Background: an optimization exercise with open tools, aiming at small area. Do not read the settings as production practice. Function was checked by simulation only, so behaviour that the tests miss may differ from the original. Some runs may be left out. An edit can pass the tests and still lose a function that they never use.

==> design.v <==
`timescale 1ns / 1ps
module DataBuffer( 	
							input 			clk,					
							input 			reset,				
							input  [31:0]	dataIn,
							output [31:0]	DesDataOut0,	
							output [31:0]	DesDataOut1,				
							output [31:0]	DesDataOut2,				
							output [31:0]	DesDataOut3,				
							output [31:0]	DesDataOut4,				
							output [31:0]	DesDataOut5,				
							output [31:0]	DesDataOut6,				
							output [31:0]	DesDataOut7,				
							output [31:0]	DesDataOut8,				
							output [31:0]	DesDataOut9,				
							output [31:0]	DesDataOut10,				
							output [31:0]	DesDataOut11,				
							output [31:0]	DesDataOut12,				
							output [31:0]	DesDataOut13,				
							output [31:0]	DesDataOut14,				
							output [31:0]	DesDataOut15,				
							output 			d_valid
						);
   parameter 			length_Bitline=16,	length_d=32;    	 
	reg						 [length_d-1:0]	dataOut0;				 
   reg						 [length_d-1:0]	dataOut1;				 
	reg						 [length_d-1:0]	dataOut2;				 
	reg						 [length_d-1:0]	dataOut3;				 
	reg						 [length_d-1:0]	dataOut4;				 
	reg						 [length_d-1:0]	dataOut5;				 
	reg						 [length_d-1:0]	dataOut6;				 
	reg						 [length_d-1:0]	dataOut7;				 
	reg						 [length_d-1:0]	dataOut8;				 
	reg						 [length_d-1:0]	dataOut9;				 
	reg						 [length_d-1:0]	dataOut10;				 
	reg						 [length_d-1:0]	dataOut11;				 
	reg						 [length_d-1:0]	dataOut12;				 
	reg						 [length_d-1:0]	dataOut13;				 
	reg						 [length_d-1:0]	dataOut14;				 
	reg						 [length_d-1:0]	dataOut15;				 
	reg						 [3:0]				count10;
	reg												inputValid;
	reg						 [length_d-1:0]	buffer0[length_Bitline-1:0];
	reg						 [length_d-1:0]	buffer1[length_Bitline-1:0];
   reg    											dataValid;
	reg    					 						sel;
	reg    											ready;
   reg    					[4:0] 				i;
		always @ (posedge clk or posedge reset)
		begin
			if(reset)
			begin
				inputValid <= 1'b0;
				count10    <= 4'b0;
			end
			else 
			begin
				if(inputValid)
					count10 <= count10;
				else if (!inputValid)
				begin
					count10 <= count10 + 4'b1;
					if (count10 == 4'd10)
						inputValid <= 1'b1;			
				end
			end
		end
    always @(posedge clk)
    begin 
			if (reset)
        	begin
				dataOut0<=0;
            dataOut1<=0;
				dataOut2<=0;
				dataOut3<=0;
				dataOut4<=0;
				dataOut5<=0;
				dataOut6<=0;
				dataOut7<=0;
				dataOut8<=0;
				dataOut9<=0;
				dataOut10<=0;
				dataOut11<=0;
				dataOut12<=0;
				dataOut13<=0;
				dataOut14<=0;
				dataOut15<=0;
				ready<=0;
				sel<=0; 
				dataValid <= 0;
				i<=0;
			end
			else if(!reset)
			begin
				if(inputValid==1'b1)
					begin  
						if(sel==1'b0)
						begin	
							buffer0[i]<= dataIn;
							i<=i+ 5'b1;
							ready<=0;
						end						 
						else if (sel == 1'b1)  
						begin
							buffer1[i]<=dataIn;
							i<=i+5'b1;
							ready<=0;
						end						 
						if(i==length_Bitline-1)
						begin
							sel<= ~sel ;
							i<=0;
							ready<=1;    		 
						end					 	 
						else if (i == 5'd1)
						begin
							dataValid <= 1'b0;
						end 					 
				if(ready==1)
				begin
					if(sel==1)
						begin
							dataOut0<=buffer0[0];
							dataOut1<=buffer0[1];
							dataOut2<=buffer0[2];
							dataOut3<=buffer0[3];
							dataOut4<=buffer0[4];
							dataOut5<=buffer0[5];
							dataOut6<=buffer0[6];
							dataOut7<=buffer0[7];
							dataOut8<=buffer0[8];
							dataOut9<=buffer0[9];
							dataOut10<=buffer0[10];
							dataOut11<=buffer0[11];
							dataOut12<=buffer0[12];
							dataOut13<=buffer0[13];
							dataOut14<=buffer0[14];
							dataOut15<=buffer0[15];
							dataValid<=1;
						end			 
					else 
						 begin  
							dataOut0<=buffer1[0];
							dataOut1<=buffer1[1];
							dataOut2<=buffer1[2];  
							dataOut3<=buffer1[3];
							dataOut4<=buffer1[4];
							dataOut5<=buffer1[5];
							dataOut6<=buffer1[6];
							dataOut7<=buffer1[7];
							dataOut8<=buffer1[8];
							dataOut9<=buffer1[9];
							dataOut10<=buffer1[10];
							dataOut11<=buffer1[11];
							dataOut12<=buffer1[12];
							dataOut13<=buffer1[13];
							dataOut14<=buffer1[14];
							dataOut15<=buffer1[15];
							dataValid<=1;
						 end			 
					ready  <=0;
					end	 			 
			end						 
		end							 
	end		
		assign  	  d_valid     = dataValid;
		assign 	  DesDataOut0 = dataOut0;
		assign     DesDataOut1 = dataOut1;
		assign     DesDataOut2 = dataOut2;
		assign     DesDataOut3 = dataOut3;
		assign     DesDataOut4 = dataOut4;
		assign     DesDataOut5 = dataOut5;
		assign     DesDataOut6 = dataOut6;
		assign     DesDataOut7 = dataOut7;
		assign     DesDataOut8 = dataOut8;
		assign     DesDataOut9 = dataOut9;
		assign     DesDataOut10 = dataOut10;
		assign     DesDataOut11 = dataOut11;
		assign     DesDataOut12 = dataOut12;
		assign     DesDataOut13 = dataOut13;
		assign     DesDataOut14 = dataOut14;
		assign     DesDataOut15 = dataOut15;
endmodule 
`timescale 1ns / 1ps
module CCI_distortionUnit(
    input 				clk,
    input 				reset,
    input 				en,
    input 	[31:0]	affectedCellVoltage,
    input 	[15:0]	XY_CCI_left,
    input 	[15:0]	Y_CCI,
    input 	[15:0]	XY_CCI_right,
    output 	[31:0]	VlotageAferCCI,
	 output  			cciDone
    );
	 parameter sigmaY = 15'd131	;			 
	 parameter sigmaXY = 15'd10	;			 
	 reg									startCCI;
	 reg		signed		[15:0]	absDeltaValueXY1,absDeltaValueXY1_tmp;
	 reg		signed		[15:0]	absDeltaValueY,absDeltaValueY_tmp;
	 reg		signed		[15:0]	absDeltaValueXY2,absDeltaValueXY2_tmp;
	 reg						[31:0]	V_tmp1,V_tmp2,V_tmp3;
	 reg						[31:0]	CellVoltageD1,CellVoltageD2,CellVoltageD3;
	 reg						[15:0]   VlotageAferCCI_tmp,initVoltage_tmp;	
	 reg									cciDoneFlag;
	always @( posedge clk or posedge reset )
	begin
	if(reset)
	begin
		startCCI <= 1'b0;
		absDeltaValueXY1 <= 16'd0; absDeltaValueY <= 16'd0; absDeltaValueXY2 <= 16'd0;
		absDeltaValueXY1_tmp <= 16'd0; absDeltaValueY_tmp <= 16'd0; absDeltaValueXY2_tmp <= 16'd0;
		CellVoltageD1 <= 32'd0; CellVoltageD2 <= 32'd0;
		V_tmp1 <= 32'd0; V_tmp2 <= 32'd0; V_tmp3 <= 32'd0;
		VlotageAferCCI_tmp <= 16'd0; initVoltage_tmp <= 16'd0;
		cciDoneFlag <= 1'b0;
	end
	else
	begin
		if(en)
		begin
			startCCI 			<= 1'b1;
			absDeltaValueXY1 	<= XY_CCI_left;
			absDeltaValueY 	<= Y_CCI;
			absDeltaValueXY2	<=	XY_CCI_right;
		end
		if(startCCI==1'b1)
		begin
			if( absDeltaValueXY1 < 0	)                       	 
				absDeltaValueXY1_tmp <= ~(absDeltaValueXY1 - 16'd1);    
			else
				absDeltaValueXY1_tmp <= absDeltaValueXY1;
			if( absDeltaValueY <  0	)
				absDeltaValueY_tmp <= ~(absDeltaValueY - 16'd1);
			else
				absDeltaValueY_tmp <= absDeltaValueY;	
			if( absDeltaValueXY2 <  0	)
				absDeltaValueXY2_tmp <= ~(absDeltaValueXY2 - 16'd1)	;
			else
				absDeltaValueXY2_tmp <= absDeltaValueXY2;
			CellVoltageD1 <= affectedCellVoltage;
			V_tmp1 <= absDeltaValueXY1_tmp * sigmaXY;
			V_tmp2 <= absDeltaValueY_tmp   * sigmaY;
			V_tmp3 <= absDeltaValueXY2_tmp * sigmaXY;
			CellVoltageD2 <= CellVoltageD1;
			VlotageAferCCI_tmp <= CellVoltageD2[31:16] + V_tmp1[26:11] +V_tmp2[26:11] + V_tmp3[26:11];
			initVoltage_tmp <= CellVoltageD2[15:0];
			cciDoneFlag <= 1'b1;	 
		end			 
	end
	end			 
	assign VlotageAferCCI = { {VlotageAferCCI_tmp},initVoltage_tmp};
	assign cciDone  		 =	cciDoneFlag;
endmodule
`timescale 1ns / 1ps
 module CellToCell_Interference(
								input					clk,
								input    			reset,
								input					inputReady,
								input		[31:0]	CCIinputData0,
								input		[31:0]	CCIinputData1,
								input		[31:0]	CCIinputData2,
								input		[31:0]	CCIinputData3,
								input		[31:0]	CCIinputData4,
								input		[31:0]	CCIinputData5,
								input		[31:0]	CCIinputData6,
								input		[31:0]	CCIinputData7,
								input		[31:0]	CCIinputData8,
								input		[31:0]	CCIinputData9,
								input		[31:0]	CCIinputData10,
								input		[31:0]	CCIinputData11,
								input		[31:0]	CCIinputData12,
								input		[31:0]	CCIinputData13,
								input		[31:0]	CCIinputData14,
								input		[31:0]	CCIinputData15,
								output	[31:0]	VthAfterCCI0,
								output	[31:0]	VthAfterCCI1,
								output	[31:0]	VthAfterCCI2,								
								output	[31:0]	VthAfterCCI3,
								output	[31:0]	VthAfterCCI4,
								output	[31:0]	VthAfterCCI5,
								output	[31:0]	VthAfterCCI6,
								output	[31:0]	VthAfterCCI7,
								output	[31:0]	VthAfterCCI8,
								output	[31:0]	VthAfterCCI9,
								output	[31:0]	VthAfterCCI10,
								output	[31:0]	VthAfterCCI11,
								output	[31:0]	VthAfterCCI12,
								output	[31:0]	VthAfterCCI13,
								output	[31:0]	VthAfterCCI14,
								output	[31:0]	VthAfterCCI15,
								output				CCI_Done
								);
			reg	[15:0]	DeltaVoltage 		[15:0];
			reg	[12:0]	WordLine_Cnt				;
			reg	[31:0]	PresentVoltage		[15:0];
			reg	[31:0]	PreviousVoltage	[15:0];
			reg				en;
			wire				cciDoneFlag			[15:0];
			always @ (posedge clk or posedge reset)
			begin
				if(reset)
				begin
					PresentVoltage[0] <= 0;
					PresentVoltage[1] <= 0;
					PresentVoltage[2] <= 0;
					PresentVoltage[3] <= 0;
					PresentVoltage[4] <= 0;
					PresentVoltage[5] <= 0;
					PresentVoltage[6] <= 0;
					PresentVoltage[7] <= 0;
					PresentVoltage[8] <= 0;
					PresentVoltage[9] <= 0;
					PresentVoltage[10] <= 0;
					PresentVoltage[11] <= 0;
					PresentVoltage[12] <= 0;
					PresentVoltage[13] <= 0;
					PresentVoltage[14] <= 0;
					PresentVoltage[15] <= 0;
					PreviousVoltage[0]<=0;	
					PreviousVoltage[1]<=0;
					PreviousVoltage[2]<=0;
					PreviousVoltage[3]<=0;
					PreviousVoltage[4]<=0;
					PreviousVoltage[5]<=0;
					PreviousVoltage[6]<=0;
					PreviousVoltage[7]<=0;
					PreviousVoltage[8]<=0;
					PreviousVoltage[9]<=0;
					PreviousVoltage[10]<=0;
					PreviousVoltage[11]<=0;
					PreviousVoltage[12]<=0;
					PreviousVoltage[13]<=0;
					PreviousVoltage[14]<=0;
					PreviousVoltage[15]<=0;
					WordLine_Cnt       <=0;									
					en 					 <= 1'b0;
				end	
				else 
				begin
					if(inputReady)
					begin
						if (WordLine_Cnt==13'b0)
						begin
							PresentVoltage[0]  <= CCIinputData0[31:0];
							PresentVoltage[1]  <= CCIinputData1[31:0];
							PresentVoltage[2]  <= CCIinputData2[31:0];
							PresentVoltage[3]  <= CCIinputData3[31:0];
							PresentVoltage[4]  <= CCIinputData4[31:0];
							PresentVoltage[5]  <= CCIinputData5[31:0];
							PresentVoltage[6]  <= CCIinputData6[31:0];
							PresentVoltage[7]  <= CCIinputData7[31:0];
							PresentVoltage[8]  <= CCIinputData8[31:0];
							PresentVoltage[9]  <= CCIinputData9[31:0];
							PresentVoltage[10] <= CCIinputData10[31:0];
							PresentVoltage[11] <= CCIinputData11[31:0];
							PresentVoltage[12] <= CCIinputData12[31:0];
							PresentVoltage[13] <= CCIinputData13[31:0];
							PresentVoltage[14] <= CCIinputData14[31:0];
							PresentVoltage[15] <= CCIinputData15[31:0];
							PreviousVoltage[0]<=PresentVoltage[0];	
							PreviousVoltage[1]<=PresentVoltage[1];
							PreviousVoltage[2]<=PresentVoltage[2];
							PreviousVoltage[3]<=PresentVoltage[3];
							PreviousVoltage[4]<=PresentVoltage[4];
							PreviousVoltage[5]<=PresentVoltage[5];
							PreviousVoltage[6]<=PresentVoltage[6];
							PreviousVoltage[7]<=PresentVoltage[7];
							PreviousVoltage[8]<=PresentVoltage[8];
							PreviousVoltage[9]<=PresentVoltage[9];
							PreviousVoltage[10]<=PresentVoltage[10];
							PreviousVoltage[11]<=PresentVoltage[11];
							PreviousVoltage[12]<=PresentVoltage[12];
							PreviousVoltage[13]<=PresentVoltage[13];
							PreviousVoltage[14]<=PresentVoltage[14];
							PreviousVoltage[15]<=PresentVoltage[15];
							DeltaVoltage[0] <=  0;		
							DeltaVoltage[1]  <= 0;
							DeltaVoltage[2]  <= 0;
							DeltaVoltage[3]  <= 0;
							DeltaVoltage[4]  <= 0;
							DeltaVoltage[5]  <= 0;
							DeltaVoltage[6]  <= 0;
							DeltaVoltage[7]  <= 0;
							DeltaVoltage[8]  <= 0;
							DeltaVoltage[9]  <= 0;
							DeltaVoltage[10] <= 0;
							DeltaVoltage[11] <= 0;
							DeltaVoltage[12] <= 0;
							DeltaVoltage[13] <= 0;
							DeltaVoltage[14] <= 0;
							DeltaVoltage[15] <= 0;
							en <= 1'b1;
						end	 
						else	 
						begin 
							PreviousVoltage[0]<=PresentVoltage[0];	
							PreviousVoltage[1]<=PresentVoltage[1];
							PreviousVoltage[2]<=PresentVoltage[2];
							PreviousVoltage[3]<=PresentVoltage[3];
							PreviousVoltage[4]<=PresentVoltage[4];
							PreviousVoltage[5]<=PresentVoltage[5];
							PreviousVoltage[6]<=PresentVoltage[6];
							PreviousVoltage[7]<=PresentVoltage[7];
							PreviousVoltage[8]<=PresentVoltage[8];
							PreviousVoltage[9]<=PresentVoltage[9];
							PreviousVoltage[10]<=PresentVoltage[10];
							PreviousVoltage[11]<=PresentVoltage[11];
							PreviousVoltage[12]<=PresentVoltage[12];
							PreviousVoltage[13]<=PresentVoltage[13];
							PreviousVoltage[14]<=PresentVoltage[14];
							PreviousVoltage[15]<=PresentVoltage[15];
							PresentVoltage[0]  <= CCIinputData0[31:0];
							PresentVoltage[1]  <= CCIinputData1[31:0];
							PresentVoltage[2]  <= CCIinputData2[31:0];
							PresentVoltage[3]  <= CCIinputData3[31:0];
							PresentVoltage[4]  <= CCIinputData4[31:0];
							PresentVoltage[5]  <= CCIinputData5[31:0];
							PresentVoltage[6]  <= CCIinputData6[31:0];
							PresentVoltage[7]  <= CCIinputData7[31:0];
							PresentVoltage[8]  <= CCIinputData8[31:0];
							PresentVoltage[9]  <= CCIinputData9[31:0];
							PresentVoltage[10] <= CCIinputData10[31:0];
							PresentVoltage[11] <= CCIinputData11[31:0];
							PresentVoltage[12] <= CCIinputData12[31:0];
							PresentVoltage[13] <= CCIinputData13[31:0];
							PresentVoltage[14] <= CCIinputData14[31:0];
							PresentVoltage[15] <= CCIinputData15[31:0];
							DeltaVoltage[0] <= CCIinputData0[31:16]-CCIinputData0[15:0];		
							DeltaVoltage[1]  <= CCIinputData1[31:16]-CCIinputData1[15:0];
							DeltaVoltage[2]  <= CCIinputData2[31:16]-CCIinputData2[15:0];
							DeltaVoltage[3]  <= CCIinputData3[31:16]-CCIinputData3[15:0];
							DeltaVoltage[4]  <= CCIinputData4[31:16]-CCIinputData4[15:0];
							DeltaVoltage[5]  <= CCIinputData5[31:16]-CCIinputData5[15:0];
							DeltaVoltage[6]  <= CCIinputData6[31:16]-CCIinputData6[15:0];
							DeltaVoltage[7]  <= CCIinputData7[31:16]-CCIinputData7[15:0];
							DeltaVoltage[8]  <= CCIinputData8[31:16]-CCIinputData8[15:0];
							DeltaVoltage[9]  <= CCIinputData9[31:16]-CCIinputData9[15:0];
							DeltaVoltage[10] <= CCIinputData10[31:16]-CCIinputData10[15:0];
							DeltaVoltage[11] <= CCIinputData11[31:16]-CCIinputData11[15:0];
							DeltaVoltage[12] <= CCIinputData12[31:16]-CCIinputData12[15:0];
							DeltaVoltage[13] <= CCIinputData13[31:16]-CCIinputData13[15:0];
							DeltaVoltage[14] <= CCIinputData14[31:16]-CCIinputData14[15:0];
							DeltaVoltage[15] <= CCIinputData15[31:16]-CCIinputData15[15:0];
							en <= 1'b1;
						end	 
						WordLine_Cnt   <= WordLine_Cnt + 13'b1;
						if(WordLine_Cnt == 13'd8191)
							WordLine_Cnt   <=13'd0;
					end		 
					else
					begin
						en <= 1'b0;
					end
				end			 
			end				 
			CCI_distortionUnit 	 	cell_0(.clk(clk), .reset(reset), .en(en), .affectedCellVoltage(PreviousVoltage[0]),  .XY_CCI_left(16'd0),            .Y_CCI(DeltaVoltage[0]),  .XY_CCI_right(DeltaVoltage[1] ),  .VlotageAferCCI(VthAfterCCI0),  .cciDone(cciDoneFlag[0]));	
			CCI_distortionUnit 	 	cell_1(.clk(clk), .reset(reset), .en(en), .affectedCellVoltage(PreviousVoltage[1]),  .XY_CCI_left(DeltaVoltage[0]),  .Y_CCI(DeltaVoltage[1]),  .XY_CCI_right(DeltaVoltage[2] ),  .VlotageAferCCI(VthAfterCCI1),  .cciDone(cciDoneFlag[1]));	
			CCI_distortionUnit		cell_2(.clk(clk), .reset(reset), .en(en), .affectedCellVoltage(PreviousVoltage[2]),  .XY_CCI_left(DeltaVoltage[1]),  .Y_CCI(DeltaVoltage[2]),  .XY_CCI_right(DeltaVoltage[3] ),  .VlotageAferCCI(VthAfterCCI2),  .cciDone(cciDoneFlag[2]));
			CCI_distortionUnit		cell_3(.clk(clk), .reset(reset), .en(en), .affectedCellVoltage(PreviousVoltage[3]),  .XY_CCI_left(DeltaVoltage[2]),  .Y_CCI(DeltaVoltage[3]),  .XY_CCI_right(DeltaVoltage[4] ),  .VlotageAferCCI(VthAfterCCI3),  .cciDone(cciDoneFlag[3]));
			CCI_distortionUnit		cell_4(.clk(clk), .reset(reset), .en(en), .affectedCellVoltage(PreviousVoltage[4]),  .XY_CCI_left(DeltaVoltage[3]),  .Y_CCI(DeltaVoltage[4]),  .XY_CCI_right(DeltaVoltage[5] ),  .VlotageAferCCI(VthAfterCCI4),  .cciDone(cciDoneFlag[4]));
			CCI_distortionUnit		cell_5(.clk(clk), .reset(reset), .en(en), .affectedCellVoltage(PreviousVoltage[5]),  .XY_CCI_left(DeltaVoltage[4]),  .Y_CCI(DeltaVoltage[5]),  .XY_CCI_right(DeltaVoltage[6] ),  .VlotageAferCCI(VthAfterCCI5),  .cciDone(cciDoneFlag[5]));
			CCI_distortionUnit		cell_6(.clk(clk), .reset(reset), .en(en), .affectedCellVoltage(PreviousVoltage[6]),  .XY_CCI_left(DeltaVoltage[5]),  .Y_CCI(DeltaVoltage[6]),  .XY_CCI_right(DeltaVoltage[7] ),  .VlotageAferCCI(VthAfterCCI6),  .cciDone(cciDoneFlag[6]));
			CCI_distortionUnit		cell_7(.clk(clk), .reset(reset), .en(en), .affectedCellVoltage(PreviousVoltage[7]),  .XY_CCI_left(DeltaVoltage[6]),  .Y_CCI(DeltaVoltage[7]),  .XY_CCI_right(DeltaVoltage[8] ),  .VlotageAferCCI(VthAfterCCI7),  .cciDone(cciDoneFlag[7]));
			CCI_distortionUnit		cell_8(.clk(clk), .reset(reset), .en(en), .affectedCellVoltage(PreviousVoltage[8]),  .XY_CCI_left(DeltaVoltage[7]),  .Y_CCI(DeltaVoltage[8]),  .XY_CCI_right(DeltaVoltage[9] ),  .VlotageAferCCI(VthAfterCCI8),  .cciDone(cciDoneFlag[8]));
			CCI_distortionUnit		cell_9(.clk(clk), .reset(reset), .en(en), .affectedCellVoltage(PreviousVoltage[9]),  .XY_CCI_left(DeltaVoltage[8]),  .Y_CCI(DeltaVoltage[9]),  .XY_CCI_right(DeltaVoltage[10] ), .VlotageAferCCI(VthAfterCCI9),  .cciDone(cciDoneFlag[9]));
			CCI_distortionUnit		cell_10(.clk(clk), .reset(reset), .en(en), .affectedCellVoltage(PreviousVoltage[10]), .XY_CCI_left(DeltaVoltage[9]),  .Y_CCI(DeltaVoltage[10]), .XY_CCI_right(DeltaVoltage[11] ), .VlotageAferCCI(VthAfterCCI10), .cciDone(cciDoneFlag[10]));
			CCI_distortionUnit		cell_11(.clk(clk), .reset(reset), .en(en), .affectedCellVoltage(PreviousVoltage[11]), .XY_CCI_left(DeltaVoltage[10]), .Y_CCI(DeltaVoltage[11]), .XY_CCI_right(DeltaVoltage[12] ), .VlotageAferCCI(VthAfterCCI11), .cciDone(cciDoneFlag[11]));
			CCI_distortionUnit		cell_12(.clk(clk), .reset(reset), .en(en), .affectedCellVoltage(PreviousVoltage[12]), .XY_CCI_left(DeltaVoltage[11]), .Y_CCI(DeltaVoltage[12]), .XY_CCI_right(DeltaVoltage[13] ), .VlotageAferCCI(VthAfterCCI12), .cciDone(cciDoneFlag[12]));
			CCI_distortionUnit		cell_13(.clk(clk), .reset(reset), .en(en), .affectedCellVoltage(PreviousVoltage[13]), .XY_CCI_left(DeltaVoltage[12]), .Y_CCI(DeltaVoltage[13]), .XY_CCI_right(DeltaVoltage[14] ), .VlotageAferCCI(VthAfterCCI13), .cciDone(cciDoneFlag[13]));
			CCI_distortionUnit		cell_14(.clk(clk), .reset(reset), .en(en), .affectedCellVoltage(PreviousVoltage[14]), .XY_CCI_left(DeltaVoltage[13]), .Y_CCI(DeltaVoltage[14]), .XY_CCI_right(DeltaVoltage[15] ), .VlotageAferCCI(VthAfterCCI14), .cciDone(cciDoneFlag[14]));
			CCI_distortionUnit		cell_15(.clk(clk), .reset(reset), .en(en), .affectedCellVoltage(PreviousVoltage[15]), .XY_CCI_left(DeltaVoltage[14]), .Y_CCI(DeltaVoltage[15]), .XY_CCI_right(16'd0 ), 				 .VlotageAferCCI(VthAfterCCI15), .cciDone(cciDoneFlag[15]));
	assign  CCI_Done = cciDoneFlag[0] && cciDoneFlag[1] && cciDoneFlag[2] && cciDoneFlag[3] && cciDoneFlag[4] && cciDoneFlag[5] && cciDoneFlag[6] && cciDoneFlag[7] && cciDoneFlag[8] && cciDoneFlag[9] && cciDoneFlag[10] && cciDoneFlag[11] && cciDoneFlag[12] && cciDoneFlag[13] && cciDoneFlag[14] && cciDoneFlag[15] ;  
endmodule
`timescale 1ns / 1ps
module ParallelToSerialConversion(
											input					clk,
											input					reset,
											input					inputValid,
											input 	[31:0]	input_Vth0,
											input 	[31:0]	input_Vth1,
											input 	[31:0]	input_Vth2,
											input 	[31:0]	input_Vth3,
											input 	[31:0]	input_Vth4,
											input 	[31:0]	input_Vth5,
											input 	[31:0]	input_Vth6,
											input 	[31:0]	input_Vth7,
											input 	[31:0]	input_Vth8,
											input 	[31:0]	input_Vth9,
											input 	[31:0]	input_Vth10,
											input 	[31:0]	input_Vth11,
											input 	[31:0]	input_Vth12,
											input 	[31:0]	input_Vth13,
											input 	[31:0]	input_Vth14,
											input 	[31:0]	input_Vth15,
											output 	[31:0]	outputVoltage,
											output 				outputValid
								);
		reg		[31:0]	dataTmp0		[15:0];						
		reg		[31:0]	dataTmp1		[15:0];
		reg					sel;
		reg		[3:0]		i;
		reg					ready;
		reg		[31:0]	outputVoltagTmp;
		reg					dataValid;
		always @ (posedge clk or posedge reset)
		begin
			if(reset)
			begin
				outputVoltagTmp <= 31'd0;
				dataValid     <= 1'b0;
				i				  <= 4'b0 ;
				sel			  <= 1'b0;
				ready			  <= 1'b0;
			end
			else 
			begin
				if(inputValid)
				begin
					if(sel == 1'b0)
					begin
						dataTmp0[0]  <= 	input_Vth0;
						dataTmp0[1]  <= 	input_Vth1;
						dataTmp0[2]  <= 	input_Vth2;
						dataTmp0[3]  <= 	input_Vth3;
						dataTmp0[4]  <= 	input_Vth4;
						dataTmp0[5]  <= 	input_Vth5;
						dataTmp0[6]  <= 	input_Vth6;
						dataTmp0[7]  <= 	input_Vth7;
						dataTmp0[8]  <= 	input_Vth8;
						dataTmp0[9]  <= 	input_Vth9;
						dataTmp0[10] <= 	input_Vth10;
						dataTmp0[11] <= 	input_Vth11;
						dataTmp0[12] <= 	input_Vth12;
						dataTmp0[13] <= 	input_Vth13;
						dataTmp0[14] <= 	input_Vth14;
						dataTmp0[15] <= 	input_Vth15;
						ready        <=   1'b1;
						sel			 <=   1'b1;
						i				 <=   4'd0;
					end    
					else 
					begin
						dataTmp1[0]  <= 	input_Vth0;
						dataTmp1[1]  <= 	input_Vth1;
						dataTmp1[2]  <= 	input_Vth2;
						dataTmp1[3]  <= 	input_Vth3;
						dataTmp1[4]  <= 	input_Vth4;
						dataTmp1[5]  <= 	input_Vth5;
						dataTmp1[6]  <= 	input_Vth6;
						dataTmp1[7]  <= 	input_Vth7;
						dataTmp1[8]  <= 	input_Vth8;
						dataTmp1[9]  <= 	input_Vth9;
						dataTmp1[10] <= 	input_Vth10;
						dataTmp1[11] <= 	input_Vth11;
						dataTmp1[12] <= 	input_Vth12;
						dataTmp1[13] <= 	input_Vth13;
						dataTmp1[14] <= 	input_Vth14;
						dataTmp1[15] <= 	input_Vth15;
						ready        <=   1'b1;
						sel			 <=   1'b0;
						i            <=   4'd0;
					end	 
				end 		 
				if (ready == 1'b1)
				begin
				   if(sel == 1'b1)
					begin
						outputVoltagTmp 	<= 	dataTmp0[i];
						i 						<= 	i+1'b1;
						dataValid     		<= 	1'b1;
					end	 
					else
					begin
						outputVoltagTmp 	<= 	dataTmp1[i];
						i 						<= 	i+1'b1;
						dataValid     		<= 	1'b1;
					end	 
				end		 
			end			 
		end				 
assign  			outputVoltage 	= 	outputVoltagTmp;
assign			outputValid		= 	dataValid ; 
endmodule
`timescale 1ns / 1ps
module CCI_stage_top(
		input				clk,
		input				reset,
		input		[31:0]	dataIn,
		output	[31:0]	outputVoltage,
		output				outputValid
		);
	wire	[31:0]	CCIVthInput		[15:0];
	wire	[31:0]	VoltageAfterCCI	[15:0];
	wire			dataInputCCIValid;
	wire			cciDoneFlag;
	DataBuffer Buff_uut(
		.clk(clk), .reset(reset), .dataIn(dataIn),
		.DesDataOut0(CCIVthInput[0]),   .DesDataOut1(CCIVthInput[1]),
		.DesDataOut2(CCIVthInput[2]),   .DesDataOut3(CCIVthInput[3]),
		.DesDataOut4(CCIVthInput[4]),   .DesDataOut5(CCIVthInput[5]),
		.DesDataOut6(CCIVthInput[6]),   .DesDataOut7(CCIVthInput[7]),
		.DesDataOut8(CCIVthInput[8]),   .DesDataOut9(CCIVthInput[9]),
		.DesDataOut10(CCIVthInput[10]), .DesDataOut11(CCIVthInput[11]),
		.DesDataOut12(CCIVthInput[12]), .DesDataOut13(CCIVthInput[13]),
		.DesDataOut14(CCIVthInput[14]), .DesDataOut15(CCIVthInput[15]),
		.d_valid(dataInputCCIValid)
	);
	CellToCell_Interference cci_uut(
		.clk(clk), .reset(reset), .inputReady(dataInputCCIValid),
		.CCIinputData0(CCIVthInput[0]),   .CCIinputData1(CCIVthInput[1]),
		.CCIinputData2(CCIVthInput[2]),   .CCIinputData3(CCIVthInput[3]),
		.CCIinputData4(CCIVthInput[4]),   .CCIinputData5(CCIVthInput[5]),
		.CCIinputData6(CCIVthInput[6]),   .CCIinputData7(CCIVthInput[7]),
		.CCIinputData8(CCIVthInput[8]),   .CCIinputData9(CCIVthInput[9]),
		.CCIinputData10(CCIVthInput[10]), .CCIinputData11(CCIVthInput[11]),
		.CCIinputData12(CCIVthInput[12]), .CCIinputData13(CCIVthInput[13]),
		.CCIinputData14(CCIVthInput[14]), .CCIinputData15(CCIVthInput[15]),
		.VthAfterCCI0(VoltageAfterCCI[0]),   .VthAfterCCI1(VoltageAfterCCI[1]),
		.VthAfterCCI2(VoltageAfterCCI[2]),   .VthAfterCCI3(VoltageAfterCCI[3]),
		.VthAfterCCI4(VoltageAfterCCI[4]),   .VthAfterCCI5(VoltageAfterCCI[5]),
		.VthAfterCCI6(VoltageAfterCCI[6]),   .VthAfterCCI7(VoltageAfterCCI[7]),
		.VthAfterCCI8(VoltageAfterCCI[8]),   .VthAfterCCI9(VoltageAfterCCI[9]),
		.VthAfterCCI10(VoltageAfterCCI[10]), .VthAfterCCI11(VoltageAfterCCI[11]),
		.VthAfterCCI12(VoltageAfterCCI[12]), .VthAfterCCI13(VoltageAfterCCI[13]),
		.VthAfterCCI14(VoltageAfterCCI[14]), .VthAfterCCI15(VoltageAfterCCI[15]),
		.CCI_Done(cciDoneFlag)
	);
	ParallelToSerialConversion ParlToSeri_uut(
		.clk(clk), .reset(reset), .inputValid(cciDoneFlag),
		.input_Vth0(VoltageAfterCCI[0]),   .input_Vth1(VoltageAfterCCI[1]),
		.input_Vth2(VoltageAfterCCI[2]),   .input_Vth3(VoltageAfterCCI[3]),
		.input_Vth4(VoltageAfterCCI[4]),   .input_Vth5(VoltageAfterCCI[5]),
		.input_Vth6(VoltageAfterCCI[6]),   .input_Vth7(VoltageAfterCCI[7]),
		.input_Vth8(VoltageAfterCCI[8]),   .input_Vth9(VoltageAfterCCI[9]),
		.input_Vth10(VoltageAfterCCI[10]), .input_Vth11(VoltageAfterCCI[11]),
		.input_Vth12(VoltageAfterCCI[12]), .input_Vth13(VoltageAfterCCI[13]),
		.input_Vth14(VoltageAfterCCI[14]), .input_Vth15(VoltageAfterCCI[15]),
		.outputVoltage(outputVoltage),
		.outputValid(outputValid)
	);
endmodule
==> run.sh <==
#!/bin/bash
# synth_recipe.tcl (not shown) runs the flow's synth.tcl, then flattens the netlist and writes it again
# the make line also repeats each setting of config.mk as NAME=value (left out here)
make -C /OpenROAD-flow-scripts/flow DESIGN_CONFIG=/design/flow/config.mk WORK_HOME=/design/flow/orfs CLKGATE_MAP_FILE= SYNTH_SCRIPT=/design/flow/synth_recipe.tcl finish
==> config.mk <==
export PLATFORM = sky130hd
export DESIGN_NAME = CCI_stage_top
export DESIGN_NICKNAME = CCI_stage_top
export VERILOG_FILES = /design/flow/design.v
export SDC_FILE = /design/flow/constraint.sdc
export NUM_CORES = 4
export LEC_CHECK = 0
export CAP_MARGIN = 20
export CORE_MARGIN = 2
export CORE_UTILIZATION = 40
export SLEW_MARGIN = 20
==> constraint.sdc <==
create_clock -name core_clock -period 5.0 [get_ports {clk}]
set_input_delay 1.0000 -clock core_clock [delete_from_list [all_inputs] [get_ports {clk}]]
set_output_delay 1.0000 -clock core_clock [all_outputs]
set_load 0.01 [all_outputs]
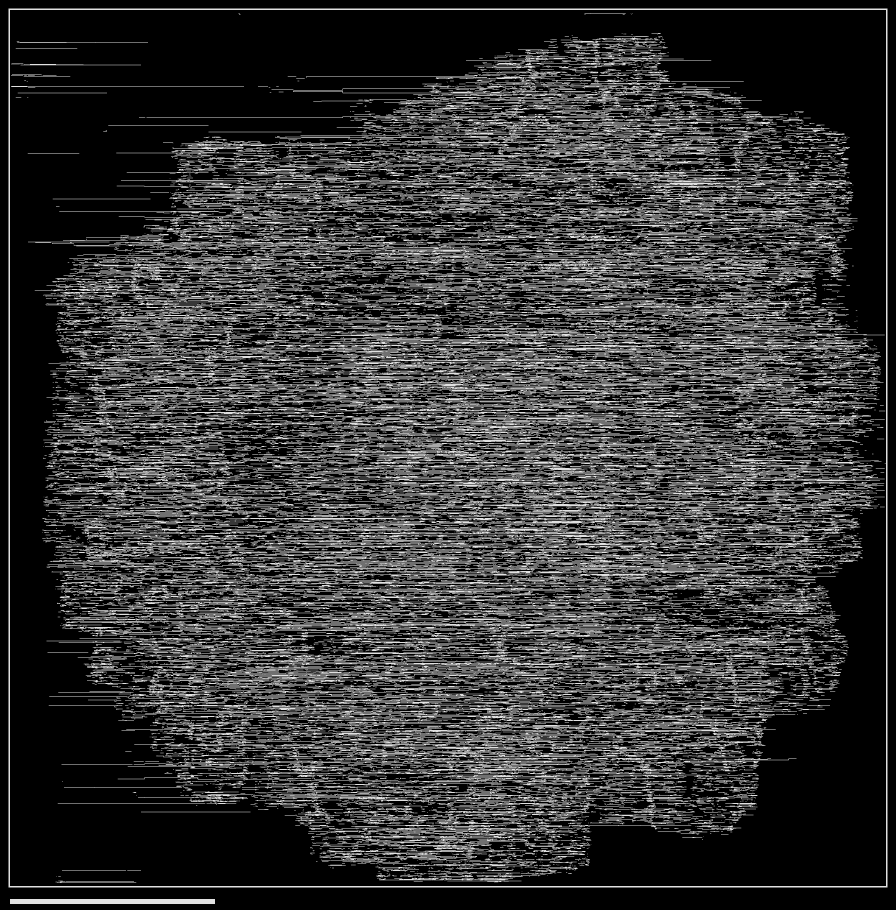
Figure 1: run 1, met1 routing.
Scale bar: 200 microns.
nets with wire on the layer: 23795
longest straight run: 229 microns
via count: 179.0k
Detailed Route WL: 890800 microns
GR Util met1: 34.52%

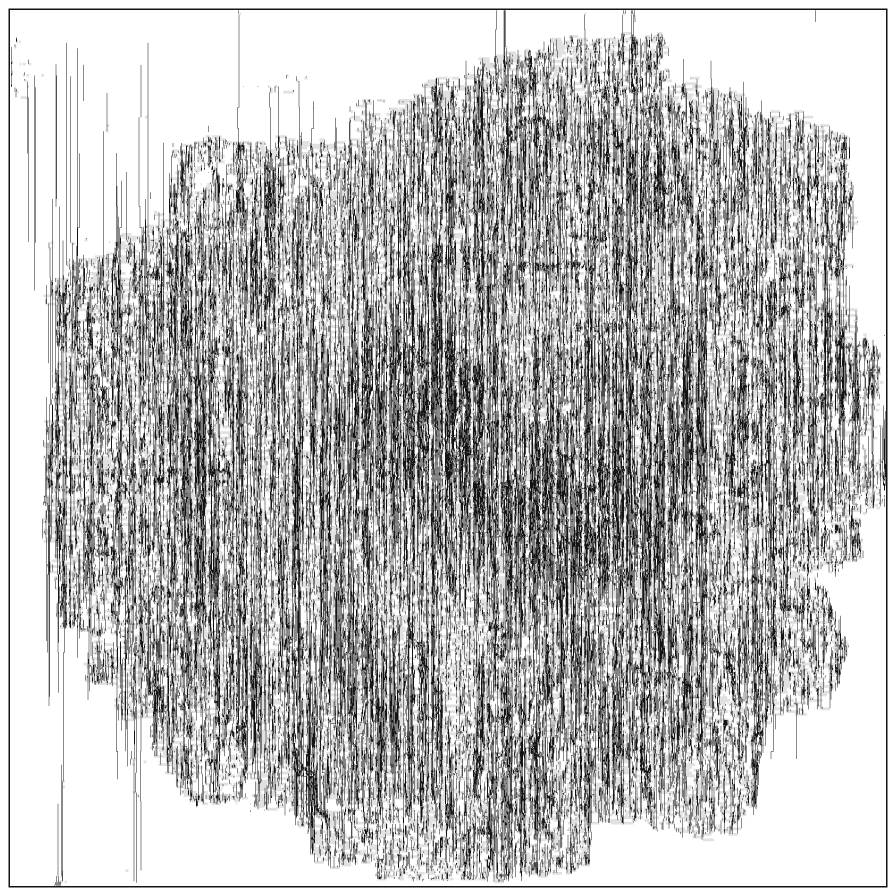
Figure 2: run 1, M2 wires.
Cells faint in the background.
nets with wire on the layer: 20853
wire length on this layer: 397 mm
longest straight run: 232 microns
share of all routed wire: 45%
M2 GR Usage: 36.99%

==> flow_summary.yaml, run 1 <==
floorplan:
  start_util_pct: 40.09
  die-area_sq_um: 729100
  core_sq_um: 720600
  die_h_microns: 853.9
route:
  antenna_left: 0
  drt_iter0_markers: 18350
clocking:
  clock_latency_ps: 1140
  clk_pin_slew_ps: 60
  cts_resized: 0
  cts_hold_buf: 0
  cts_buffer_depth: 4
  cts_tree: "done"
  cts_made_buffers: 671
critical_path:
  r2r_setup_slack_ps: 580
  critPathRequiredTime_ps: 5980
  worstPathCellList: "inv_1 > fa_1 > inv_1 > fa_1 > ha_1 > fa_1 > a21o_1 > a21oi_1 > o21bai_1 > a2111o_1 > a31o_2 > a21oi_1 > xnor2_1 > mux2_2"
  rr_startpoint: "cci_uut.cell_6.V_tmp3[12]$_DFFE_PP0P_"
  crit_buf_inv: 2
  worstSetupPathType: "register to register"
  crit_path_end_kind: "register"
  cp_max_fo: 3
  cpLargestDelayFamily: "adder cells"
  cpMaxStageDelayCell: "dfrtp_1"
  critPathLaunch: "cci_uut.cell_6.V_tmp3[12]$_DFFE_PP0P_"
sta:
  final.period_utilization_pct: 88.36
  slew-limit-headroom_pct: 23.12
  slew_violations: 0
  worst_slew_pin_slew_ps: 1153
  tns_ps: 0
  hold_viol: 0
  whs_ps: 283.6
synth:
  ys_seq_area_share_pct: 57.73
  synth_cells: 22120
  yosys_warnings: 13
  ys_types: 99
  synth_edf_count: 2304
  ys.flop_type: "dfrtp_1"
worst_hold_path:
  hold_start: "dataIn[29]"
  worstHoldEndpoint: "Buff_uut.buffer1[13][29]$_DFFE_PP_"
  hp-class: "primary input to register"
cells_and_area:
  nNonClkBuffers: 530
  fin_util_pct: 45.29
  largestClassByArea: "registers"
  mostFrequentLayoutCell: "dfrtp_1"
  multi_input_cells: 13300
  num-nonclk-inverters: 1660
  n_clock_buffer: 979
  sh_seq_area_pct: 51.10
  drive_gt1_share_pct: 19.20
place:
  io_buffers: 66
  dp_hpwl_microns: 657500
run_status:
  status: "timing/DRC/antenna clean"
grt:
  grt_pass1_vias: 173800
  grtUsageTotal_pct: 24.02
  grt_antenna_before_repair: 126
flow_run:
  cap_violations: 0
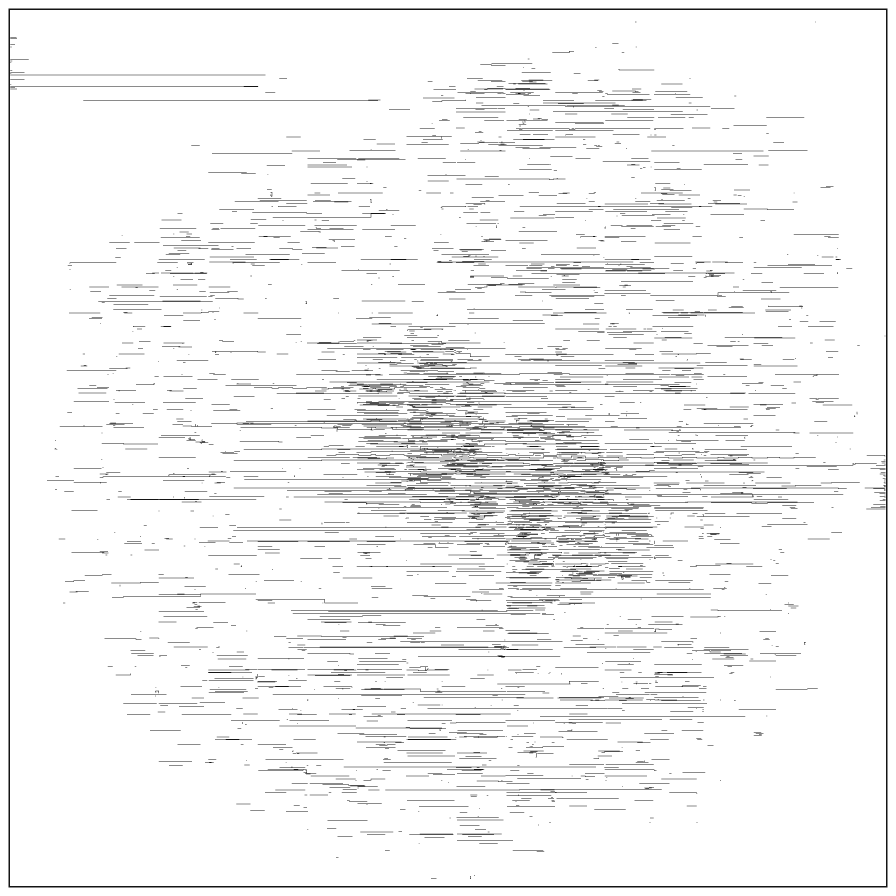
Figure 3: run 1, met3 routing.
main direction: horizontal
share of all routed wire: 7.4%
longest straight run: 374 microns
met3 Track Usage GR: 4.034%

==> run 1: worst reg2reg max path, stage by stage (launching register included) <==
cell      delay, ps
dfrtp_1         600
inv_1           210
fa_1            550
inv_1            60
fa_1            440
ha_1            230
fa_1            470
a21o_1          170
a21oi_1         230
o21bai_1        120
a2111o_1        470
a31o_2          240
a21oi_1         170
xnor2_1          80
mux2_2          270
==> run 1: cells by family (layout without fill, tap and decap cells) <==
logic type	after synthesis	in the layout	share of synthesized area, %
other cells	0	86	0
buf+inv	2515	3450	3.291
flops	6308	6308	57.73
fa+ha+maj	2206	2206	10.68
simple gates	3624	3624	5.784
xor+xnor	726	726	2.201
compound gates	3395	3395	7.545
mux	3346	3346	12.77
==> run 1: cell usage after synthesis (79+ instances only) <==
library cell  count  area share (%)
a21o_1          158            0.41
a21oi_1         790             1.4
a221oi_1        115            0.35
a22o_1           79            0.24
a22oi_1         189            0.49
a31oi_1         115            0.25
and2_1          102            0.22
and3_1          104            0.23
clkbuf_1        745            0.97
dfrtp_1        3484              30
dfxtp_1         520             3.6
edfxtp_1       2304              24
fa_1            432             3.0
ha_1           1774             7.7
inv_1          1659             2.2
mux2_2         2694              11
mux2i_1         649             2.2
nand2_1        1331             1.7
nand3_1         290            0.50
nor2_1          892             1.2
nor2b_1         115            0.25
nor3_1          285            0.49
o21ai_0        1039             1.8
o31ai_1         169            0.44
or3_1           116            0.25
xnor2_1         312            0.95
xor2_1          414             1.3
==> run 1: registers in the layout, summed over array words and instances (netlist names), 256 cells and up <==
name,cells
Buff_uut.buffer0,512
Buff_uut.buffer1,512
ParlToSeri_uut.dataTmp0,512
ParlToSeri_uut.dataTmp1,512
cci_uut.PresentVoltage,512
cci_uut.PreviousVoltage,512
cci_uut.DeltaVoltage,256
==> run 1: through the flow <==
step	std cells	setup slack, ps
after CTS	32630	621.6
after floorplan	22120	-63060
after detailed placement	31370	635.5
after global placement	31370	636.0
final	32720	581.9
after global routing	32640	385.9
==> run 1: per-layer routing <==
layer | share of wire [%] | vias to the layer above | GRT usage (%)
met5 | 0.016 | - | 0
met4 | 3.9 | 22 | 8.098
met3 | 7.3 | 1260 | 4.034
met2 | 45 | 6112 | 36.99
met1 | 44 | 91300 | 34.52
li1 | - | 80280 | -
==> run 2: a larger rewrite; changed files in full <==
==> design.v <==
`timescale 1ns / 1ps
module CCI_stage_top(
		input				clk,
		input				reset,
		input		[31:0]	dataIn,
		output	reg	[31:0]	outputVoltage,
		output	reg			outputValid
		);
	localparam DEPTH = 37;			 
	reg		[16:0]	q;
	reg				live;			 
	reg		[32*DEPTH-1:0]	sr;		 
	reg		[31:0]	hold0;			 
	reg		[7:0]	y1;				 
	reg		[11:0]	z;				 
	reg		[11:0]	cr;				 
	reg		[11:0]	k1;				 
	wire	[31:0]	s0  = sr[0 +: 32];
	wire	[31:0]	s18 = sr[32*18 +: 32];
	wire	[31:0]	s36 = sr[32*36 +: 32];
	wire	[15:0]	d   = s0[31:16] - s0[15:0];
	wire	[15:0]	ad0 = d[15] ? (~d + 16'd1) : d;
	wire	[15:0]	ad  = (q[16:4] == 13'd0) ? 16'd0 : ad0;
	wire	[26:0]	p10  = ad * 5'd10;
	wire	[26:0]	p131 = ad * 8'd131;
	wire	[7:0]	f10  = p10[18:11];
	wire	[11:0]	f131 = p131[22:11];
	wire			edge0 = (q[3:0] == 4'd0);	 
	wire			cell1 = (q[3:0] == 4'd3);	 
	wire			cell0 = (q[3:0] == 4'd4);	 
	wire	[11:0]	term = cell1 ? k1 : cr;
	wire	[15:0]	upd  = s18[31:16] + {4'd0, term};
	always @(posedge clk) begin
		sr <= {sr[32*(DEPTH-1)-1 : 32*19], upd, s18[15:0], sr[32*18-1 : 0], dataIn};
		y1 <= f10;
		z  <= f131 + (edge0 ? 12'd0 : {4'd0, y1});
		cr <= (edge0 ? 12'd0 : {4'd0, f10}) + z;
		if (cell1) k1 <= cr;
		if (cell0) hold0 <= s36;
	end
	always @(posedge clk or posedge reset) begin
		if (reset) begin
			q             <= 17'h1FFF4;
			live          <= 1'b0;
			outputValid   <= 1'b0;
			outputVoltage <= 32'd0;
		end else begin
			q <= q + 17'd1;
			if (q[5] & ~q[4] & q[2]) live <= 1'b1;				 
			if (~q[5] & q[4] & q[2]) outputValid <= 1'b1;		 
			outputVoltage <= live ? (cell0 ? hold0 : s36) : 32'd0;
		end
	end
endmodule
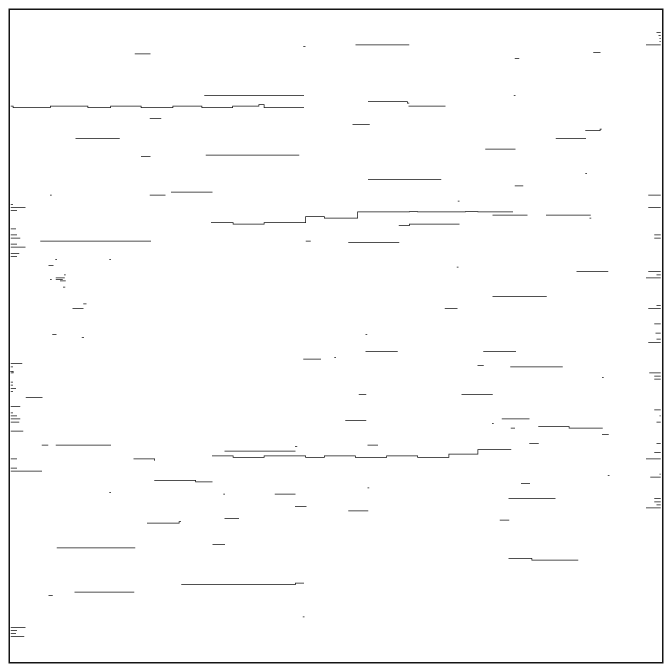
Figure 4: run 2, met3 routing.
share of all routed wire: 4.0%
main direction: horizontal
longest straight run: 50.4 microns
wire length on this layer: 1570 microns
nets with wire on the layer: 85
via count: 14.62k
Detailed Route WL: 39080 microns

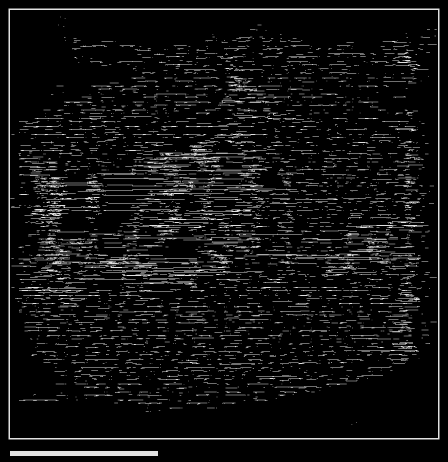
Figure 5: run 2, met1 routing.
Scale bar: 100 microns.
longest straight run: 49.9 microns
main direction: horizontal
wire length on this layer: 17700 microns
GR Util met1: 11.41%

==> flow_summary.yaml, run 2 <==
route:
  antenna_left: 0
  drt_iter0_markers: 419
sta:
  tns_ps: -20800
  setup_viol: 25
  hold_viol: 0
  slew_violations: 0
  whs_ps: 307.6
  final.period_utilization_pct: 133.9
  worst_slew_pin_slew_ps: 910.6
  timing.final.ws_setup_ps: -1695
  slew-limit-headroom_pct: 39.29
run_status:
  so_faults: "negative setup slack"
  status: "failed layout checks"
synth:
  ys.flop_type: "dfxtp_1"
  synth-async-reset-ratio_pct: 3.890
  synth_cells: 2080
  ys_top_cells_by_area: "dfxtp_1 (75%), ha_1 (4.5%), edfxtp_1 (4.1%)"
  yosys.area.top_type: "dfxtp_1"
  synth_most_common_cell: "dfxtp_1"
  ys_seq_area_share_pct: 82.90
  ys_types: 71
  yosysTopAreaCellShare_pct: 74.86
  yosys_warnings: 1
  yosys-top-cells-count: "dfxtp_1 (1216), ha_1 (117), inv_1 (93), nand2_1 (88), xnor2_1 (51)"
  synth_edf_count: 44
clocking:
  cts_made_buffers: 116
  clock_latency_ps: 660
  cts_hold_buf: 0
  cts_resized: 53
  cts_buffer_depth: 3
  clk_pin_slew_ps: 60
cells_and_area:
  mostFrequentLayoutCell: "dfxtp_1"
  instances_no_fill: 3635
  largest_register: "sr"
  largestRegisters: "sr x1184, hold0 x32, outputVoltage x32"
  drive_gt1_share_pct: 22.76
  mostFrequentLayoutCells: "dfxtp_1 (1206), buf_4 (207), clkbuf_16 (124)"
  largest_register_ffs: 1184
place:
  place_inst: 3386
  dp_hpwl_microns: 25150
  io_buffers: 66
  pre_cts_ws_ps: -1846
floorplan:
  die-area_sq_um: 83600
  start_util_pct: 40.37
  die-width_microns: 289.1
  core_sq_um: 80550
  die_h_microns: 289.1
critical_path:
  crit_path_end_kind: "register"
  cp_max_fo: 3
  crit_buf_inv: 6
  worstSetupPathType: "register to register"
  cpLargestDelayFamily: "adder cells"
grt:
  grtUsageTotal_pct: 9.707
  grt_antenna_before_repair: 0
  grt_pass1_vias: 14940
flow_run:
  cap_violations: 0
==> run 2: cell types whose count changed after synthesis, moves of 419 or more <==
cell,before,now
dfxtp_1,520,1216
edfxtp_1,2304,44
clkbuf_1,745,11
fa_1,432,13
nor2_1,892,44
o21ai_0,1039,22
mux2i_1,649,0
nand2_1,1331,88
inv_1,1659,93
mux2_2,2694,13
dfrtp_1,3484,37
a21oi_1,790,42
ha_1,1774,117
==> run 2: kinds of logic (layout without fill, tap and decap cells) <==
group	after synthesis	count (layout)	synth area share, %
muxes	14	14	0.4925
and+or+nand+nor	259	259	4.001
AOI/OAI and AO/OA	176	176	3.821
DFF	1311	1311	82.90
adders and majority gates	131	131	5.333
xor gates and xnor gates	82	82	2.208
buffers and inverters	107	602	1.247
==> run 2: worst paths after layout <==
| path | slack (ps) | depth (start not counted) | startpoint | to |
|---|---|---|---|---|
| setup reg to reg | -1700 | 36 | sr[1]$_DFF_P_ | z[11]$_DFF_P_ |
| hold / removal | 310 | 0 | sr[961]$_DFF_P_ | sr[993]$_DFF_P_ |
| max in group asynchronous | 3590 | 2 | reset | outputVoltage[25]$_DFF_PP0_ |
| hold reg to reg | 310 | 0 | sr[961]$_DFF_P_ | sr[993]$_DFF_P_ |
| setup / recovery | -1700 | 36 | sr[1]$_DFF_P_ | z[11]$_DFF_P_ |
| min in group asynchronous | 880 | 2 | reset | outputVoltage[4]$_DFF_PP0_ |
==> run 2: metal layers <==
metal	global-route usage [%]	vias up	share of wire, %
met5	0	-	0
met4	4.072	0	2.9
met3	2.709	91	4.0
met2	16.67	197	48
met1	11.41	6715	45
li1	-	7617	-
==> run 2: final cells by class <==
type	count	area [sq um]
multi-input cells	662	5889
repair buffers	292	2437
inverters	93	354.1
clock inverters	46	563.0
flip-flops and latches	1311	26970
well taps	1060	1326
fillers	6635	39540
clock buffers	171	3460
==> run 2: worst register-to-register path: cells and delay by family (launching register included) <==
family / cells / cell delay [ps]
AOI/OAI and AO/OA: 11 / 1520
xor gates and xnor gates: 3 / 450
adders and majority gates: 6 / 1920
buffers and inverters: 6 / 640
DFF: 1 / 360
and+or+nand+nor: 10 / 1700
==> run 2 -> run 3 <==
==> design.v (replaced) <==
`timescale 1ns / 1ps
module CCI_stage_top(
		input				clk,
		input				reset,
		input		[31:0]	dataIn,
		output	reg	[31:0]	outputVoltage,
		output	reg			outputValid
		);
	localparam DEPTH = 37;			 
	reg		[16:0]	u;
	reg				live;			 
	reg		[32*DEPTH-1:0]	sr;		 
	reg		[31:0]	hold0;			 
	reg				an;				 
	reg		[15:0]	ax;				 
	reg		[7:0]	y1;				 
	reg		[11:0]	z;				 
	reg		[11:0]	cr;				 
	reg		[11:0]	k1;				 
	wire	[31:0]	s0  = sr[0 +: 32];
	wire	[31:0]	s19 = sr[32*19 +: 32];
	wire	[31:0]	s36 = sr[32*36 +: 32];
	wire	[15:0]	d    = s0[31:16] - s0[15:0];
	wire			edge0 = (u[3:0] == 4'd15);	 
	wire			lineM = (u[16:4] == 13'd0);	 
	wire			cell0 = (u[3:0] == 4'd2);	 
	wire	[18:0]	p10 = {ax, 3'd0} + {2'd0, ax, 1'd0} + (an ? 19'd10 : 19'd0);
	wire	[7:0]	f10 = p10[18:11];
	wire	[7:0]	y1m = edge0 ? 8'd0 : y1;
	wire	[22:0]	pz  = {ax, 7'd0} + {6'd0, ax, 1'd0} + {7'd0, ax} + (an ? 23'd131 : 23'd0) + {y1m, 11'd0};
	wire	[11:0]	crn = (edge0 ? 12'd0 : {4'd0, f10}) + z;
	wire	[11:0]	term = cell0 ? k1 : cr;
	wire	[15:0]	upd  = s19[31:16] + {4'd0, term};
	always @(posedge clk) begin
		sr <= {sr[32*(DEPTH-1)-1 : 32*20], upd, s19[15:0], sr[32*19-1 : 0], dataIn};
		an <= d[15];
		ax <= d ^ {16{d[15]}};
		y1 <= f10;
		z  <= pz[22:11];
		cr <= lineM ? 12'd0 : crn;
		if (cell0) k1 <= cr;
		if (cell0) hold0 <= s36;
	end
	always @(posedge clk or posedge reset) begin
		if (reset) begin
			u             <= 17'h1FFF2;
			live          <= 1'b0;
			outputValid   <= 1'b0;
			outputVoltage <= 32'd0;
		end else begin
			u <= u + 17'd1;
			if (u[5] & ~u[4] & u[1]) live <= 1'b1;				 
			if (~u[5] & u[4] & u[1]) outputValid <= 1'b1;		 
			outputVoltage <= live ? (cell0 ? hold0 : s36) : 32'd0;
		end
	end
endmodule
--- a/config.mk
+++ b/config.mk
@@ -7,5 +7,9 @@
 export LEC_CHECK = 0
 export CAP_MARGIN = 20
 export CORE_MARGIN = 2
-export CORE_UTILIZATION = 40
+export CORE_UTILIZATION = 70
+export CTS_BUF_LIST = sky130_fd_sc_hd__clkbuf_4
+export CTS_CLUSTER_SIZE = 20
+export GPL_TIMING_DRIVEN = 0
+export PLACE_DENSITY = 0.8
 export SLEW_MARGIN = 20
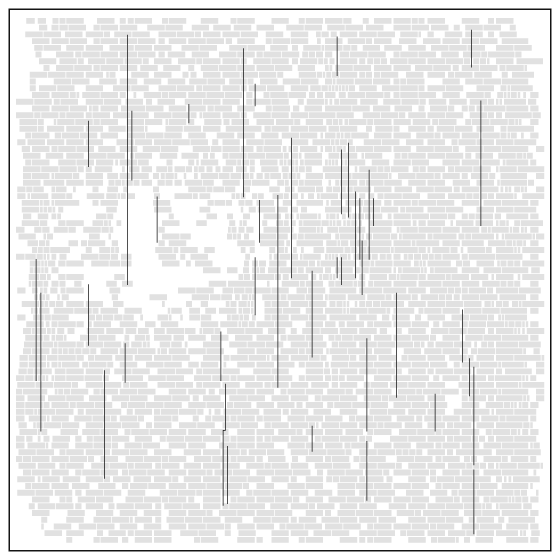
Figure 6: run 3, signal wires on met4.
Cells faint in the background.
share of all routed wire: 2.7%
nets with wire on the layer: 32
wire length on this layer: 1240 microns
main direction: vertical
Detailed Route WL: 46310 microns
via count: 14.85k

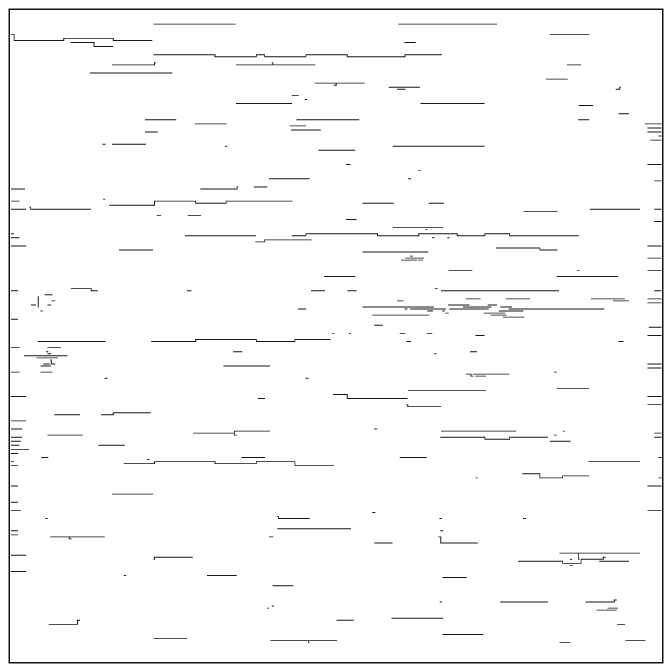
Figure 7: run 3, met3 routing.
longest straight run: 39.1 microns
nets with wire on the layer: 158
main direction: horizontal
share of all routed wire: 4.8%
wire length on this layer: 2240 microns
met3 Track Usage GR: 7.448%

==> flow_summary.yaml, run 3 <==
synth:
  yosys.area.top_type: "dfxtp_1"
  ys.flop_type: "dfxtp_1"
  ys_types: 59
  ys_top_cells_by_area: "dfxtp_1 (77%), edfxtp_1 (4.1%), ha_1 (4.0%)"
  ys_seq_area_share_pct: 85.16
  yosys-top-cells-count: "dfxtp_1 (1232), nand2_1 (120), ha_1 (102), xnor2_1 (53), edfxtp_1 (44)"
  yosys_warnings: 1
  synth_most_common_cell: "dfxtp_1"
  synth_cells: 1973
  synth-async-reset-ratio_pct: 3.843
  synth_edf_count: 44
  yosysTopAreaCellShare_pct: 77.00
clocking:
  cts_buffer_depth: 4
  cts_resized: 0
  htreeDepth: 5
  clk_pin_slew_ps: 80
  cts_hold_buf: 0
  cts_made_buffers: 305
  clock_latency_ps: 1060
sta:
  worst_slew_pin_slew_ps: 775.5
  slew_violations: 0
  slew-limit-headroom_pct: 47.82
  hold_viol: 0
  setup_viol: 0
  whs_ps: 247.0
route:
  drt_iter0_markers: 598
  antenna_left: 0
floorplan:
  start_util_pct: 70.74
  die_h_microns: 217.9
  die-width_microns: 217.9
  die-area_sq_um: 47490
  core_sq_um: 45280
grt:
  grt_antenna_before_repair: 2
  grt_pass1_vias: 16800
critical_path:
  cp_max_fo: 53
  worstSetupPathType: "register to register"
  crit_path_end_kind: "register"
cells_and_area:
  largestRegisters: "sr x1184, hold0 x32, outputVoltage x32"
  instances_no_fill: 3150
  mostFrequentLayoutCells: "dfxtp_1 (1232), clkbuf_4 (466), nand2_1 (120)"
  largest_register: "sr"
  drive_gt1_share_pct: 19.63
  mostFrequentLayoutCell: "dfxtp_1"
flow_run:
  cap_violations: 0
run_status:
  status: "timing/DRC/antenna clean"
place:
  place_inst: 2640
  io_buffers: 66
  dp_hpwl_microns: 25120
==> run 3: cell types whose count changed after synthesis, moves of 5 or more <==
cell     previous run  this run
mux2_2             13         1
fa_1               13        19
nand3_1            24        13
nand2_1            88       120
ha_1              117       102
inv_1              93        37
nand4_1            10         4
nor2b_1            26        11
dfxtp_1          1216      1232
a21oi_1            42        37
nor2_1             44        34
and2_1              3        16
xor2_1             31        16
==> run 3: layer usage <==
metal	track usage [%]	wire, microns
met5	0	0
met3	7.448	2239
met4	11.47	1244
met2	39.02	25770
met1	19.97	17050
==> run 3: area by class of cell <==
class                   count  area, sq um
plain buffers              15        67.56
repair buffers             67        680.7
clock buffers             465         3491
diodes                      3        7.507
flip-flops and latches   1327        27280
clock inverters            42        185.2
well taps                 600        750.7
multi-input cells         593         4547
inverters                  38        142.6
fillers                  2198         8133
==> run 3: stage by stage <==
step | setup slack, ps | area [sq um] | setup TNS (ps)
6_report | 503.3 | 37150 | 0
5_1_grt | 230.4 | 37150 | 0
4_1_cts | 487.7 | 37140 | 0
3_5_place_dp | 634.1 | 33470 | 0
3_3_place_gp | -636.8 | 33440 | -2415
2_1_floorplan | 656.1 | 32030 | 0
==> run 3: path summary, 6_finish.rpt <==
path / start / to / slack (ps)
setup / recovery: u[1]$_DFF_PP1_ / sr[669]$_DFF_P_ / 500
hold / removal: reset / outputVoltage[5]$_DFF_PP0_ / 250
setup reg to reg: u[1]$_DFF_PP1_ / sr[669]$_DFF_P_ / 500
hold reg to reg: sr[61]$_DFF_P_ / sr[93]$_DFF_P_ / 290
max in group asynchronous: reset / u[1]$_DFF_PP1_ / 4110
min in group core_clock: sr[61]$_DFF_P_ / sr[93]$_DFF_P_ / 290
==> run 3: critical path, stage by stage, from the launching register on <==
cell	delay, ps
dfstp_2	600
ha_1	180
nand2_1	310
inv_2	300
clkbuf_4	670
nand2_1	110
nand2_1	140
ha_1	250
a21o_1	160
a21oi_1	370
o21a_1	240
o21ai_0	130
a31oi_1	410
mux2_2	400
o2111ai_1	100
==> run 3: kinds of logic after synthesis <==
logic type      synth area share, %
buf+inv                      0.6445
flops                         85.16
fa+ha+maj                     5.172
mux                         0.06640
simple gates                  3.394
compound gates                3.375
xor+xnor                      2.187
==> run 3 -> run 4 <==
==> config.mk (replaced) <==
export PLATFORM = sky130hd
export DESIGN_NAME = CCI_stage_top
export DESIGN_NICKNAME = CCI_stage_top
export VERILOG_FILES = /design/flow/design.v
export SDC_FILE = /design/flow/constraint.sdc
export NUM_CORES = 4
export LEC_CHECK = 0
export CAP_MARGIN = 20
export CORE_MARGIN = 2
export CORE_UTILIZATION = 40
export SLEW_MARGIN = 20
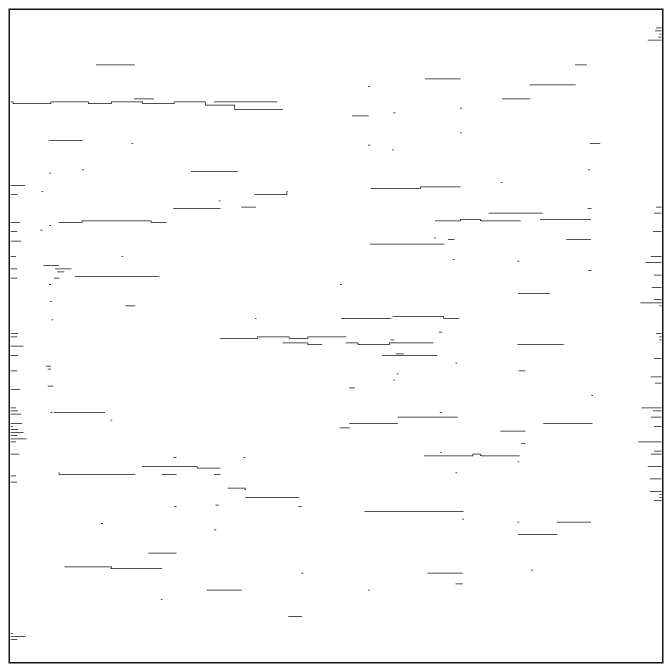
Figure 8: run 4, met3 routing.
longest straight run: 43.2 microns
share of all routed wire: 4.1%
wire length on this layer: 1510 microns
main direction: horizontal
Detailed Route WL: 36460 microns
via count: 13.07k
met3 Track Usage GR: 2.349%

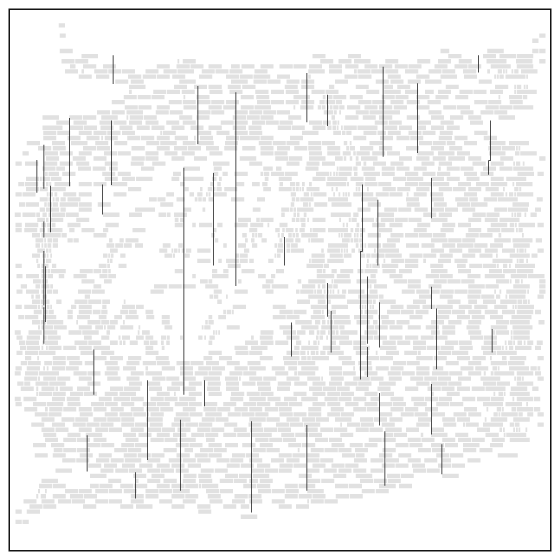
Figure 9: run 4, signal wires on met4.
Cells faint in the background.
main direction: vertical
longest straight run: 120 microns
share of all routed wire: 3.8%

==> flow_summary.yaml, run 4 <==
run_status:
  status: "timing/DRC/antenna clean"
cells_and_area:
  antenna_cells: 0
  mostFrequentLayoutCells: "dfxtp_1 (1232), nand2_1 (120), clkbuf_16 (119)"
  drive_gt1_share_pct: 9.611
  seq_area_sq_um: 27280
  multiInputGateArea_sq_um: 4562
  largestRegisters: "sr x1184, hold0 x32, outputVoltage x32"
synth:
  synth_edf_count: 44
  synth_cells: 1973
  yosysTopAreaCellShare_pct: 77.00
  ys.flop_type: "dfxtp_1"
clocking:
  htreeDepth: 3
  clock_latency_ps: 650
  cts_buffer_depth: 3
  cts_resized: 0
sta:
  whs_ps: 298.7
  slew-limit-headroom_pct: 30.47
place:
  dp_hpwl_microns: 22520
  pre_cts_ws_ps: 652.9
  io_buffers: 66
flow_run:
  cap_violations: 0
critical_path:
  cp_max_fo: 4
  worstSetupPathType: "register to register"
route:
  drt_iter0_markers: 450
floorplan:
  die-area_sq_um: 82360
  die-width_microns: 287.0
  die_h_microns: 287.0
  core_sq_um: 79130
-- run 4: cell counts after synthesis --
No cell type changed its count.
-- run 4: worst max-delay path, cell delays in order, from the launching register on --
cell and delay, ps:
dfxtp_1 380, fa_1 450, ha_1 290, a41o_1 230, a211oi_1 350, or3_1 230, nand2_1 90, xor2_1 180
and2_1 200, ha_1 280, a21o_1 160, a21oi_1 220, o21bai_1 140, a2111o_1 490, a32oi_1 230, xor2_1 170
nor2_1 50
-- run 4: final cells by class --
| class | instances | share of cell area [%] |
|---|---|---|
| flip-flops and latches | 1327 | 72.05 |
| multi-input cells | 593 | 12.05 |
| clock buffers | 172 | 9.131 |
| well taps | 1050 | 3.470 |
| repair buffers | 68 | 1.785 |
| clock inverters | 39 | 1.137 |
| inverters | 38 | 0.3800 |
-- run 4: cell families after synthesis --
family                     count (synthesis)  share of synthesized area [%]
AOI/OAI and AO/OA                        157                          3.375
xor gates and xnor gates                  73                          2.187
adders and majority gates                121                          5.172
buffers and inverters                     53                         0.6445
DFF                                     1327                          85.16
muxes                                      2                        0.06640
and+or+nand+nor                          240                          3.394
-- run 4: routing by layer --
metal	vias to the layer above	wire (microns)	track usage, %	share of wire (%)
li1	6755	-	-	-
met1	5983	16470	10.73	45
met2	221	17080	15.19	47
met3	111	1511	2.349	4.1
met4	0	1400	4.818	3.8
met5	-	0	0	0
-- run 4: worst paths after layout --
check,start,end,slack (ps),cells past startpoint
setup / recovery,an$_DFF_P_,cr[9]$_SDFF_PN0_,710,16
hold / removal,sr[537]$_DFF_P_,sr[569]$_DFF_P_,300,0
setup reg to reg,an$_DFF_P_,cr[9]$_SDFF_PN0_,710,16
hold reg to reg,sr[537]$_DFF_P_,sr[569]$_DFF_P_,300,0
max in group asynchronous,reset,u[2]$_DFF_PP0_,3620,2
min in group asynchronous,reset,outputVoltage[10]$_DFF_PP0_,840,2
==> run 4 -> run 5 <==
--- a/config.mk
+++ b/config.mk
@@ -7,5 +7,9 @@
 export LEC_CHECK = 0
 export CAP_MARGIN = 20
 export CORE_MARGIN = 2
-export CORE_UTILIZATION = 40
+export CORE_UTILIZATION = 80
+export CTS_BUF_LIST = sky130_fd_sc_hd__clkbuf_16
+export CTS_CLUSTER_DIAMETER = 45
+export CTS_CLUSTER_SIZE = 30
+export PLACE_DENSITY = 0.88
 export SLEW_MARGIN = 20
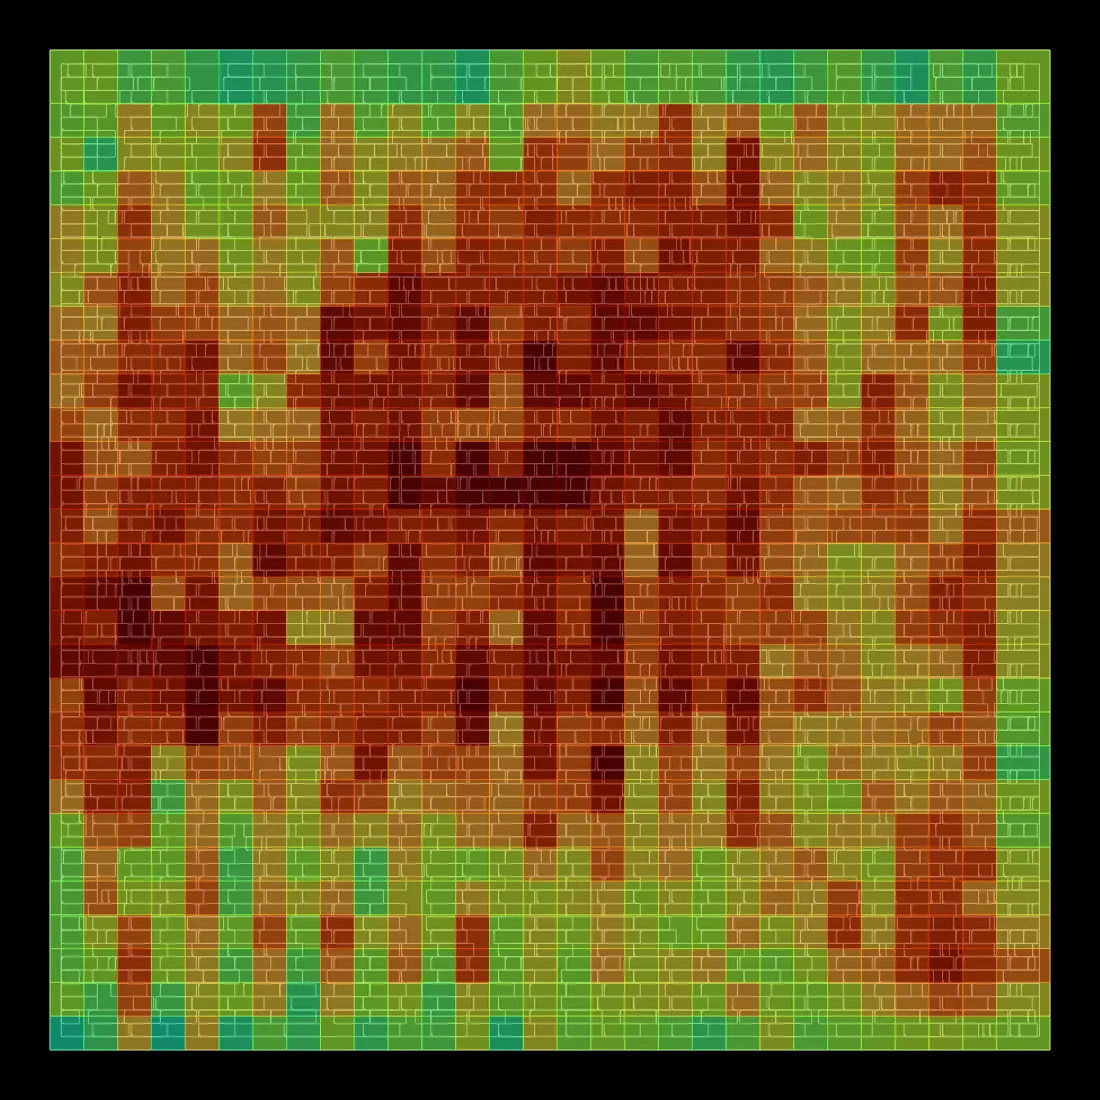
Figure 10: run 5, congestion heat map.
post-layout util: 90.61%
GR Util met1: 38.41%

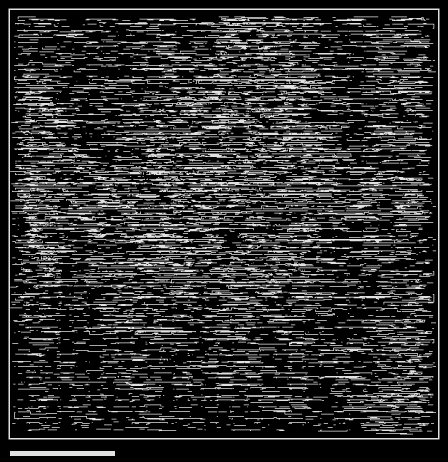
Figure 11: run 5, met1 routing.
Scale bar: 50 microns.
wire length on this layer: 25.9 mm
longest straight run: 55.2 microns
main direction: horizontal
via count: 15.87k
Detailed Route WL: 78060 microns

==> flow_summary.yaml, run 5 <==
critical_path:
  worstPathCellList: "ha_1 > ha_1 > o2111ai_1 > or3_1 > a31oi_1 > xor2_1 > and2_1 > ha_1 > inv_1 > o21bai_1 > a2111o_1 > a31oi_2 > or3_1 > a21oi_1"
  cp_max_fo: 5
  startpoint_type: "register"
  critical_path.max_stage_delay_ps: 570
  crit_buf_inv: 1
  worstSetupPathType: "register to register"
  cp.arrival_ps: 5610
  cpLargestDelayFamily: "compound AO/OA/AOI/OAI gates"
  cpMaxStageDelayCell: "a31oi_1"
  path_common_cell: "ha_1"
floorplan:
  die_h_microns: 204.1
  die-width_microns: 204.1
  die-area_sq_um: 41660
  start_util_pct: 80.81
  core_sq_um: 39640
synth:
  synth_cells: 1973
  muxShareOfSynthArea_pct: 0.06640
  synth_adder_area_share_pct: 5.172
  synth.avg_cell_area_sq_um: 16.24
  synth_compound_gate_area_share_pct: 3.375
  synth_edf_count: 44
  ys_top_cells_by_area: "dfxtp_1 (77%), edfxtp_1 (4.1%), ha_1 (4.0%)"
  yosysTopAreaCellShare_pct: 77.00
  ys.flop_type: "dfxtp_1"
  synth-xor-area-share_pct: 2.187
  syn_area_sq_um: 32030
  synth-simple-area-share_pct: 3.394
  synth_top_family_by_area: "adder cells"
  yosys_warnings: 1
sta:
  timing.final.ws_setup_ps: -10.81
  slew-limit-headroom_pct: 21.51
  setup_viol: 1
place:
  io_buffers: 66
  dp_hpwl_microns: 34660
cells_and_area:
  drive_gt1_share_pct: 7.328
  largestRegisters: "sr x1184, hold0 x32, outputVoltage x32"
  mostFrequentLayoutCells: "dfxtp_1 (1230), nand2_1 (120), ha_1 (102)"
  antenna_cells: 0
  syn_to_final_growth_pct: 12.13
grt:
  grt_pass1_vias: 17250
clocking:
  ctsRootBufferMaster: "clkbuf_16"
  clk_pin_slew_ps: 110
  cts.sinks: 1327
  clock_latency_ps: 650
  cts_buffer_depth: 3
  htreeDepth: 3
run_status:
  status: "failed layout checks"
  so_faults: "negative setup slack"
route:
  drc: 0
  drt_iter0_markers: 1396
flow_run:
  cap_violations: 0
==> run 5: cell count changes in the layout (fill, tap and decap cells not counted), sizes merged <==
cell,before,now
clkinvlp,0,3
inv,43,70
clkbuf,172,75
bufinv,5,2
clkinv,29,18
==> run 5: cells by family (layout without fill, tap and decap cells) <==
logic type / after synthesis / after routing
compound gates: 157 / 157
mux: 2 / 2
flops: 1327 / 1327
buf+inv: 53 / 236
fa+ha+maj: 121 / 121
xor+xnor: 73 / 73
simple gates: 240 / 240
==> run 5: final timing paths <==
kind / slack, ps / endpoint / from / depth (start not counted)
max: -10 / cr[11]$_SDFF_PN0_ / ax[5]$_DFF_P_ / 14
min: 320 / sr[353]$_DFF_P_ / sr[321]$_DFF_P_ / 0
max reg2reg: -10 / cr[11]$_SDFF_PN0_ / ax[5]$_DFF_P_ / 14
min reg2reg: 320 / sr[353]$_DFF_P_ / sr[321]$_DFF_P_ / 0
max in group asynchronous: 3520 / u[3]$_DFF_PP0_ / reset / 2
min in group asynchronous: 850 / outputVoltage[4]$_DFF_PP0_ / reset / 2
==> run 5: stage by stage <==
step                hold slack [ps]  setup TNS (ps)  util [%]  worst slack (ps)
floorplan                     309.6               0         -             656.1
global placement              309.5               0     84.02             866.0
detailed placement            312.1               0     84.02             541.8
CTS                           318.0               0     90.53             35.41
global route                  321.6          -62.98     90.61            -40.81
finish                        319.4          -10.81     90.61            -10.81
==> run 5: what timing repair did <==
item                                    4_1_cts  5_1_grt
pin swaps                                     0        1
gates cloned                                  0        0
endpoints found under the setup margin        2        6
gates resized for setup                       2        6
hold buffers                                  0        0
==> run 5: final cells by class <==
cell class,instances,area [sq um]
Clock buffer,75,1877
Clock inverter,55,694.4
Fill cell,1133,3722
Inverter,38,143.9
Multi-Input combinational cell,593,4589
Sequential cell,1327,27280
Tap cell,525,656.9
Timing Repair Buffer,68,675.6
==> run 5: layer usage <==
layer	up-vias	share of wire [%]	GRT usage, %
met5	-	0.019	0
li1	6639	-	-
met2	1018	52	66.90
met3	459	6.8	8.179
met4	2	8.4	23.24
met1	7756	33	38.41
==> run 5 -> run 6 <==
--- a/config.mk
+++ b/config.mk
@@ -7,9 +7,9 @@
 export LEC_CHECK = 0
 export CAP_MARGIN = 20
 export CORE_MARGIN = 2
-export CORE_UTILIZATION = 80
+export CORE_UTILIZATION = 60
 export CTS_BUF_LIST = sky130_fd_sc_hd__clkbuf_16
-export CTS_CLUSTER_DIAMETER = 45
-export CTS_CLUSTER_SIZE = 30
-export PLACE_DENSITY = 0.88
+export CTS_CLUSTER_DIAMETER = 50
+export CTS_CLUSTER_SIZE = 25
+export PLACE_DENSITY = 0.75
 export SLEW_MARGIN = 20
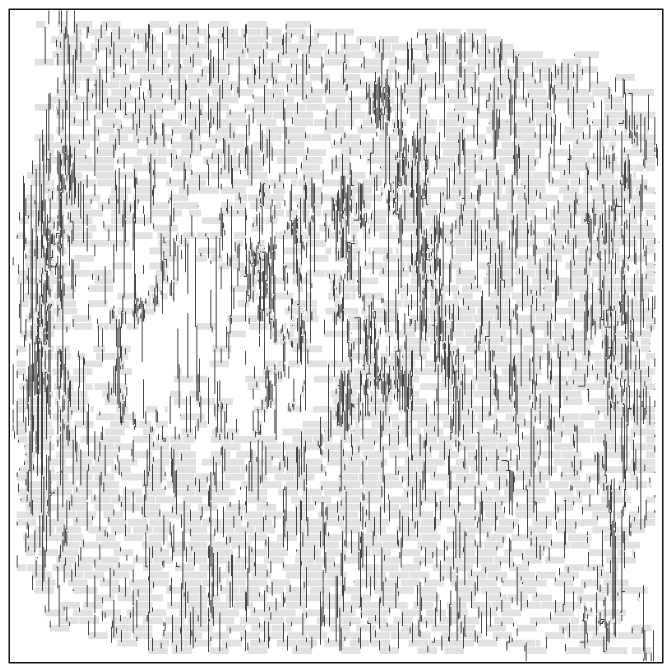
Figure 12: run 6, M2 wires.
Cells faint in the background.
nets with wire on the layer: 1915
main direction: vertical
share of all routed wire: 49%
longest straight run: 80.6 microns
Detailed Route WL: 36570 microns
via count: 12.96k
M2 GR Usage: 23.67%

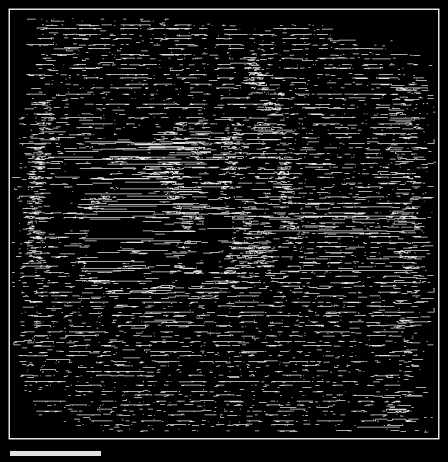
Figure 13: run 6, met1 routing.
Scale bar: 50 microns.
main direction: horizontal
longest straight run: 67.4 microns
wire length on this layer: 16000 microns
nets with wire on the layer: 2176
share of all routed wire: 44%
GR Util met1: 16.04%

==> flow_summary.yaml, run 6 <==
critical_path:
  crit_path_end_kind: "register"
  cpMaxStageDelayCell: "fa_1"
  startpoint_type: "register"
  cp.arrival_ps: 4690
  worstPathCellList: "fa_1 > ha_1 > a41o_1 > a211oi_1 > o21bai_1 > a21oi_1 > xnor2_1 > and2_1 > ha_1 > fa_1 > a21o_1 > a21oi_1 > nor2b_1 > o21ai_0 > a211oi_1 > xnor2_1 > nor2_1"
  critical_path.max_stage_delay_ps: 440
  cp_max_fo: 4
  worstSetupPathType: "register to register"
  critPathRequiredTime_ps: 5480
clocking:
  cts_buffer_depth: 3
  ctsRootBufferMaster: "clkbuf_16"
  cts_resized: 0
  cts_hold_buf: 0
  cts.sinks: 1327
  cts_setup_buffers: 0
  htreeDepth: 3
  clock_latency_ps: 610
  clk_pin_slew_ps: 90
cells_and_area:
  mostFrequentLayoutCell: "dfxtp_1"
  antenna_cells: 0
  mostFrequentLayoutCells: "dfxtp_1 (1232), nand2_1 (120), ha_1 (102)"
  syn_to_final_growth_pct: 11.70
  largestRegisters: "sr x1184, hold0 x32, outputVoltage x32"
  layout.nets: 2254
  drive_gt1_share_pct: 6.089
synth:
  ys.flop_type: "dfxtp_1"
  synth_cells: 1973
  synth_edf_count: 44
  yosys.area.top_type: "dfxtp_1"
  yosysTopAreaCellShare_pct: 77.00
  ys_ff_latch: 1327
  yosys_warnings: 1
  ys_top_cells_by_area: "dfxtp_1 (77%), edfxtp_1 (4.1%), ha_1 (4.0%)"
  syn_area_sq_um: 32030
  synth.avg_cell_area_sq_um: 16.24
grt:
  gr-total-overflow: 0
  grtUsageTotal_pct: 13.68
  grt_max_degree: 65
  grt_pass1_wl_microns: 61610
  grt_pass1_vias: 13220
worst_hold_path:
  hp-class: "register to register"
floorplan:
  die-width_microns: 235.1
  start_util_pct: 60.83
  core_sq_um: 52660
  die-area_sq_um: 55250
  die_h_microns: 235.1
sta:
  skew_ps: 18.37
  setup_viol: 0
  tns_ps: 0
  slew-limit-headroom_pct: 34.72
  whs_ps: 320.5
flow_run:
  cap_violations: 0
route:
  routed_via_density: 4.591
  drt_iter0_markers: 522
  drc: 0
run_status:
  status: "timing/DRC/antenna clean"
place:
  dp_hpwl_microns: 22810
  io_buffers: 66
-- run 6: area by class of cell --
| class | count | area, sq um |
|---|---|---|
| Multi-Input combinational cell | 593 | 4562 |
| Tap cell | 688 | 860.8 |
| Fill cell | 3455 | 16880 |
| Clock buffer | 74 | 1852 |
| Sequential cell | 1327 | 27280 |
| Clock inverter | 35 | 406.6 |
| Timing Repair Buffer | 68 | 675.6 |
| Inverter | 38 | 143.9 |
-- run 6: critical path: cells and delay by family, from the launching register on --
family	cells	cell delay (ps)
AOI/OAI and AO/OA	8	1730
adders and majority gates	4	1330
DFF	1	380
and+or+nand+nor	3	330
xor gates and xnor gates	2	310
-- run 6: through the flow --
stage | utilization [%] | std cells | cell area [sq um] | setup WS (ps)
4_1_cts | 67.93 | 2823 | 35770 | 763.0
2_1_floorplan | - | 1973 | 32030 | 656.1
6_report | 67.95 | 2823 | 35780 | 790.3
3_5_place_dp | 63.64 | 2714 | 33510 | 760.8
5_1_grt | 67.95 | 2823 | 35780 | 399.5
3_3_place_gp | 63.64 | 2714 | 33510 | 800.9
-- run 6: worst paths after layout --
kind	startpoint	endpoint	slack, ps	cells past startpoint
min in group asynchronous	reset	outputVoltage[4]$_DFF_PP0_	880	2
setup / recovery	an$_DFF_P_	cr[10]$_SDFF_PN0_	790	17
setup reg to reg	an$_DFF_P_	cr[10]$_SDFF_PN0_	790	17
max in group asynchronous	reset	u[2]$_DFF_PP0_	3540	2
hold reg to reg	sr[211]$_DFF_P_	sr[243]$_DFF_P_	320	0
hold / removal	sr[211]$_DFF_P_	sr[243]$_DFF_P_	320	0
-- run 6: routing by layer --
| metal | GRT usage [%] | vias to the layer above | wire (microns) |
|---|---|---|---|
| met5 | 0 | - | 0 |
| met4 | 7.039 | 0 | 1460 |
| met3 | 2.949 | 82 | 1398 |
| met2 | 23.67 | 191 | 17750 |
| met1 | 16.04 | 6056 | 15970 |
| li1 | - | 6630 | - |
-- run 6: cell families after synthesis --
family / count (synthesis) / synth area share, %
compound gates: 157 / 3.375
mux: 2 / 0.06640
simple gates: 240 / 3.394
fa+ha+maj: 121 / 5.172
buf+inv: 53 / 0.6445
flops: 1327 / 85.16
xor+xnor: 73 / 2.187
==> run 6 -> run 7 <==
--- a/config.mk
+++ b/config.mk
@@ -8,8 +8,8 @@
 export CAP_MARGIN = 20
 export CORE_MARGIN = 2
 export CORE_UTILIZATION = 60
-export CTS_BUF_LIST = sky130_fd_sc_hd__clkbuf_16
+export CTS_BUF_LIST = sky130_fd_sc_hd__clkbuf_8
 export CTS_CLUSTER_DIAMETER = 50
-export CTS_CLUSTER_SIZE = 25
+export CTS_CLUSTER_SIZE = 18
 export PLACE_DENSITY = 0.75
 export SLEW_MARGIN = 20
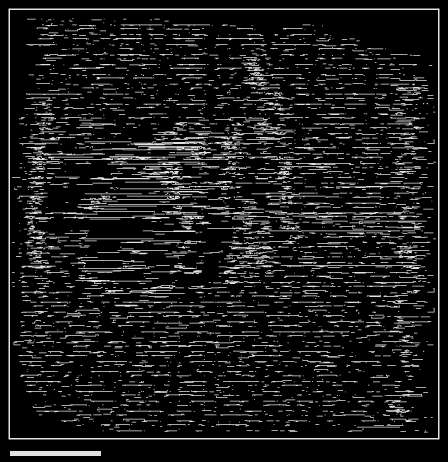
Figure 14: run 7, met1 routing.
Scale bar: 50 microns.
wire length on this layer: 15800 microns
share of all routed wire: 44%
Detailed Route WL: 35610 microns
GR Util met1: 15.47%
via count: 12.93k

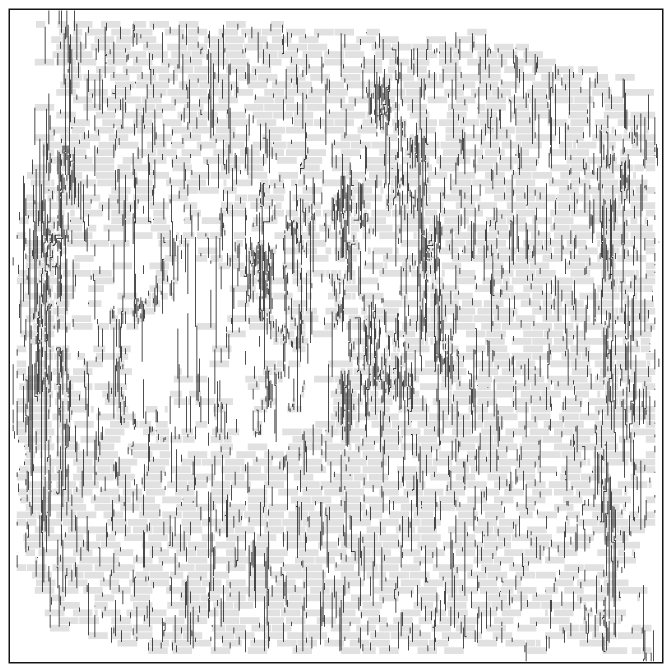
Figure 15: run 7, M2 wires.
Cells faint in the background.
wire length on this layer: 16700 microns
nets with wire on the layer: 1918
share of all routed wire: 47%
main direction: vertical
longest straight run: 80.6 microns
M2 GR Usage: 22.42%

==> flow_summary.yaml, run 7 <==
run_status:
  status: "timing/DRC/antenna clean"
place:
  place_inst: 2714
  dp_hpwl_microns: 22810
  io_buffers: 66
clocking:
  cts.sinks: 1327
  cts_resized: 0
  cts_setup_buffers: 0
  clock_latency_ps: 690
cells_and_area:
  antenna_cells: 0
  fin_area_sq_um: 34960
  fin_util_pct: 66.40
  mostFrequentLayoutCell: "dfxtp_1"
synth:
  ys.flop_type: "dfxtp_1"
  synth_cells: 1973
  ys_ff_latch: 1327
route:
  route.met2.wl_microns: 16730
  drt_iter0_markers: 501
  drc: 0
  highest_layer: "met4"
  met3_length_microns: 1481
grt:
  grt_pass1_wl_microns: 59760
  grt_pass1_vias: 13120
critical_path:
  worstSetupPathType: "register to register"
  startpoint_type: "register"
floorplan:
  start_util_pct: 60.83
  die-area_sq_um: 55250
-- run 7: changes by cell type in the layout (fill, tap and decap cells not counted) --
cell | before | now
inv_1 | 43 | 54
clkinv_4 | 2 | 1
inv_8 | 3 | 4
clkinv_8 | 1 | 2
inv_6 | 4 | 2
inv_16 | 5 | 0
clkinv_2 | 6 | 3
inv_4 | 2 | 0
clkinv_1 | 1 | 0
bufinv_16 | 3 | 0
clkbuf_8 | 0 | 90
clkinv_16 | 1 | 0
clkinvlp_4 | 0 | 1
clkbuf_16 | 74 | 0
-- run 7: cells by family after synthesis --
family	Yosys count	share of synthesized area, %
multiplexers	2	0.06640
adder cells (fa/ha/maj)	121	5.172
AND/OR/NAND/NOR	240	3.394
XOR/XNOR	73	2.187
AO/OA/AOI/OAI	157	3.375
buffers and inverters	53	0.6445
flip-flops	1327	85.16
-- run 7: final cells by class --
| class | count | area (sq um) |
|---|---|---|
| tap | 688 | 860.8 |
| sequential | 1327 | 27280 |
| timing repair buffer | 68 | 675.6 |
| clock inverter | 31 | 205.2 |
| multi-input combinational | 593 | 4562 |
| fill | 3576 | 17690 |
| inverter | 38 | 143.9 |
| clock buffer | 90 | 1239 |
-- run 7: worst reg2reg max path: stages, from the launching register on --
cell and delay, ps:
dfxtp_1 390, fa_1 440, ha_1 280, a41o_1 240
a211oi_1 340, o21bai_1 110, a21oi_1 180, xnor2_1 140
and2_1 190, ha_1 200, fa_1 410, a21o_1 170
a21oi_1 180, nor2b_1 90, o21ai_0 330, a211oi_1 170
xnor2_1 170, nor2_1 50
-- run 7: final timing paths --
| kind | start | end | cells after the start |
|---|---|---|---|
| max | an$_DFF_P_ | cr[10]$_SDFF_PN0_ | 17 |
| min | sr[1003]$_DFF_P_ | sr[1035]$_DFF_P_ | 0 |
| max reg2reg | an$_DFF_P_ | cr[10]$_SDFF_PN0_ | 17 |
| min reg2reg | sr[1003]$_DFF_P_ | sr[1035]$_DFF_P_ | 0 |
| max in group asynchronous | reset | outputVoltage[29]$_DFF_PP0_ | 2 |
| min in group asynchronous | reset | outputVoltage[4]$_DFF_PP0_ | 2 |
==> run 7 -> run 8 <==
--- a/config.mk
+++ b/config.mk
@@ -9,7 +9,7 @@
 export CORE_MARGIN = 2
 export CORE_UTILIZATION = 60
 export CTS_BUF_LIST = sky130_fd_sc_hd__clkbuf_8
-export CTS_CLUSTER_DIAMETER = 50
-export CTS_CLUSTER_SIZE = 18
+export CTS_CLUSTER_DIAMETER = 45
+export CTS_CLUSTER_SIZE = 20
 export PLACE_DENSITY = 0.75
 export SLEW_MARGIN = 20
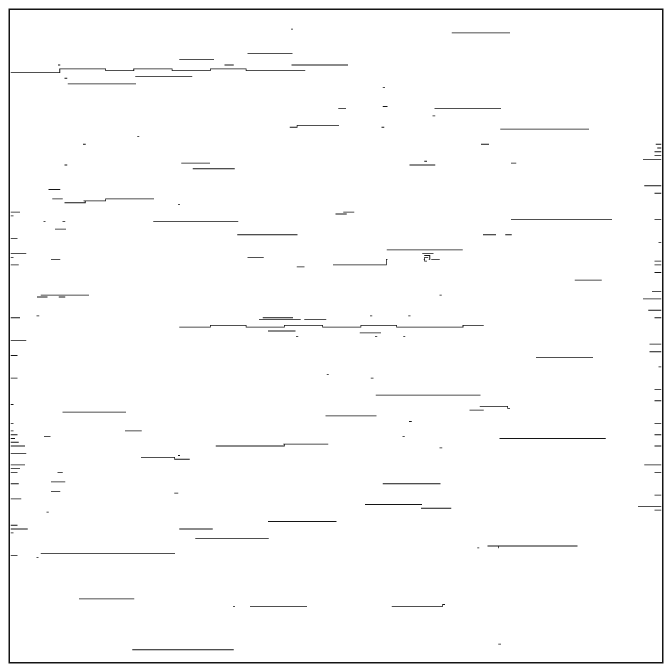
Figure 16: run 8, met3 routing.
share of all routed wire: 4.0%
wire length on this layer: 1450 microns
Detailed Route WL: 35900 microns
met3 Track Usage GR: 3.066%
via count: 12.96k

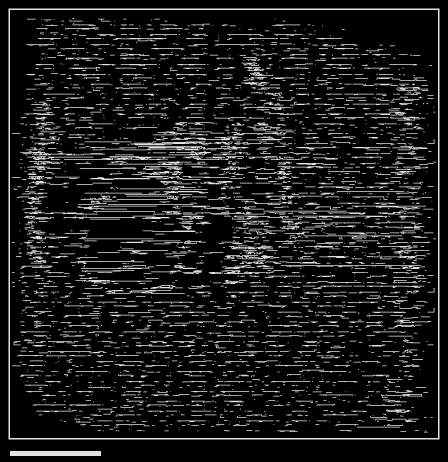
Figure 17: run 8, met1 routing.
Scale bar: 50 microns.
longest straight run: 76.8 microns
main direction: horizontal
GR Util met1: 15.77%

==> flow_summary.yaml, run 8 <==
synth:
  ys_types: 59
  ys_ff_latch: 1327
  ys.flop_type: "dfxtp_1"
  synth_cells: 1973
  synth_nets: 2128
  yosys.area.top_type: "dfxtp_1"
place:
  dp_hpwl_microns: 22810
  io_buffers: 66
  place_congestion: 0.8154
  place_inst: 2714
floorplan:
  die_h_microns: 235.1
  die-area_sq_um: 55250
  start_util_pct: 60.83
cells_and_area:
  mostFrequentLayoutCell: "dfxtp_1"
  antenna_cells: 0
  fin_util_pct: 67.46
  largest_register_ffs: 1184
  multiInputGateArea_sq_um: 4562
  fillers: 3504
  layout.nets: 2275
  seq_area_sq_um: 27280
route:
  drc: 0
  antenna_left: 0
  met3_length_microns: 1446
  drt_iter0_markers: 469
  route.met2.wl_microns: 16820
  highest_layer: "met4"
critical_path:
  timing.rr.end: "cr[10]$_SDFF_PN0_"
  worstPathCellList: "fa_1 > ha_1 > a41o_1 > a211oi_1 > o21bai_1 > a21oi_1 > xnor2_1 > and2_1 > ha_1 > fa_1 > a21o_1 > a21oi_1 > nor2b_1 > o21ai_0 > a211oi_1 > xnor2_1 > nor2_1"
  critPathRequiredTime_ps: 5570
  startpoint_type: "register"
  rr_worst_depth: 17
  rr_startpoint: "an$_DFF_P_"
  cp_max_fo: 4
  worstSetupPathType: "register to register"
clocking:
  cts.sinks: 1327
  cts_buffer_depth: 3
  htreeDepth: 3
  cts_tree: "done"
  cts_resized: 0
  cts_setup_buffers: 0
  clock_latency_ps: 700
worst_hold_path:
  worstHoldEndpoint: "sr[702]$_DFF_P_"
  hold_start: "sr[670]$_DFF_P_"
  holdPathStages: 0
grt:
  grt_pass1_vias: 13160
  grt_pass1_wl_microns: 60550
  grtUsageTotal_pct: 13.38
sta:
  slew-limit-headroom_pct: 33.59
  setup_viol: 0
  worst_slew_pin_slew_ps: 996.2
  tns_ps: 0
  hold_viol: 0
  slew_violations: 0
run_status:
  status: "timing/DRC/antenna clean"
run 8: changes by cell type in the layout (fill, tap and decap cells not counted), sizes merged:
cell | previous run | this run
clkinvlp | 1 | 7
bufinv | 0 | 5
clkbuf | 90 | 101
clkinv | 6 | 17
inv | 62 | 66
run 8: kinds of logic (layout without fill, tap and decap cells):
logic type | after synthesis | count (layout) | share of synthesized area [%]
and+or+nand+nor | 240 | 240 | 3.394
DFF | 1327 | 1327 | 85.16
buffers and inverters | 53 | 264 | 0.6445
xor gates and xnor gates | 73 | 73 | 2.187
AOI/OAI and AO/OA | 157 | 157 | 3.375
adders and majority gates | 121 | 121 | 5.172
muxes | 2 | 2 | 0.06640
run 8: per-stage QoR:
stage | area [sq um]
floorplan | 32030
global placement | 33510
detailed placement | 33510
CTS | 35510
global route | 35520
finish | 35520
run 8: worst max path at each step:
stage / startpoint / endpoint / slack, ps / cells past startpoint
finish: an$_DFF_P_ / cr[10]$_SDFF_PN0_ / 780 / 17
global route: an$_DFF_P_ / cr[10]$_SDFF_PN0_ / 370 / 17
CTS: an$_DFF_P_ / cr[10]$_SDFF_PN0_ / 730 / 17
detailed placement: an$_DFF_P_ / cr[10]$_SDFF_PN0_ / 760 / 17
global placement: an$_DFF_P_ / cr[9]$_SDFF_PN0_ / 800 / 16
floorplan: u[1]$_DFF_PP1_ / sr[669]$_DFF_P_ / 660 / 14
run 8: area by class of cell:
| class | instances | area share, % |
|---|---|---|
| well taps | 688 | 2.423 |
| clock inverters | 57 | 1.715 |
| inverters | 38 | 0.4051 |
| flip-flops and latches | 1327 | 76.80 |
| clock buffers | 101 | 3.913 |
| repair buffers | 68 | 1.902 |
| multi-input cells | 593 | 12.84 |
run 8: routing by layer:
metal	up-vias	global-route usage, %
met5	-	0
met2	214	22.42
li1	6690	-
met4	0	7.979
met1	5970	15.77
met3	90	3.066
==> run 8 -> run 9 <==
==> flow/run.sh (new file) <==
#!/bin/bash
# The standard layout (standard.sh), with two changes made through ORFS's own
# variables: the port buffers use the smallest buffer cell, and CTS balances
# the tree without dummy loads. Each tool's output goes to orfs/logs; make's
# own output goes to flow_make.log here.
set -euo pipefail
export BUFFER_PORTS_ARGS="-buffer_cell sky130_fd_sc_hd__buf_1"
export CTS_ARGS="-sink_clustering_enable -repair_clock_nets -dont_use_dummy_load -sink_clustering_size 18 -sink_clustering_max_diameter 50 -buf_list sky130_fd_sc_hd__clkbuf_8"
bash standard.sh > flow_make.log 2>&1
==> standard.sh (new file) <==
#!/bin/bash
# synth_recipe.tcl (not shown) runs the flow's synth.tcl, then flattens the netlist and writes it again
# the make line also repeats each setting of config.mk as NAME=value (left out here)
make -C /OpenROAD-flow-scripts/flow DESIGN_CONFIG=/design/flow/config.mk WORK_HOME=/design/flow/orfs CLKGATE_MAP_FILE= SYNTH_SCRIPT=/design/flow/synth_recipe.tcl "${@:-finish}"
--- a/config.mk
+++ b/config.mk
@@ -9,7 +9,7 @@
 export CORE_MARGIN = 2
 export CORE_UTILIZATION = 60
 export CTS_BUF_LIST = sky130_fd_sc_hd__clkbuf_8
-export CTS_CLUSTER_DIAMETER = 45
-export CTS_CLUSTER_SIZE = 20
+export CTS_CLUSTER_DIAMETER = 50
+export CTS_CLUSTER_SIZE = 18
 export PLACE_DENSITY = 0.75
 export SLEW_MARGIN = 20
removed: run.sh
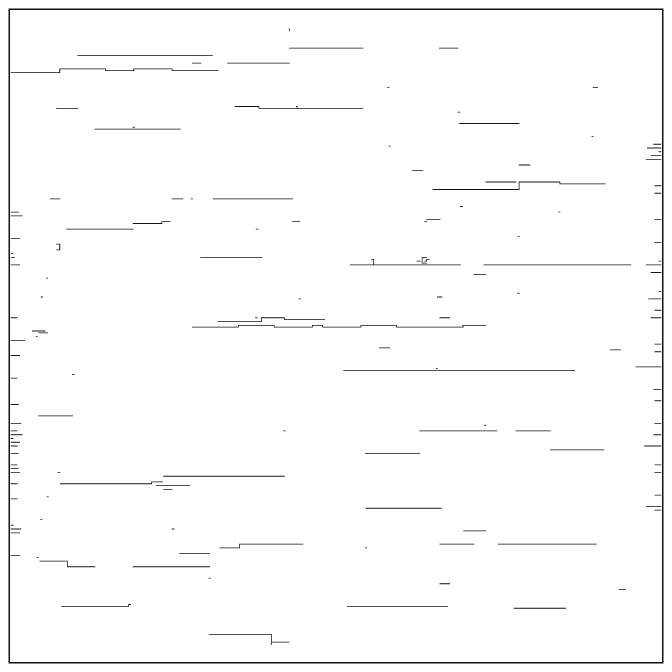
Figure 18: run 9, met3 routing.
main direction: horizontal
wire length on this layer: 1490 microns
via count: 12.81k
met3 Track Usage GR: 3.102%

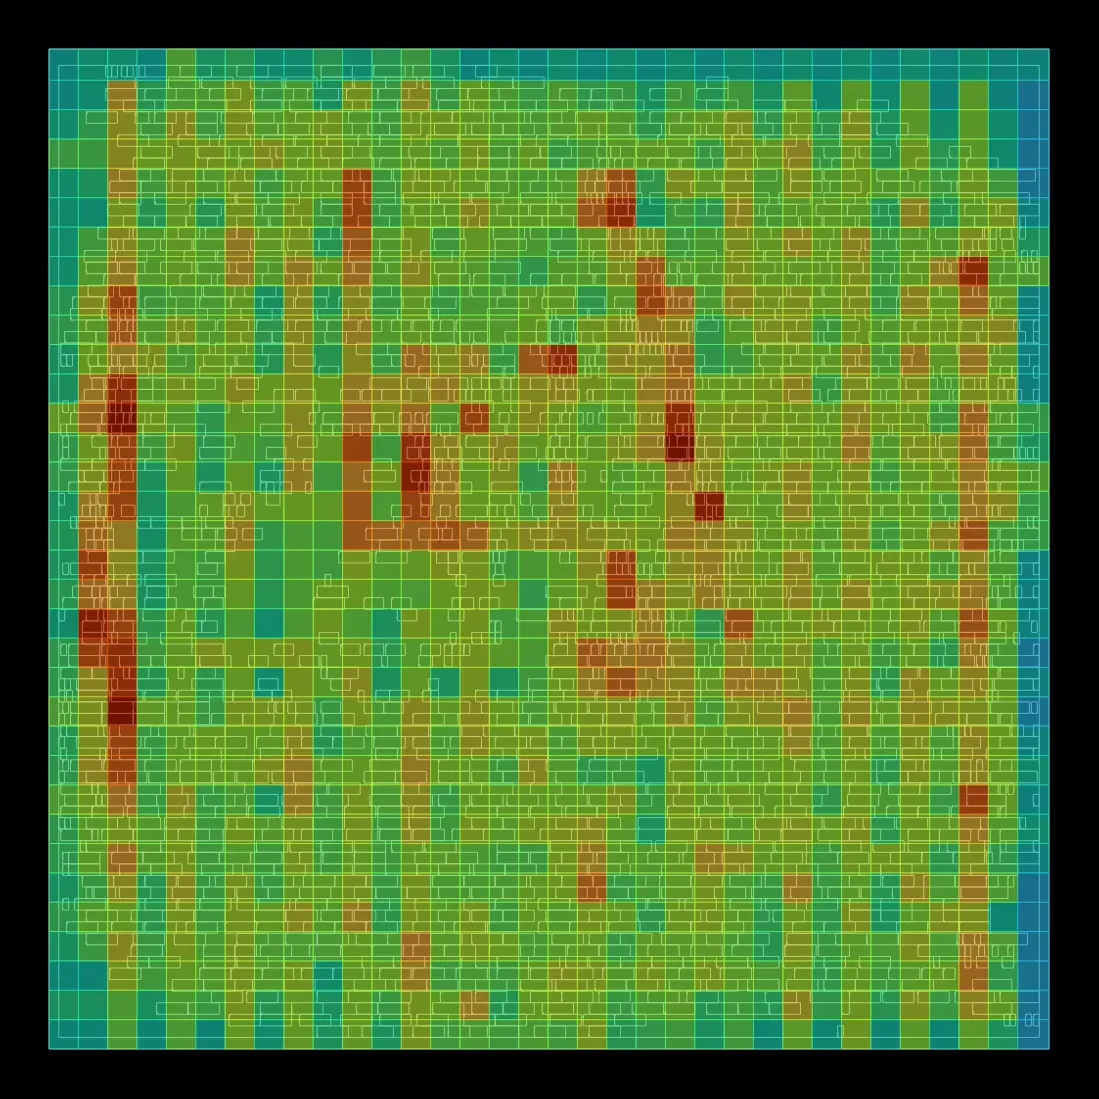
Figure 19: run 9, congestion heat map.
Routed WL per cell: 12.48 microns
Total GRT Usage: 12.92%
Top Usage Layer GRT: met2

==> flow_summary.yaml, run 9 <==
sta:
  setup_viol: 0
  hold_viol: 0
  worst_slew_pin_slew_ps: 970.5
critical_path:
  startpoint_type: "register"
  worstPathCellList: "fa_1 > ha_1 > a41o_1 > a211oi_1 > or3_1 > nand2_1 > xor2_1 > and2_1 > ha_1 > a21o_1 > a21oi_1 > o21bai_1 > a2111o_1 > a32oi_1 > xor2_1 > nor2_1"
  critPathRequiredTime_ps: 5500
synth:
  ys_ff_latch: 1327
  synth-simple-area-share_pct: 3.394
  ys_types: 59
  synth_top_family_by_area: "adder cells"
  synth_nets: 2128
  synth_cells: 1973
  synth_compound_gate_area_share_pct: 3.375
  synth-xor-area-share_pct: 2.187
clocking:
  cts_resized: 0
  cts.sinks: 1327
  cts_setup_buffers: 0
  clock_latency_ps: 680
  htreeDepth: 3
  cts_tree: "done"
  cts_buffer_depth: 3
route:
  drc: 0
floorplan:
  die_h_microns: 235.1
cells_and_area:
  layout.nets: 2272
  largest_register_ffs: 1184
  antenna_cells: 0
  mostFrequentLayoutCell: "dfxtp_1"
  multiInputGateArea_sq_um: 4562
  seq_area_sq_um: 27280
place:
  dp_hpwl_microns: 22560
  place_congestion: 0.7669
  io_buffers: 66
run_status:
  status: "timing/DRC/antenna clean"
run 9: cell counts after synthesis:
No cell type changed its count.
run 9: per-layer routing:
layer / routed length [microns] / track usage, %
met5: 0 / 0
met4: 1325 / 6.866
met3: 1494 / 3.102
met2: 16650 / 22.05
met1: 15500 / 15.14
run 9: stage by stage:
step	worst slack (ps)	hold slack, ps	utilization (%)	instance area (sq um)
final	771.5	291.2	65.20	34330
after global routing	495.3	288.4	65.20	34330
after CTS	725.6	280.6	65.18	34320
after detailed placement	796.9	312.1	62.86	33100
after global placement	801.0	309.5	62.86	33100
after floorplan	656.1	309.6	-	32030
run 9: area by class of cell:
| cell class | instances | share of cell area [%] |
|---|---|---|
| repair buffers | 68 | 0.7653 |
| inverters | 38 | 0.4191 |
| well taps | 688 | 2.507 |
| multi-input cells | 593 | 13.29 |
| clock buffers | 89 | 3.568 |
| flip-flops and latches | 1327 | 79.45 |
run 9: cells by family after synthesis:
family | after synthesis
AO/OA/AOI/OAI | 157
multiplexers | 2
flip-flops | 1327
adder cells (fa/ha/maj) | 121
buffers and inverters | 53
AND/OR/NAND/NOR | 240
XOR/XNOR | 73
run 9: worst register-to-register path, stage by stage, from the launching register on:
cell and delay [ps]:
dfxtp_1 390, fa_1 440, ha_1 280, a41o_1 240
a211oi_1 350, or3_1 210, nand2_1 110, xor2_1 180
and2_1 200, ha_1 280, a21o_1 160, a21oi_1 210
o21bai_1 120, a2111o_1 480, a32oi_1 220, xor2_1 170
nor2_1 50
run 9: final timing paths:
kind / start / endpoint / slack (ps) / cells past startpoint
max: an$_DFF_P_ / cr[9]$_SDFF_PN0_ / 770 / 16
min: sr[440]$_DFF_P_ / sr[472]$_DFF_P_ / 290 / 0
max reg2reg: an$_DFF_P_ / cr[9]$_SDFF_PN0_ / 770 / 16
min reg2reg: sr[440]$_DFF_P_ / sr[472]$_DFF_P_ / 290 / 0
max in group asynchronous: reset / u[0]$_DFF_PP0_ / 3930 / 2
min in group asynchronous: reset / outputVoltage[5]$_DFF_PP0_ / 450 / 2
==> run 9 -> run 10 <==
--- a/flow/run.sh
+++ b/flow/run.sh
@@ -5,5 +5,5 @@
 # own output goes to flow_make.log here.
 set -euo pipefail
 export BUFFER_PORTS_ARGS="-buffer_cell sky130_fd_sc_hd__buf_1"
-export CTS_ARGS="-sink_clustering_enable -repair_clock_nets -dont_use_dummy_load -sink_clustering_size 18 -sink_clustering_max_diameter 50 -buf_list sky130_fd_sc_hd__clkbuf_8"
+export CTS_ARGS="-sink_clustering_enable -repair_clock_nets -dont_use_dummy_load -sink_clustering_size 22 -sink_clustering_max_diameter 40 -buf_list sky130_fd_sc_hd__clkbuf_8"
 bash standard.sh > flow_make.log 2>&1
==> config.mk (replaced) <==
export PLATFORM = sky130hd
export DESIGN_NAME = CCI_stage_top
export DESIGN_NICKNAME = CCI_stage_top
export VERILOG_FILES = /design/flow/design.v
export SDC_FILE = /design/flow/constraint.sdc
export NUM_CORES = 4
export LEC_CHECK = 0
export CAP_MARGIN = 20
export CORE_MARGIN = 2
export CORE_UTILIZATION = 70
export PLACE_DENSITY = 0.8
export SLEW_MARGIN = 20
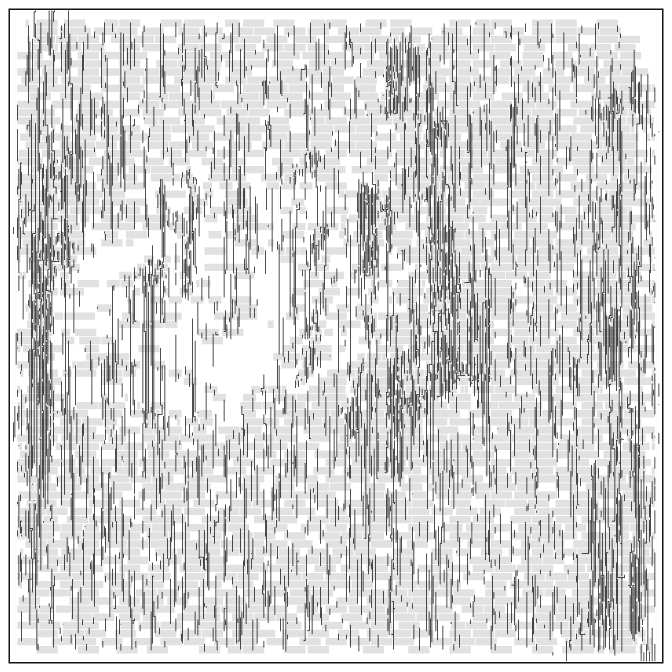
Figure 20: run 10, M2 wires.
Cells faint in the background.
longest straight run: 77.9 microns
nets with wire on the layer: 1980
via count: 13.11k
M2 GR Usage: 34.28%

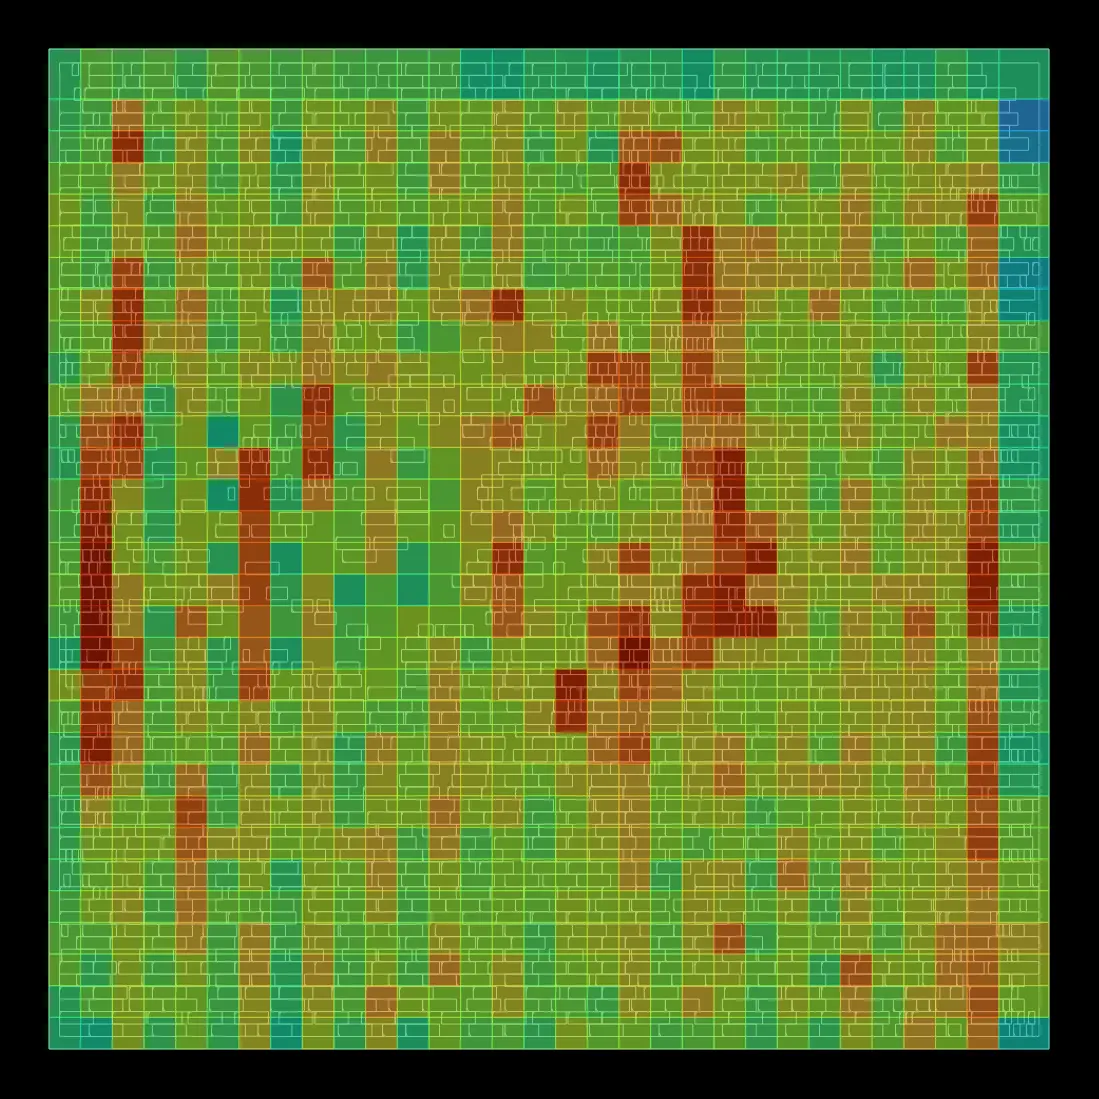
Figure 21: run 10, congestion heat map.
GR Util met1: 19.84%
Routed WL per cell: 15.29 microns
Total GRT Usage: 18.39%

==> flow_summary.yaml, run 10 <==
critical_path:
  r2r_setup_slack_ps: 840
  critPathRequiredTime_ps: 5520
  startpoint_type: "register"
  critPathLaunch: "an$_DFF_P_"
  rr_startpoint: "an$_DFF_P_"
  worstPathCellList: "fa_1 > ha_1 > a41o_1 > a211oi_1 > or3_1 > nand2_1 > xor2_1 > and2_1 > ha_1 > a21o_1 > a21oi_1 > o21bai_1 > a2111o_1 > a32oi_1 > xor2_1 > nor2_1"
synth:
  ys_ff_latch: 1327
  synth-simple-area-share_pct: 3.394
  synth_compound_gate_area_share_pct: 3.375
  synth_edf_count: 44
  yosys_warnings: 1
  ys_types: 59
  synth_adder_area_share_pct: 5.172
  synth_nets: 2128
  synth-xor-area-share_pct: 2.187
  synth_cells: 1973
  synth_top_family_by_area: "adder cells"
cells_and_area:
  syn_to_final_growth_pct: 7.386
  mostFrequentLayoutCells: "dfxtp_1 (1232), nand2_1 (120), ha_1 (102)"
  mostFrequentLayoutCell: "dfxtp_1"
  layout.nets: 2286
  largest_register_ffs: 1184
place:
  io_buffers: 66
  pre_cts_ws_ps: 763.0
  dp_hpwl_microns: 27020
  place_congestion: 0.8142
clocking:
  cts_setup_buffers: 0
  htreeDepth: 3
  cts_buffer_depth: 3
  cts_made_buffers: 100
  cts_resized: 0
  cts_tree: "done"
  cts.sinks: 1327
  clock_latency_ps: 690
grt:
  gr-total-overflow: 0
  grt_pass1_wl_microns: 67530
  grt_max_degree: 65
sta:
  hold_viol: 0
  setup_viol: 0
  slew-limit-headroom_pct: 32.20
  final.period_utilization_pct: 83.15
  grt_setup_unrepaired: "false"
  worst_slew_pin_slew_ps: 1017
  timing.final.ws_setup_ps: 842.5
floorplan:
  num_io_pins: 67
  die_h_microns: 217.9
flow_run:
  cap_violations: 0
worst_hold_path:
  hold_start: "sr[679]$_DFF_P_"
run_status:
  status: "timing/DRC/antenna clean"
route:
  drc: 0
==> run 10: logic make-up after synthesis <==
group | Yosys count
flip-flops | 1327
AO/OA/AOI/OAI | 157
buffers and inverters | 53
multiplexers | 2
adder cells (fa/ha/maj) | 121
XOR/XNOR | 73
AND/OR/NAND/NOR | 240
==> run 10: layer usage <==
metal / track usage (%) / share of wire (%) / up-vias
li1: - / - / 6618
met1: 19.84 / 41 / 6142
met2: 34.28 / 52 / 234
met3: 4.003 / 3.4 / 118
met4: 8.367 / 4.1 / 0
met5: 0 / 0 / -
==> run 10: cell type report <==
class	count	area [sq um]
flip-flops and latches	1327	27280
inverters	38	142.6
diodes	1	2.502
well taps	600	750.7
fillers	2528	10890
clock buffers	100	1376
multi-input cells	593	4562
repair buffers	71	285.3
==> run 10: worst paths after layout <==
| path | end | cells past startpoint |
|---|---|---|
| setup / recovery | cr[9]$_SDFF_PN0_ | 16 |
| hold / removal | sr[711]$_DFF_P_ | 0 |
| setup reg to reg | cr[9]$_SDFF_PN0_ | 16 |
| hold reg to reg | sr[711]$_DFF_P_ | 0 |
| max in group asynchronous | u[2]$_DFF_PP0_ | 3 |
| min in group asynchronous | outputVoltage[6]$_DFF_PP0_ | 3 |
==> run 10: through the flow <==
stage	utilization [%]	cell area, sq um	hold slack, ps	cells
detailed placement	72.90	33010	312.1	2629
CTS	75.94	34390	274.4	2729
global route	75.96	34400	269.0	2730
floorplan	-	32030	309.6	1973
global placement	72.90	33010	309.5	2629
finish	75.96	34400	271.2	2730
==> run 10: worst max-delay path: cells and delay by family, from the launching register on <==
family	cells	cell delay, ps
fa+ha+maj	3	990
compound gates	7	1820
simple gates	4	520
xor+xnor	2	330
flops	1	370

==> gallery <==
M2 wires.
Cells faint in the background.
panel A
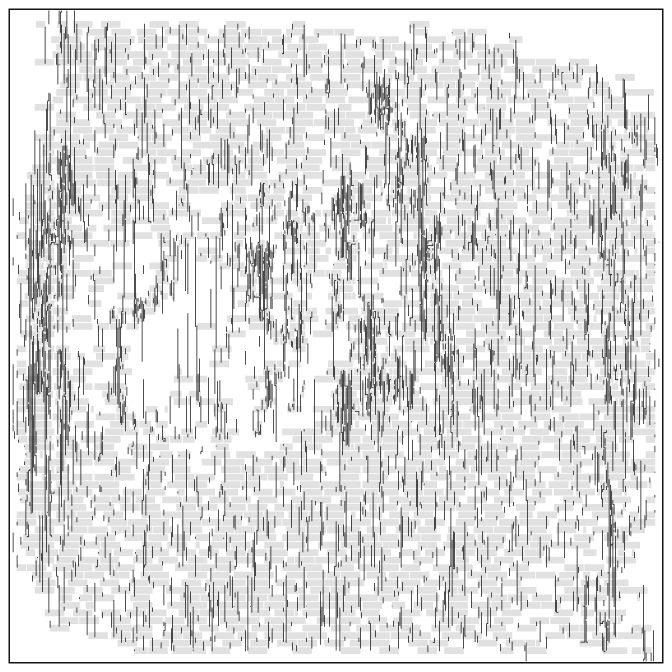
panel B
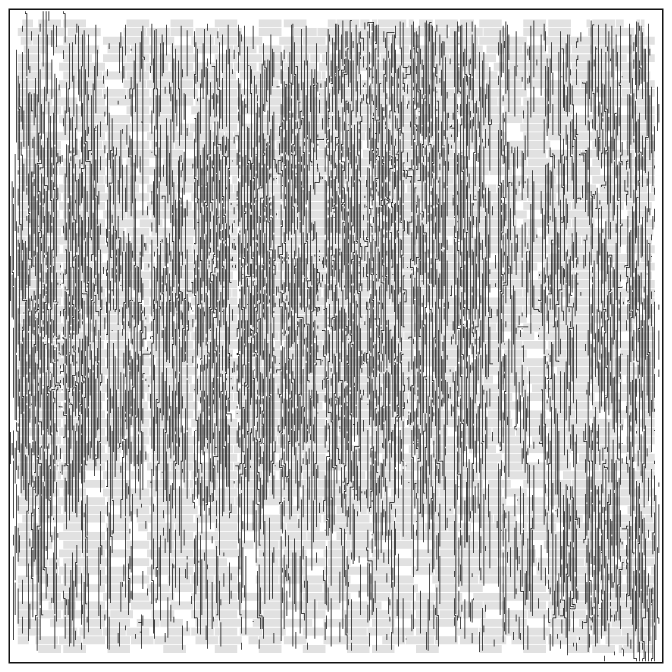
panel C
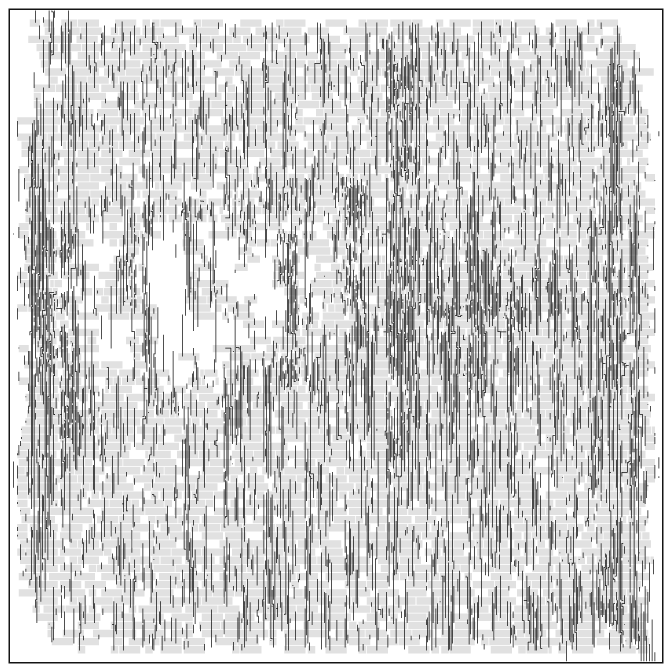
Run 5 is panel B.
Run 8 is panel A.
Run 3 is panel C.


## Gallery

Signal wires on met4.
Cells faint in the background.
(a)
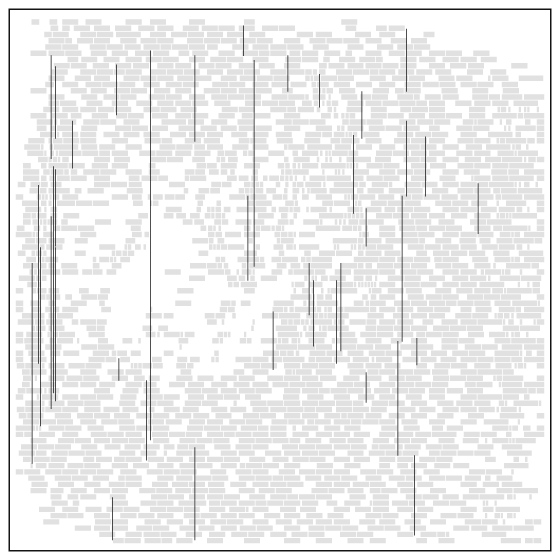
(b)
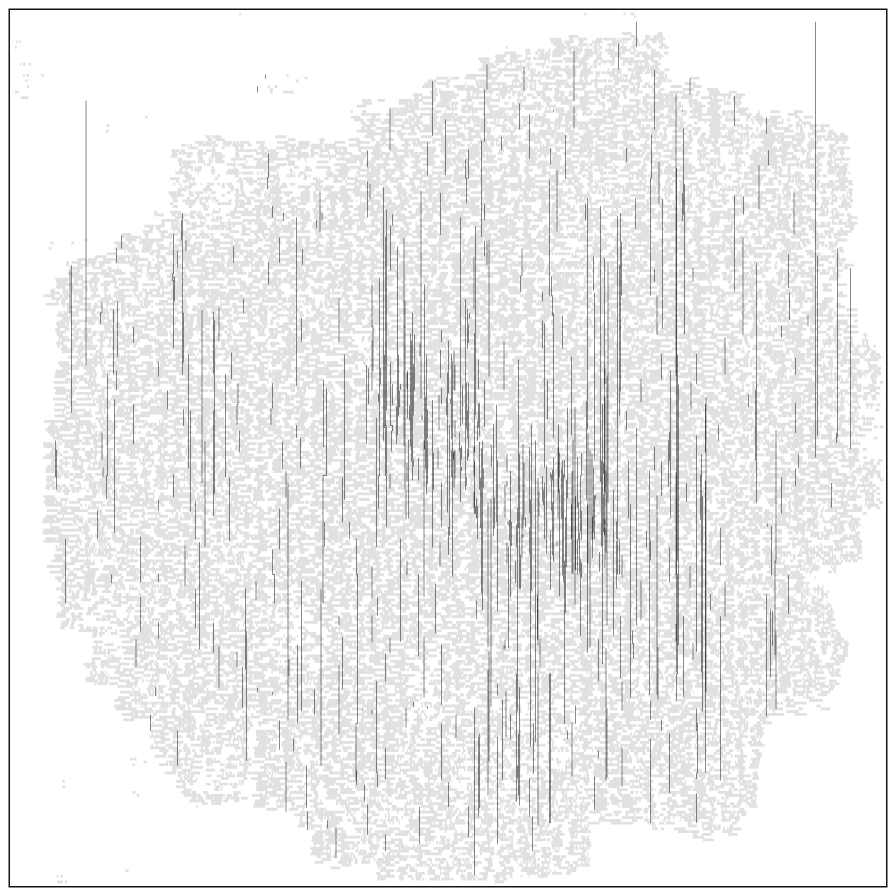
(c)
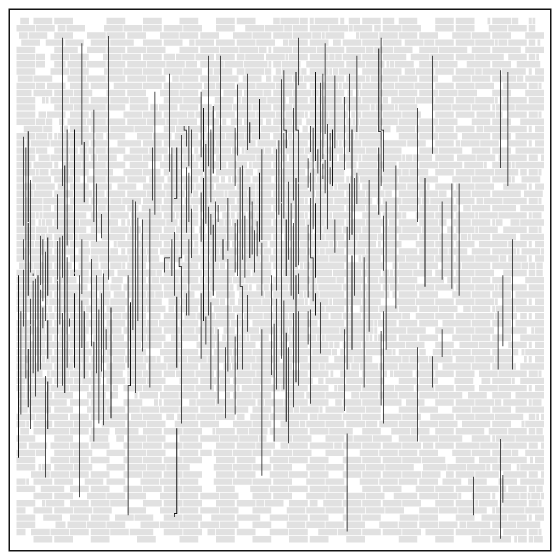
(d)
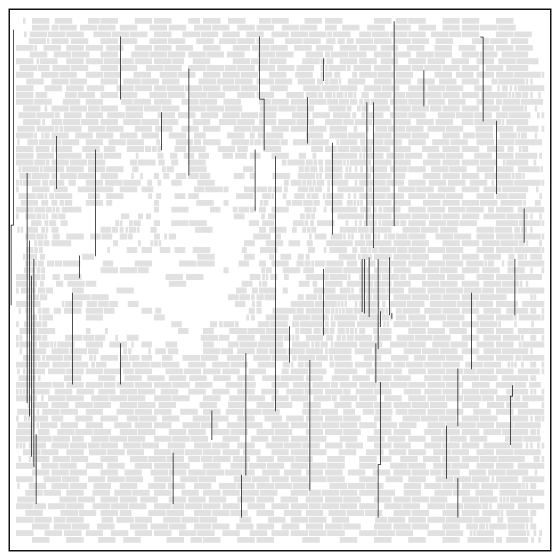
Run 1 is (b).
Run 8 is (a).
Run 5 is (c).
Run 10 is (d).

Key to (c):
longest straight run: 91.8 microns
main direction: vertical
wire length on this layer: 6580 microns
nets with wire on the layer: 188

## afterwards: timing with drivers on the ports
How much do the figures lean on ideal ports? The routed layouts below were timed once more, with nothing changed but the port constraints. Step 1, drivers: a clkbuf_16 drives clk and a buf_2 each remaining input, both assumed. Step 2 times the ports against the registers' clock, not the clock port: input delays grow and output delays shrink by t, the midpoint of the rising clock arrivals with the driver on. Slacks: ideal ports / drivers / drivers and shift; pairs: ideal ports / drivers.
run | t (ns) | setup slack, ns | latest minus earliest clock arrival (ns) | worst register clock-pin slew, ns
run 1 | 1.255 | 0.582 / 0.582 / 0.543 | 0.082 / 0.082 | 0.07 / 0.07
run 2 | 0.710 | -1.695 / -1.695 / -1.695 | 0.026 / 0.026 | 0.07 / 0.07
run 3 | 1.074 | 0.503 / 0.503 / 0.503 | 0.082 / 0.082 | 0.09 / 0.09
run 4 | 0.700 | 0.711 / 0.711 / 0.711 | 0.028 / 0.029 | 0.07 / 0.07
run 5 | 0.695 | -0.011 / -0.011 / -0.011 | 0.039 / 0.039 | 0.12 / 0.12
run 6 | 0.657 | 0.790 / 0.790 / 0.790 | 0.027 / 0.027 | 0.09 / 0.09
run 7 | 0.724 | 0.799 / 0.799 / 0.799 | 0.042 / 0.041 | 0.11 / 0.11
run 8 | 0.733 | 0.783 / 0.783 / 0.783 | 0.037 / 0.038 | 0.12 / 0.12
run 9 | 0.688 | 0.772 / 0.772 / 0.772 | 0.087 / 0.086 | 0.11 / 0.11
run 10 | 0.713 | 0.842 / 0.842 / 0.842 | 0.084 / 0.084 | 0.12 / 0.12
The setup slack of run 1, which loses most, moves by 0.000 ns with the drivers and by -0.039 ns with both steps.
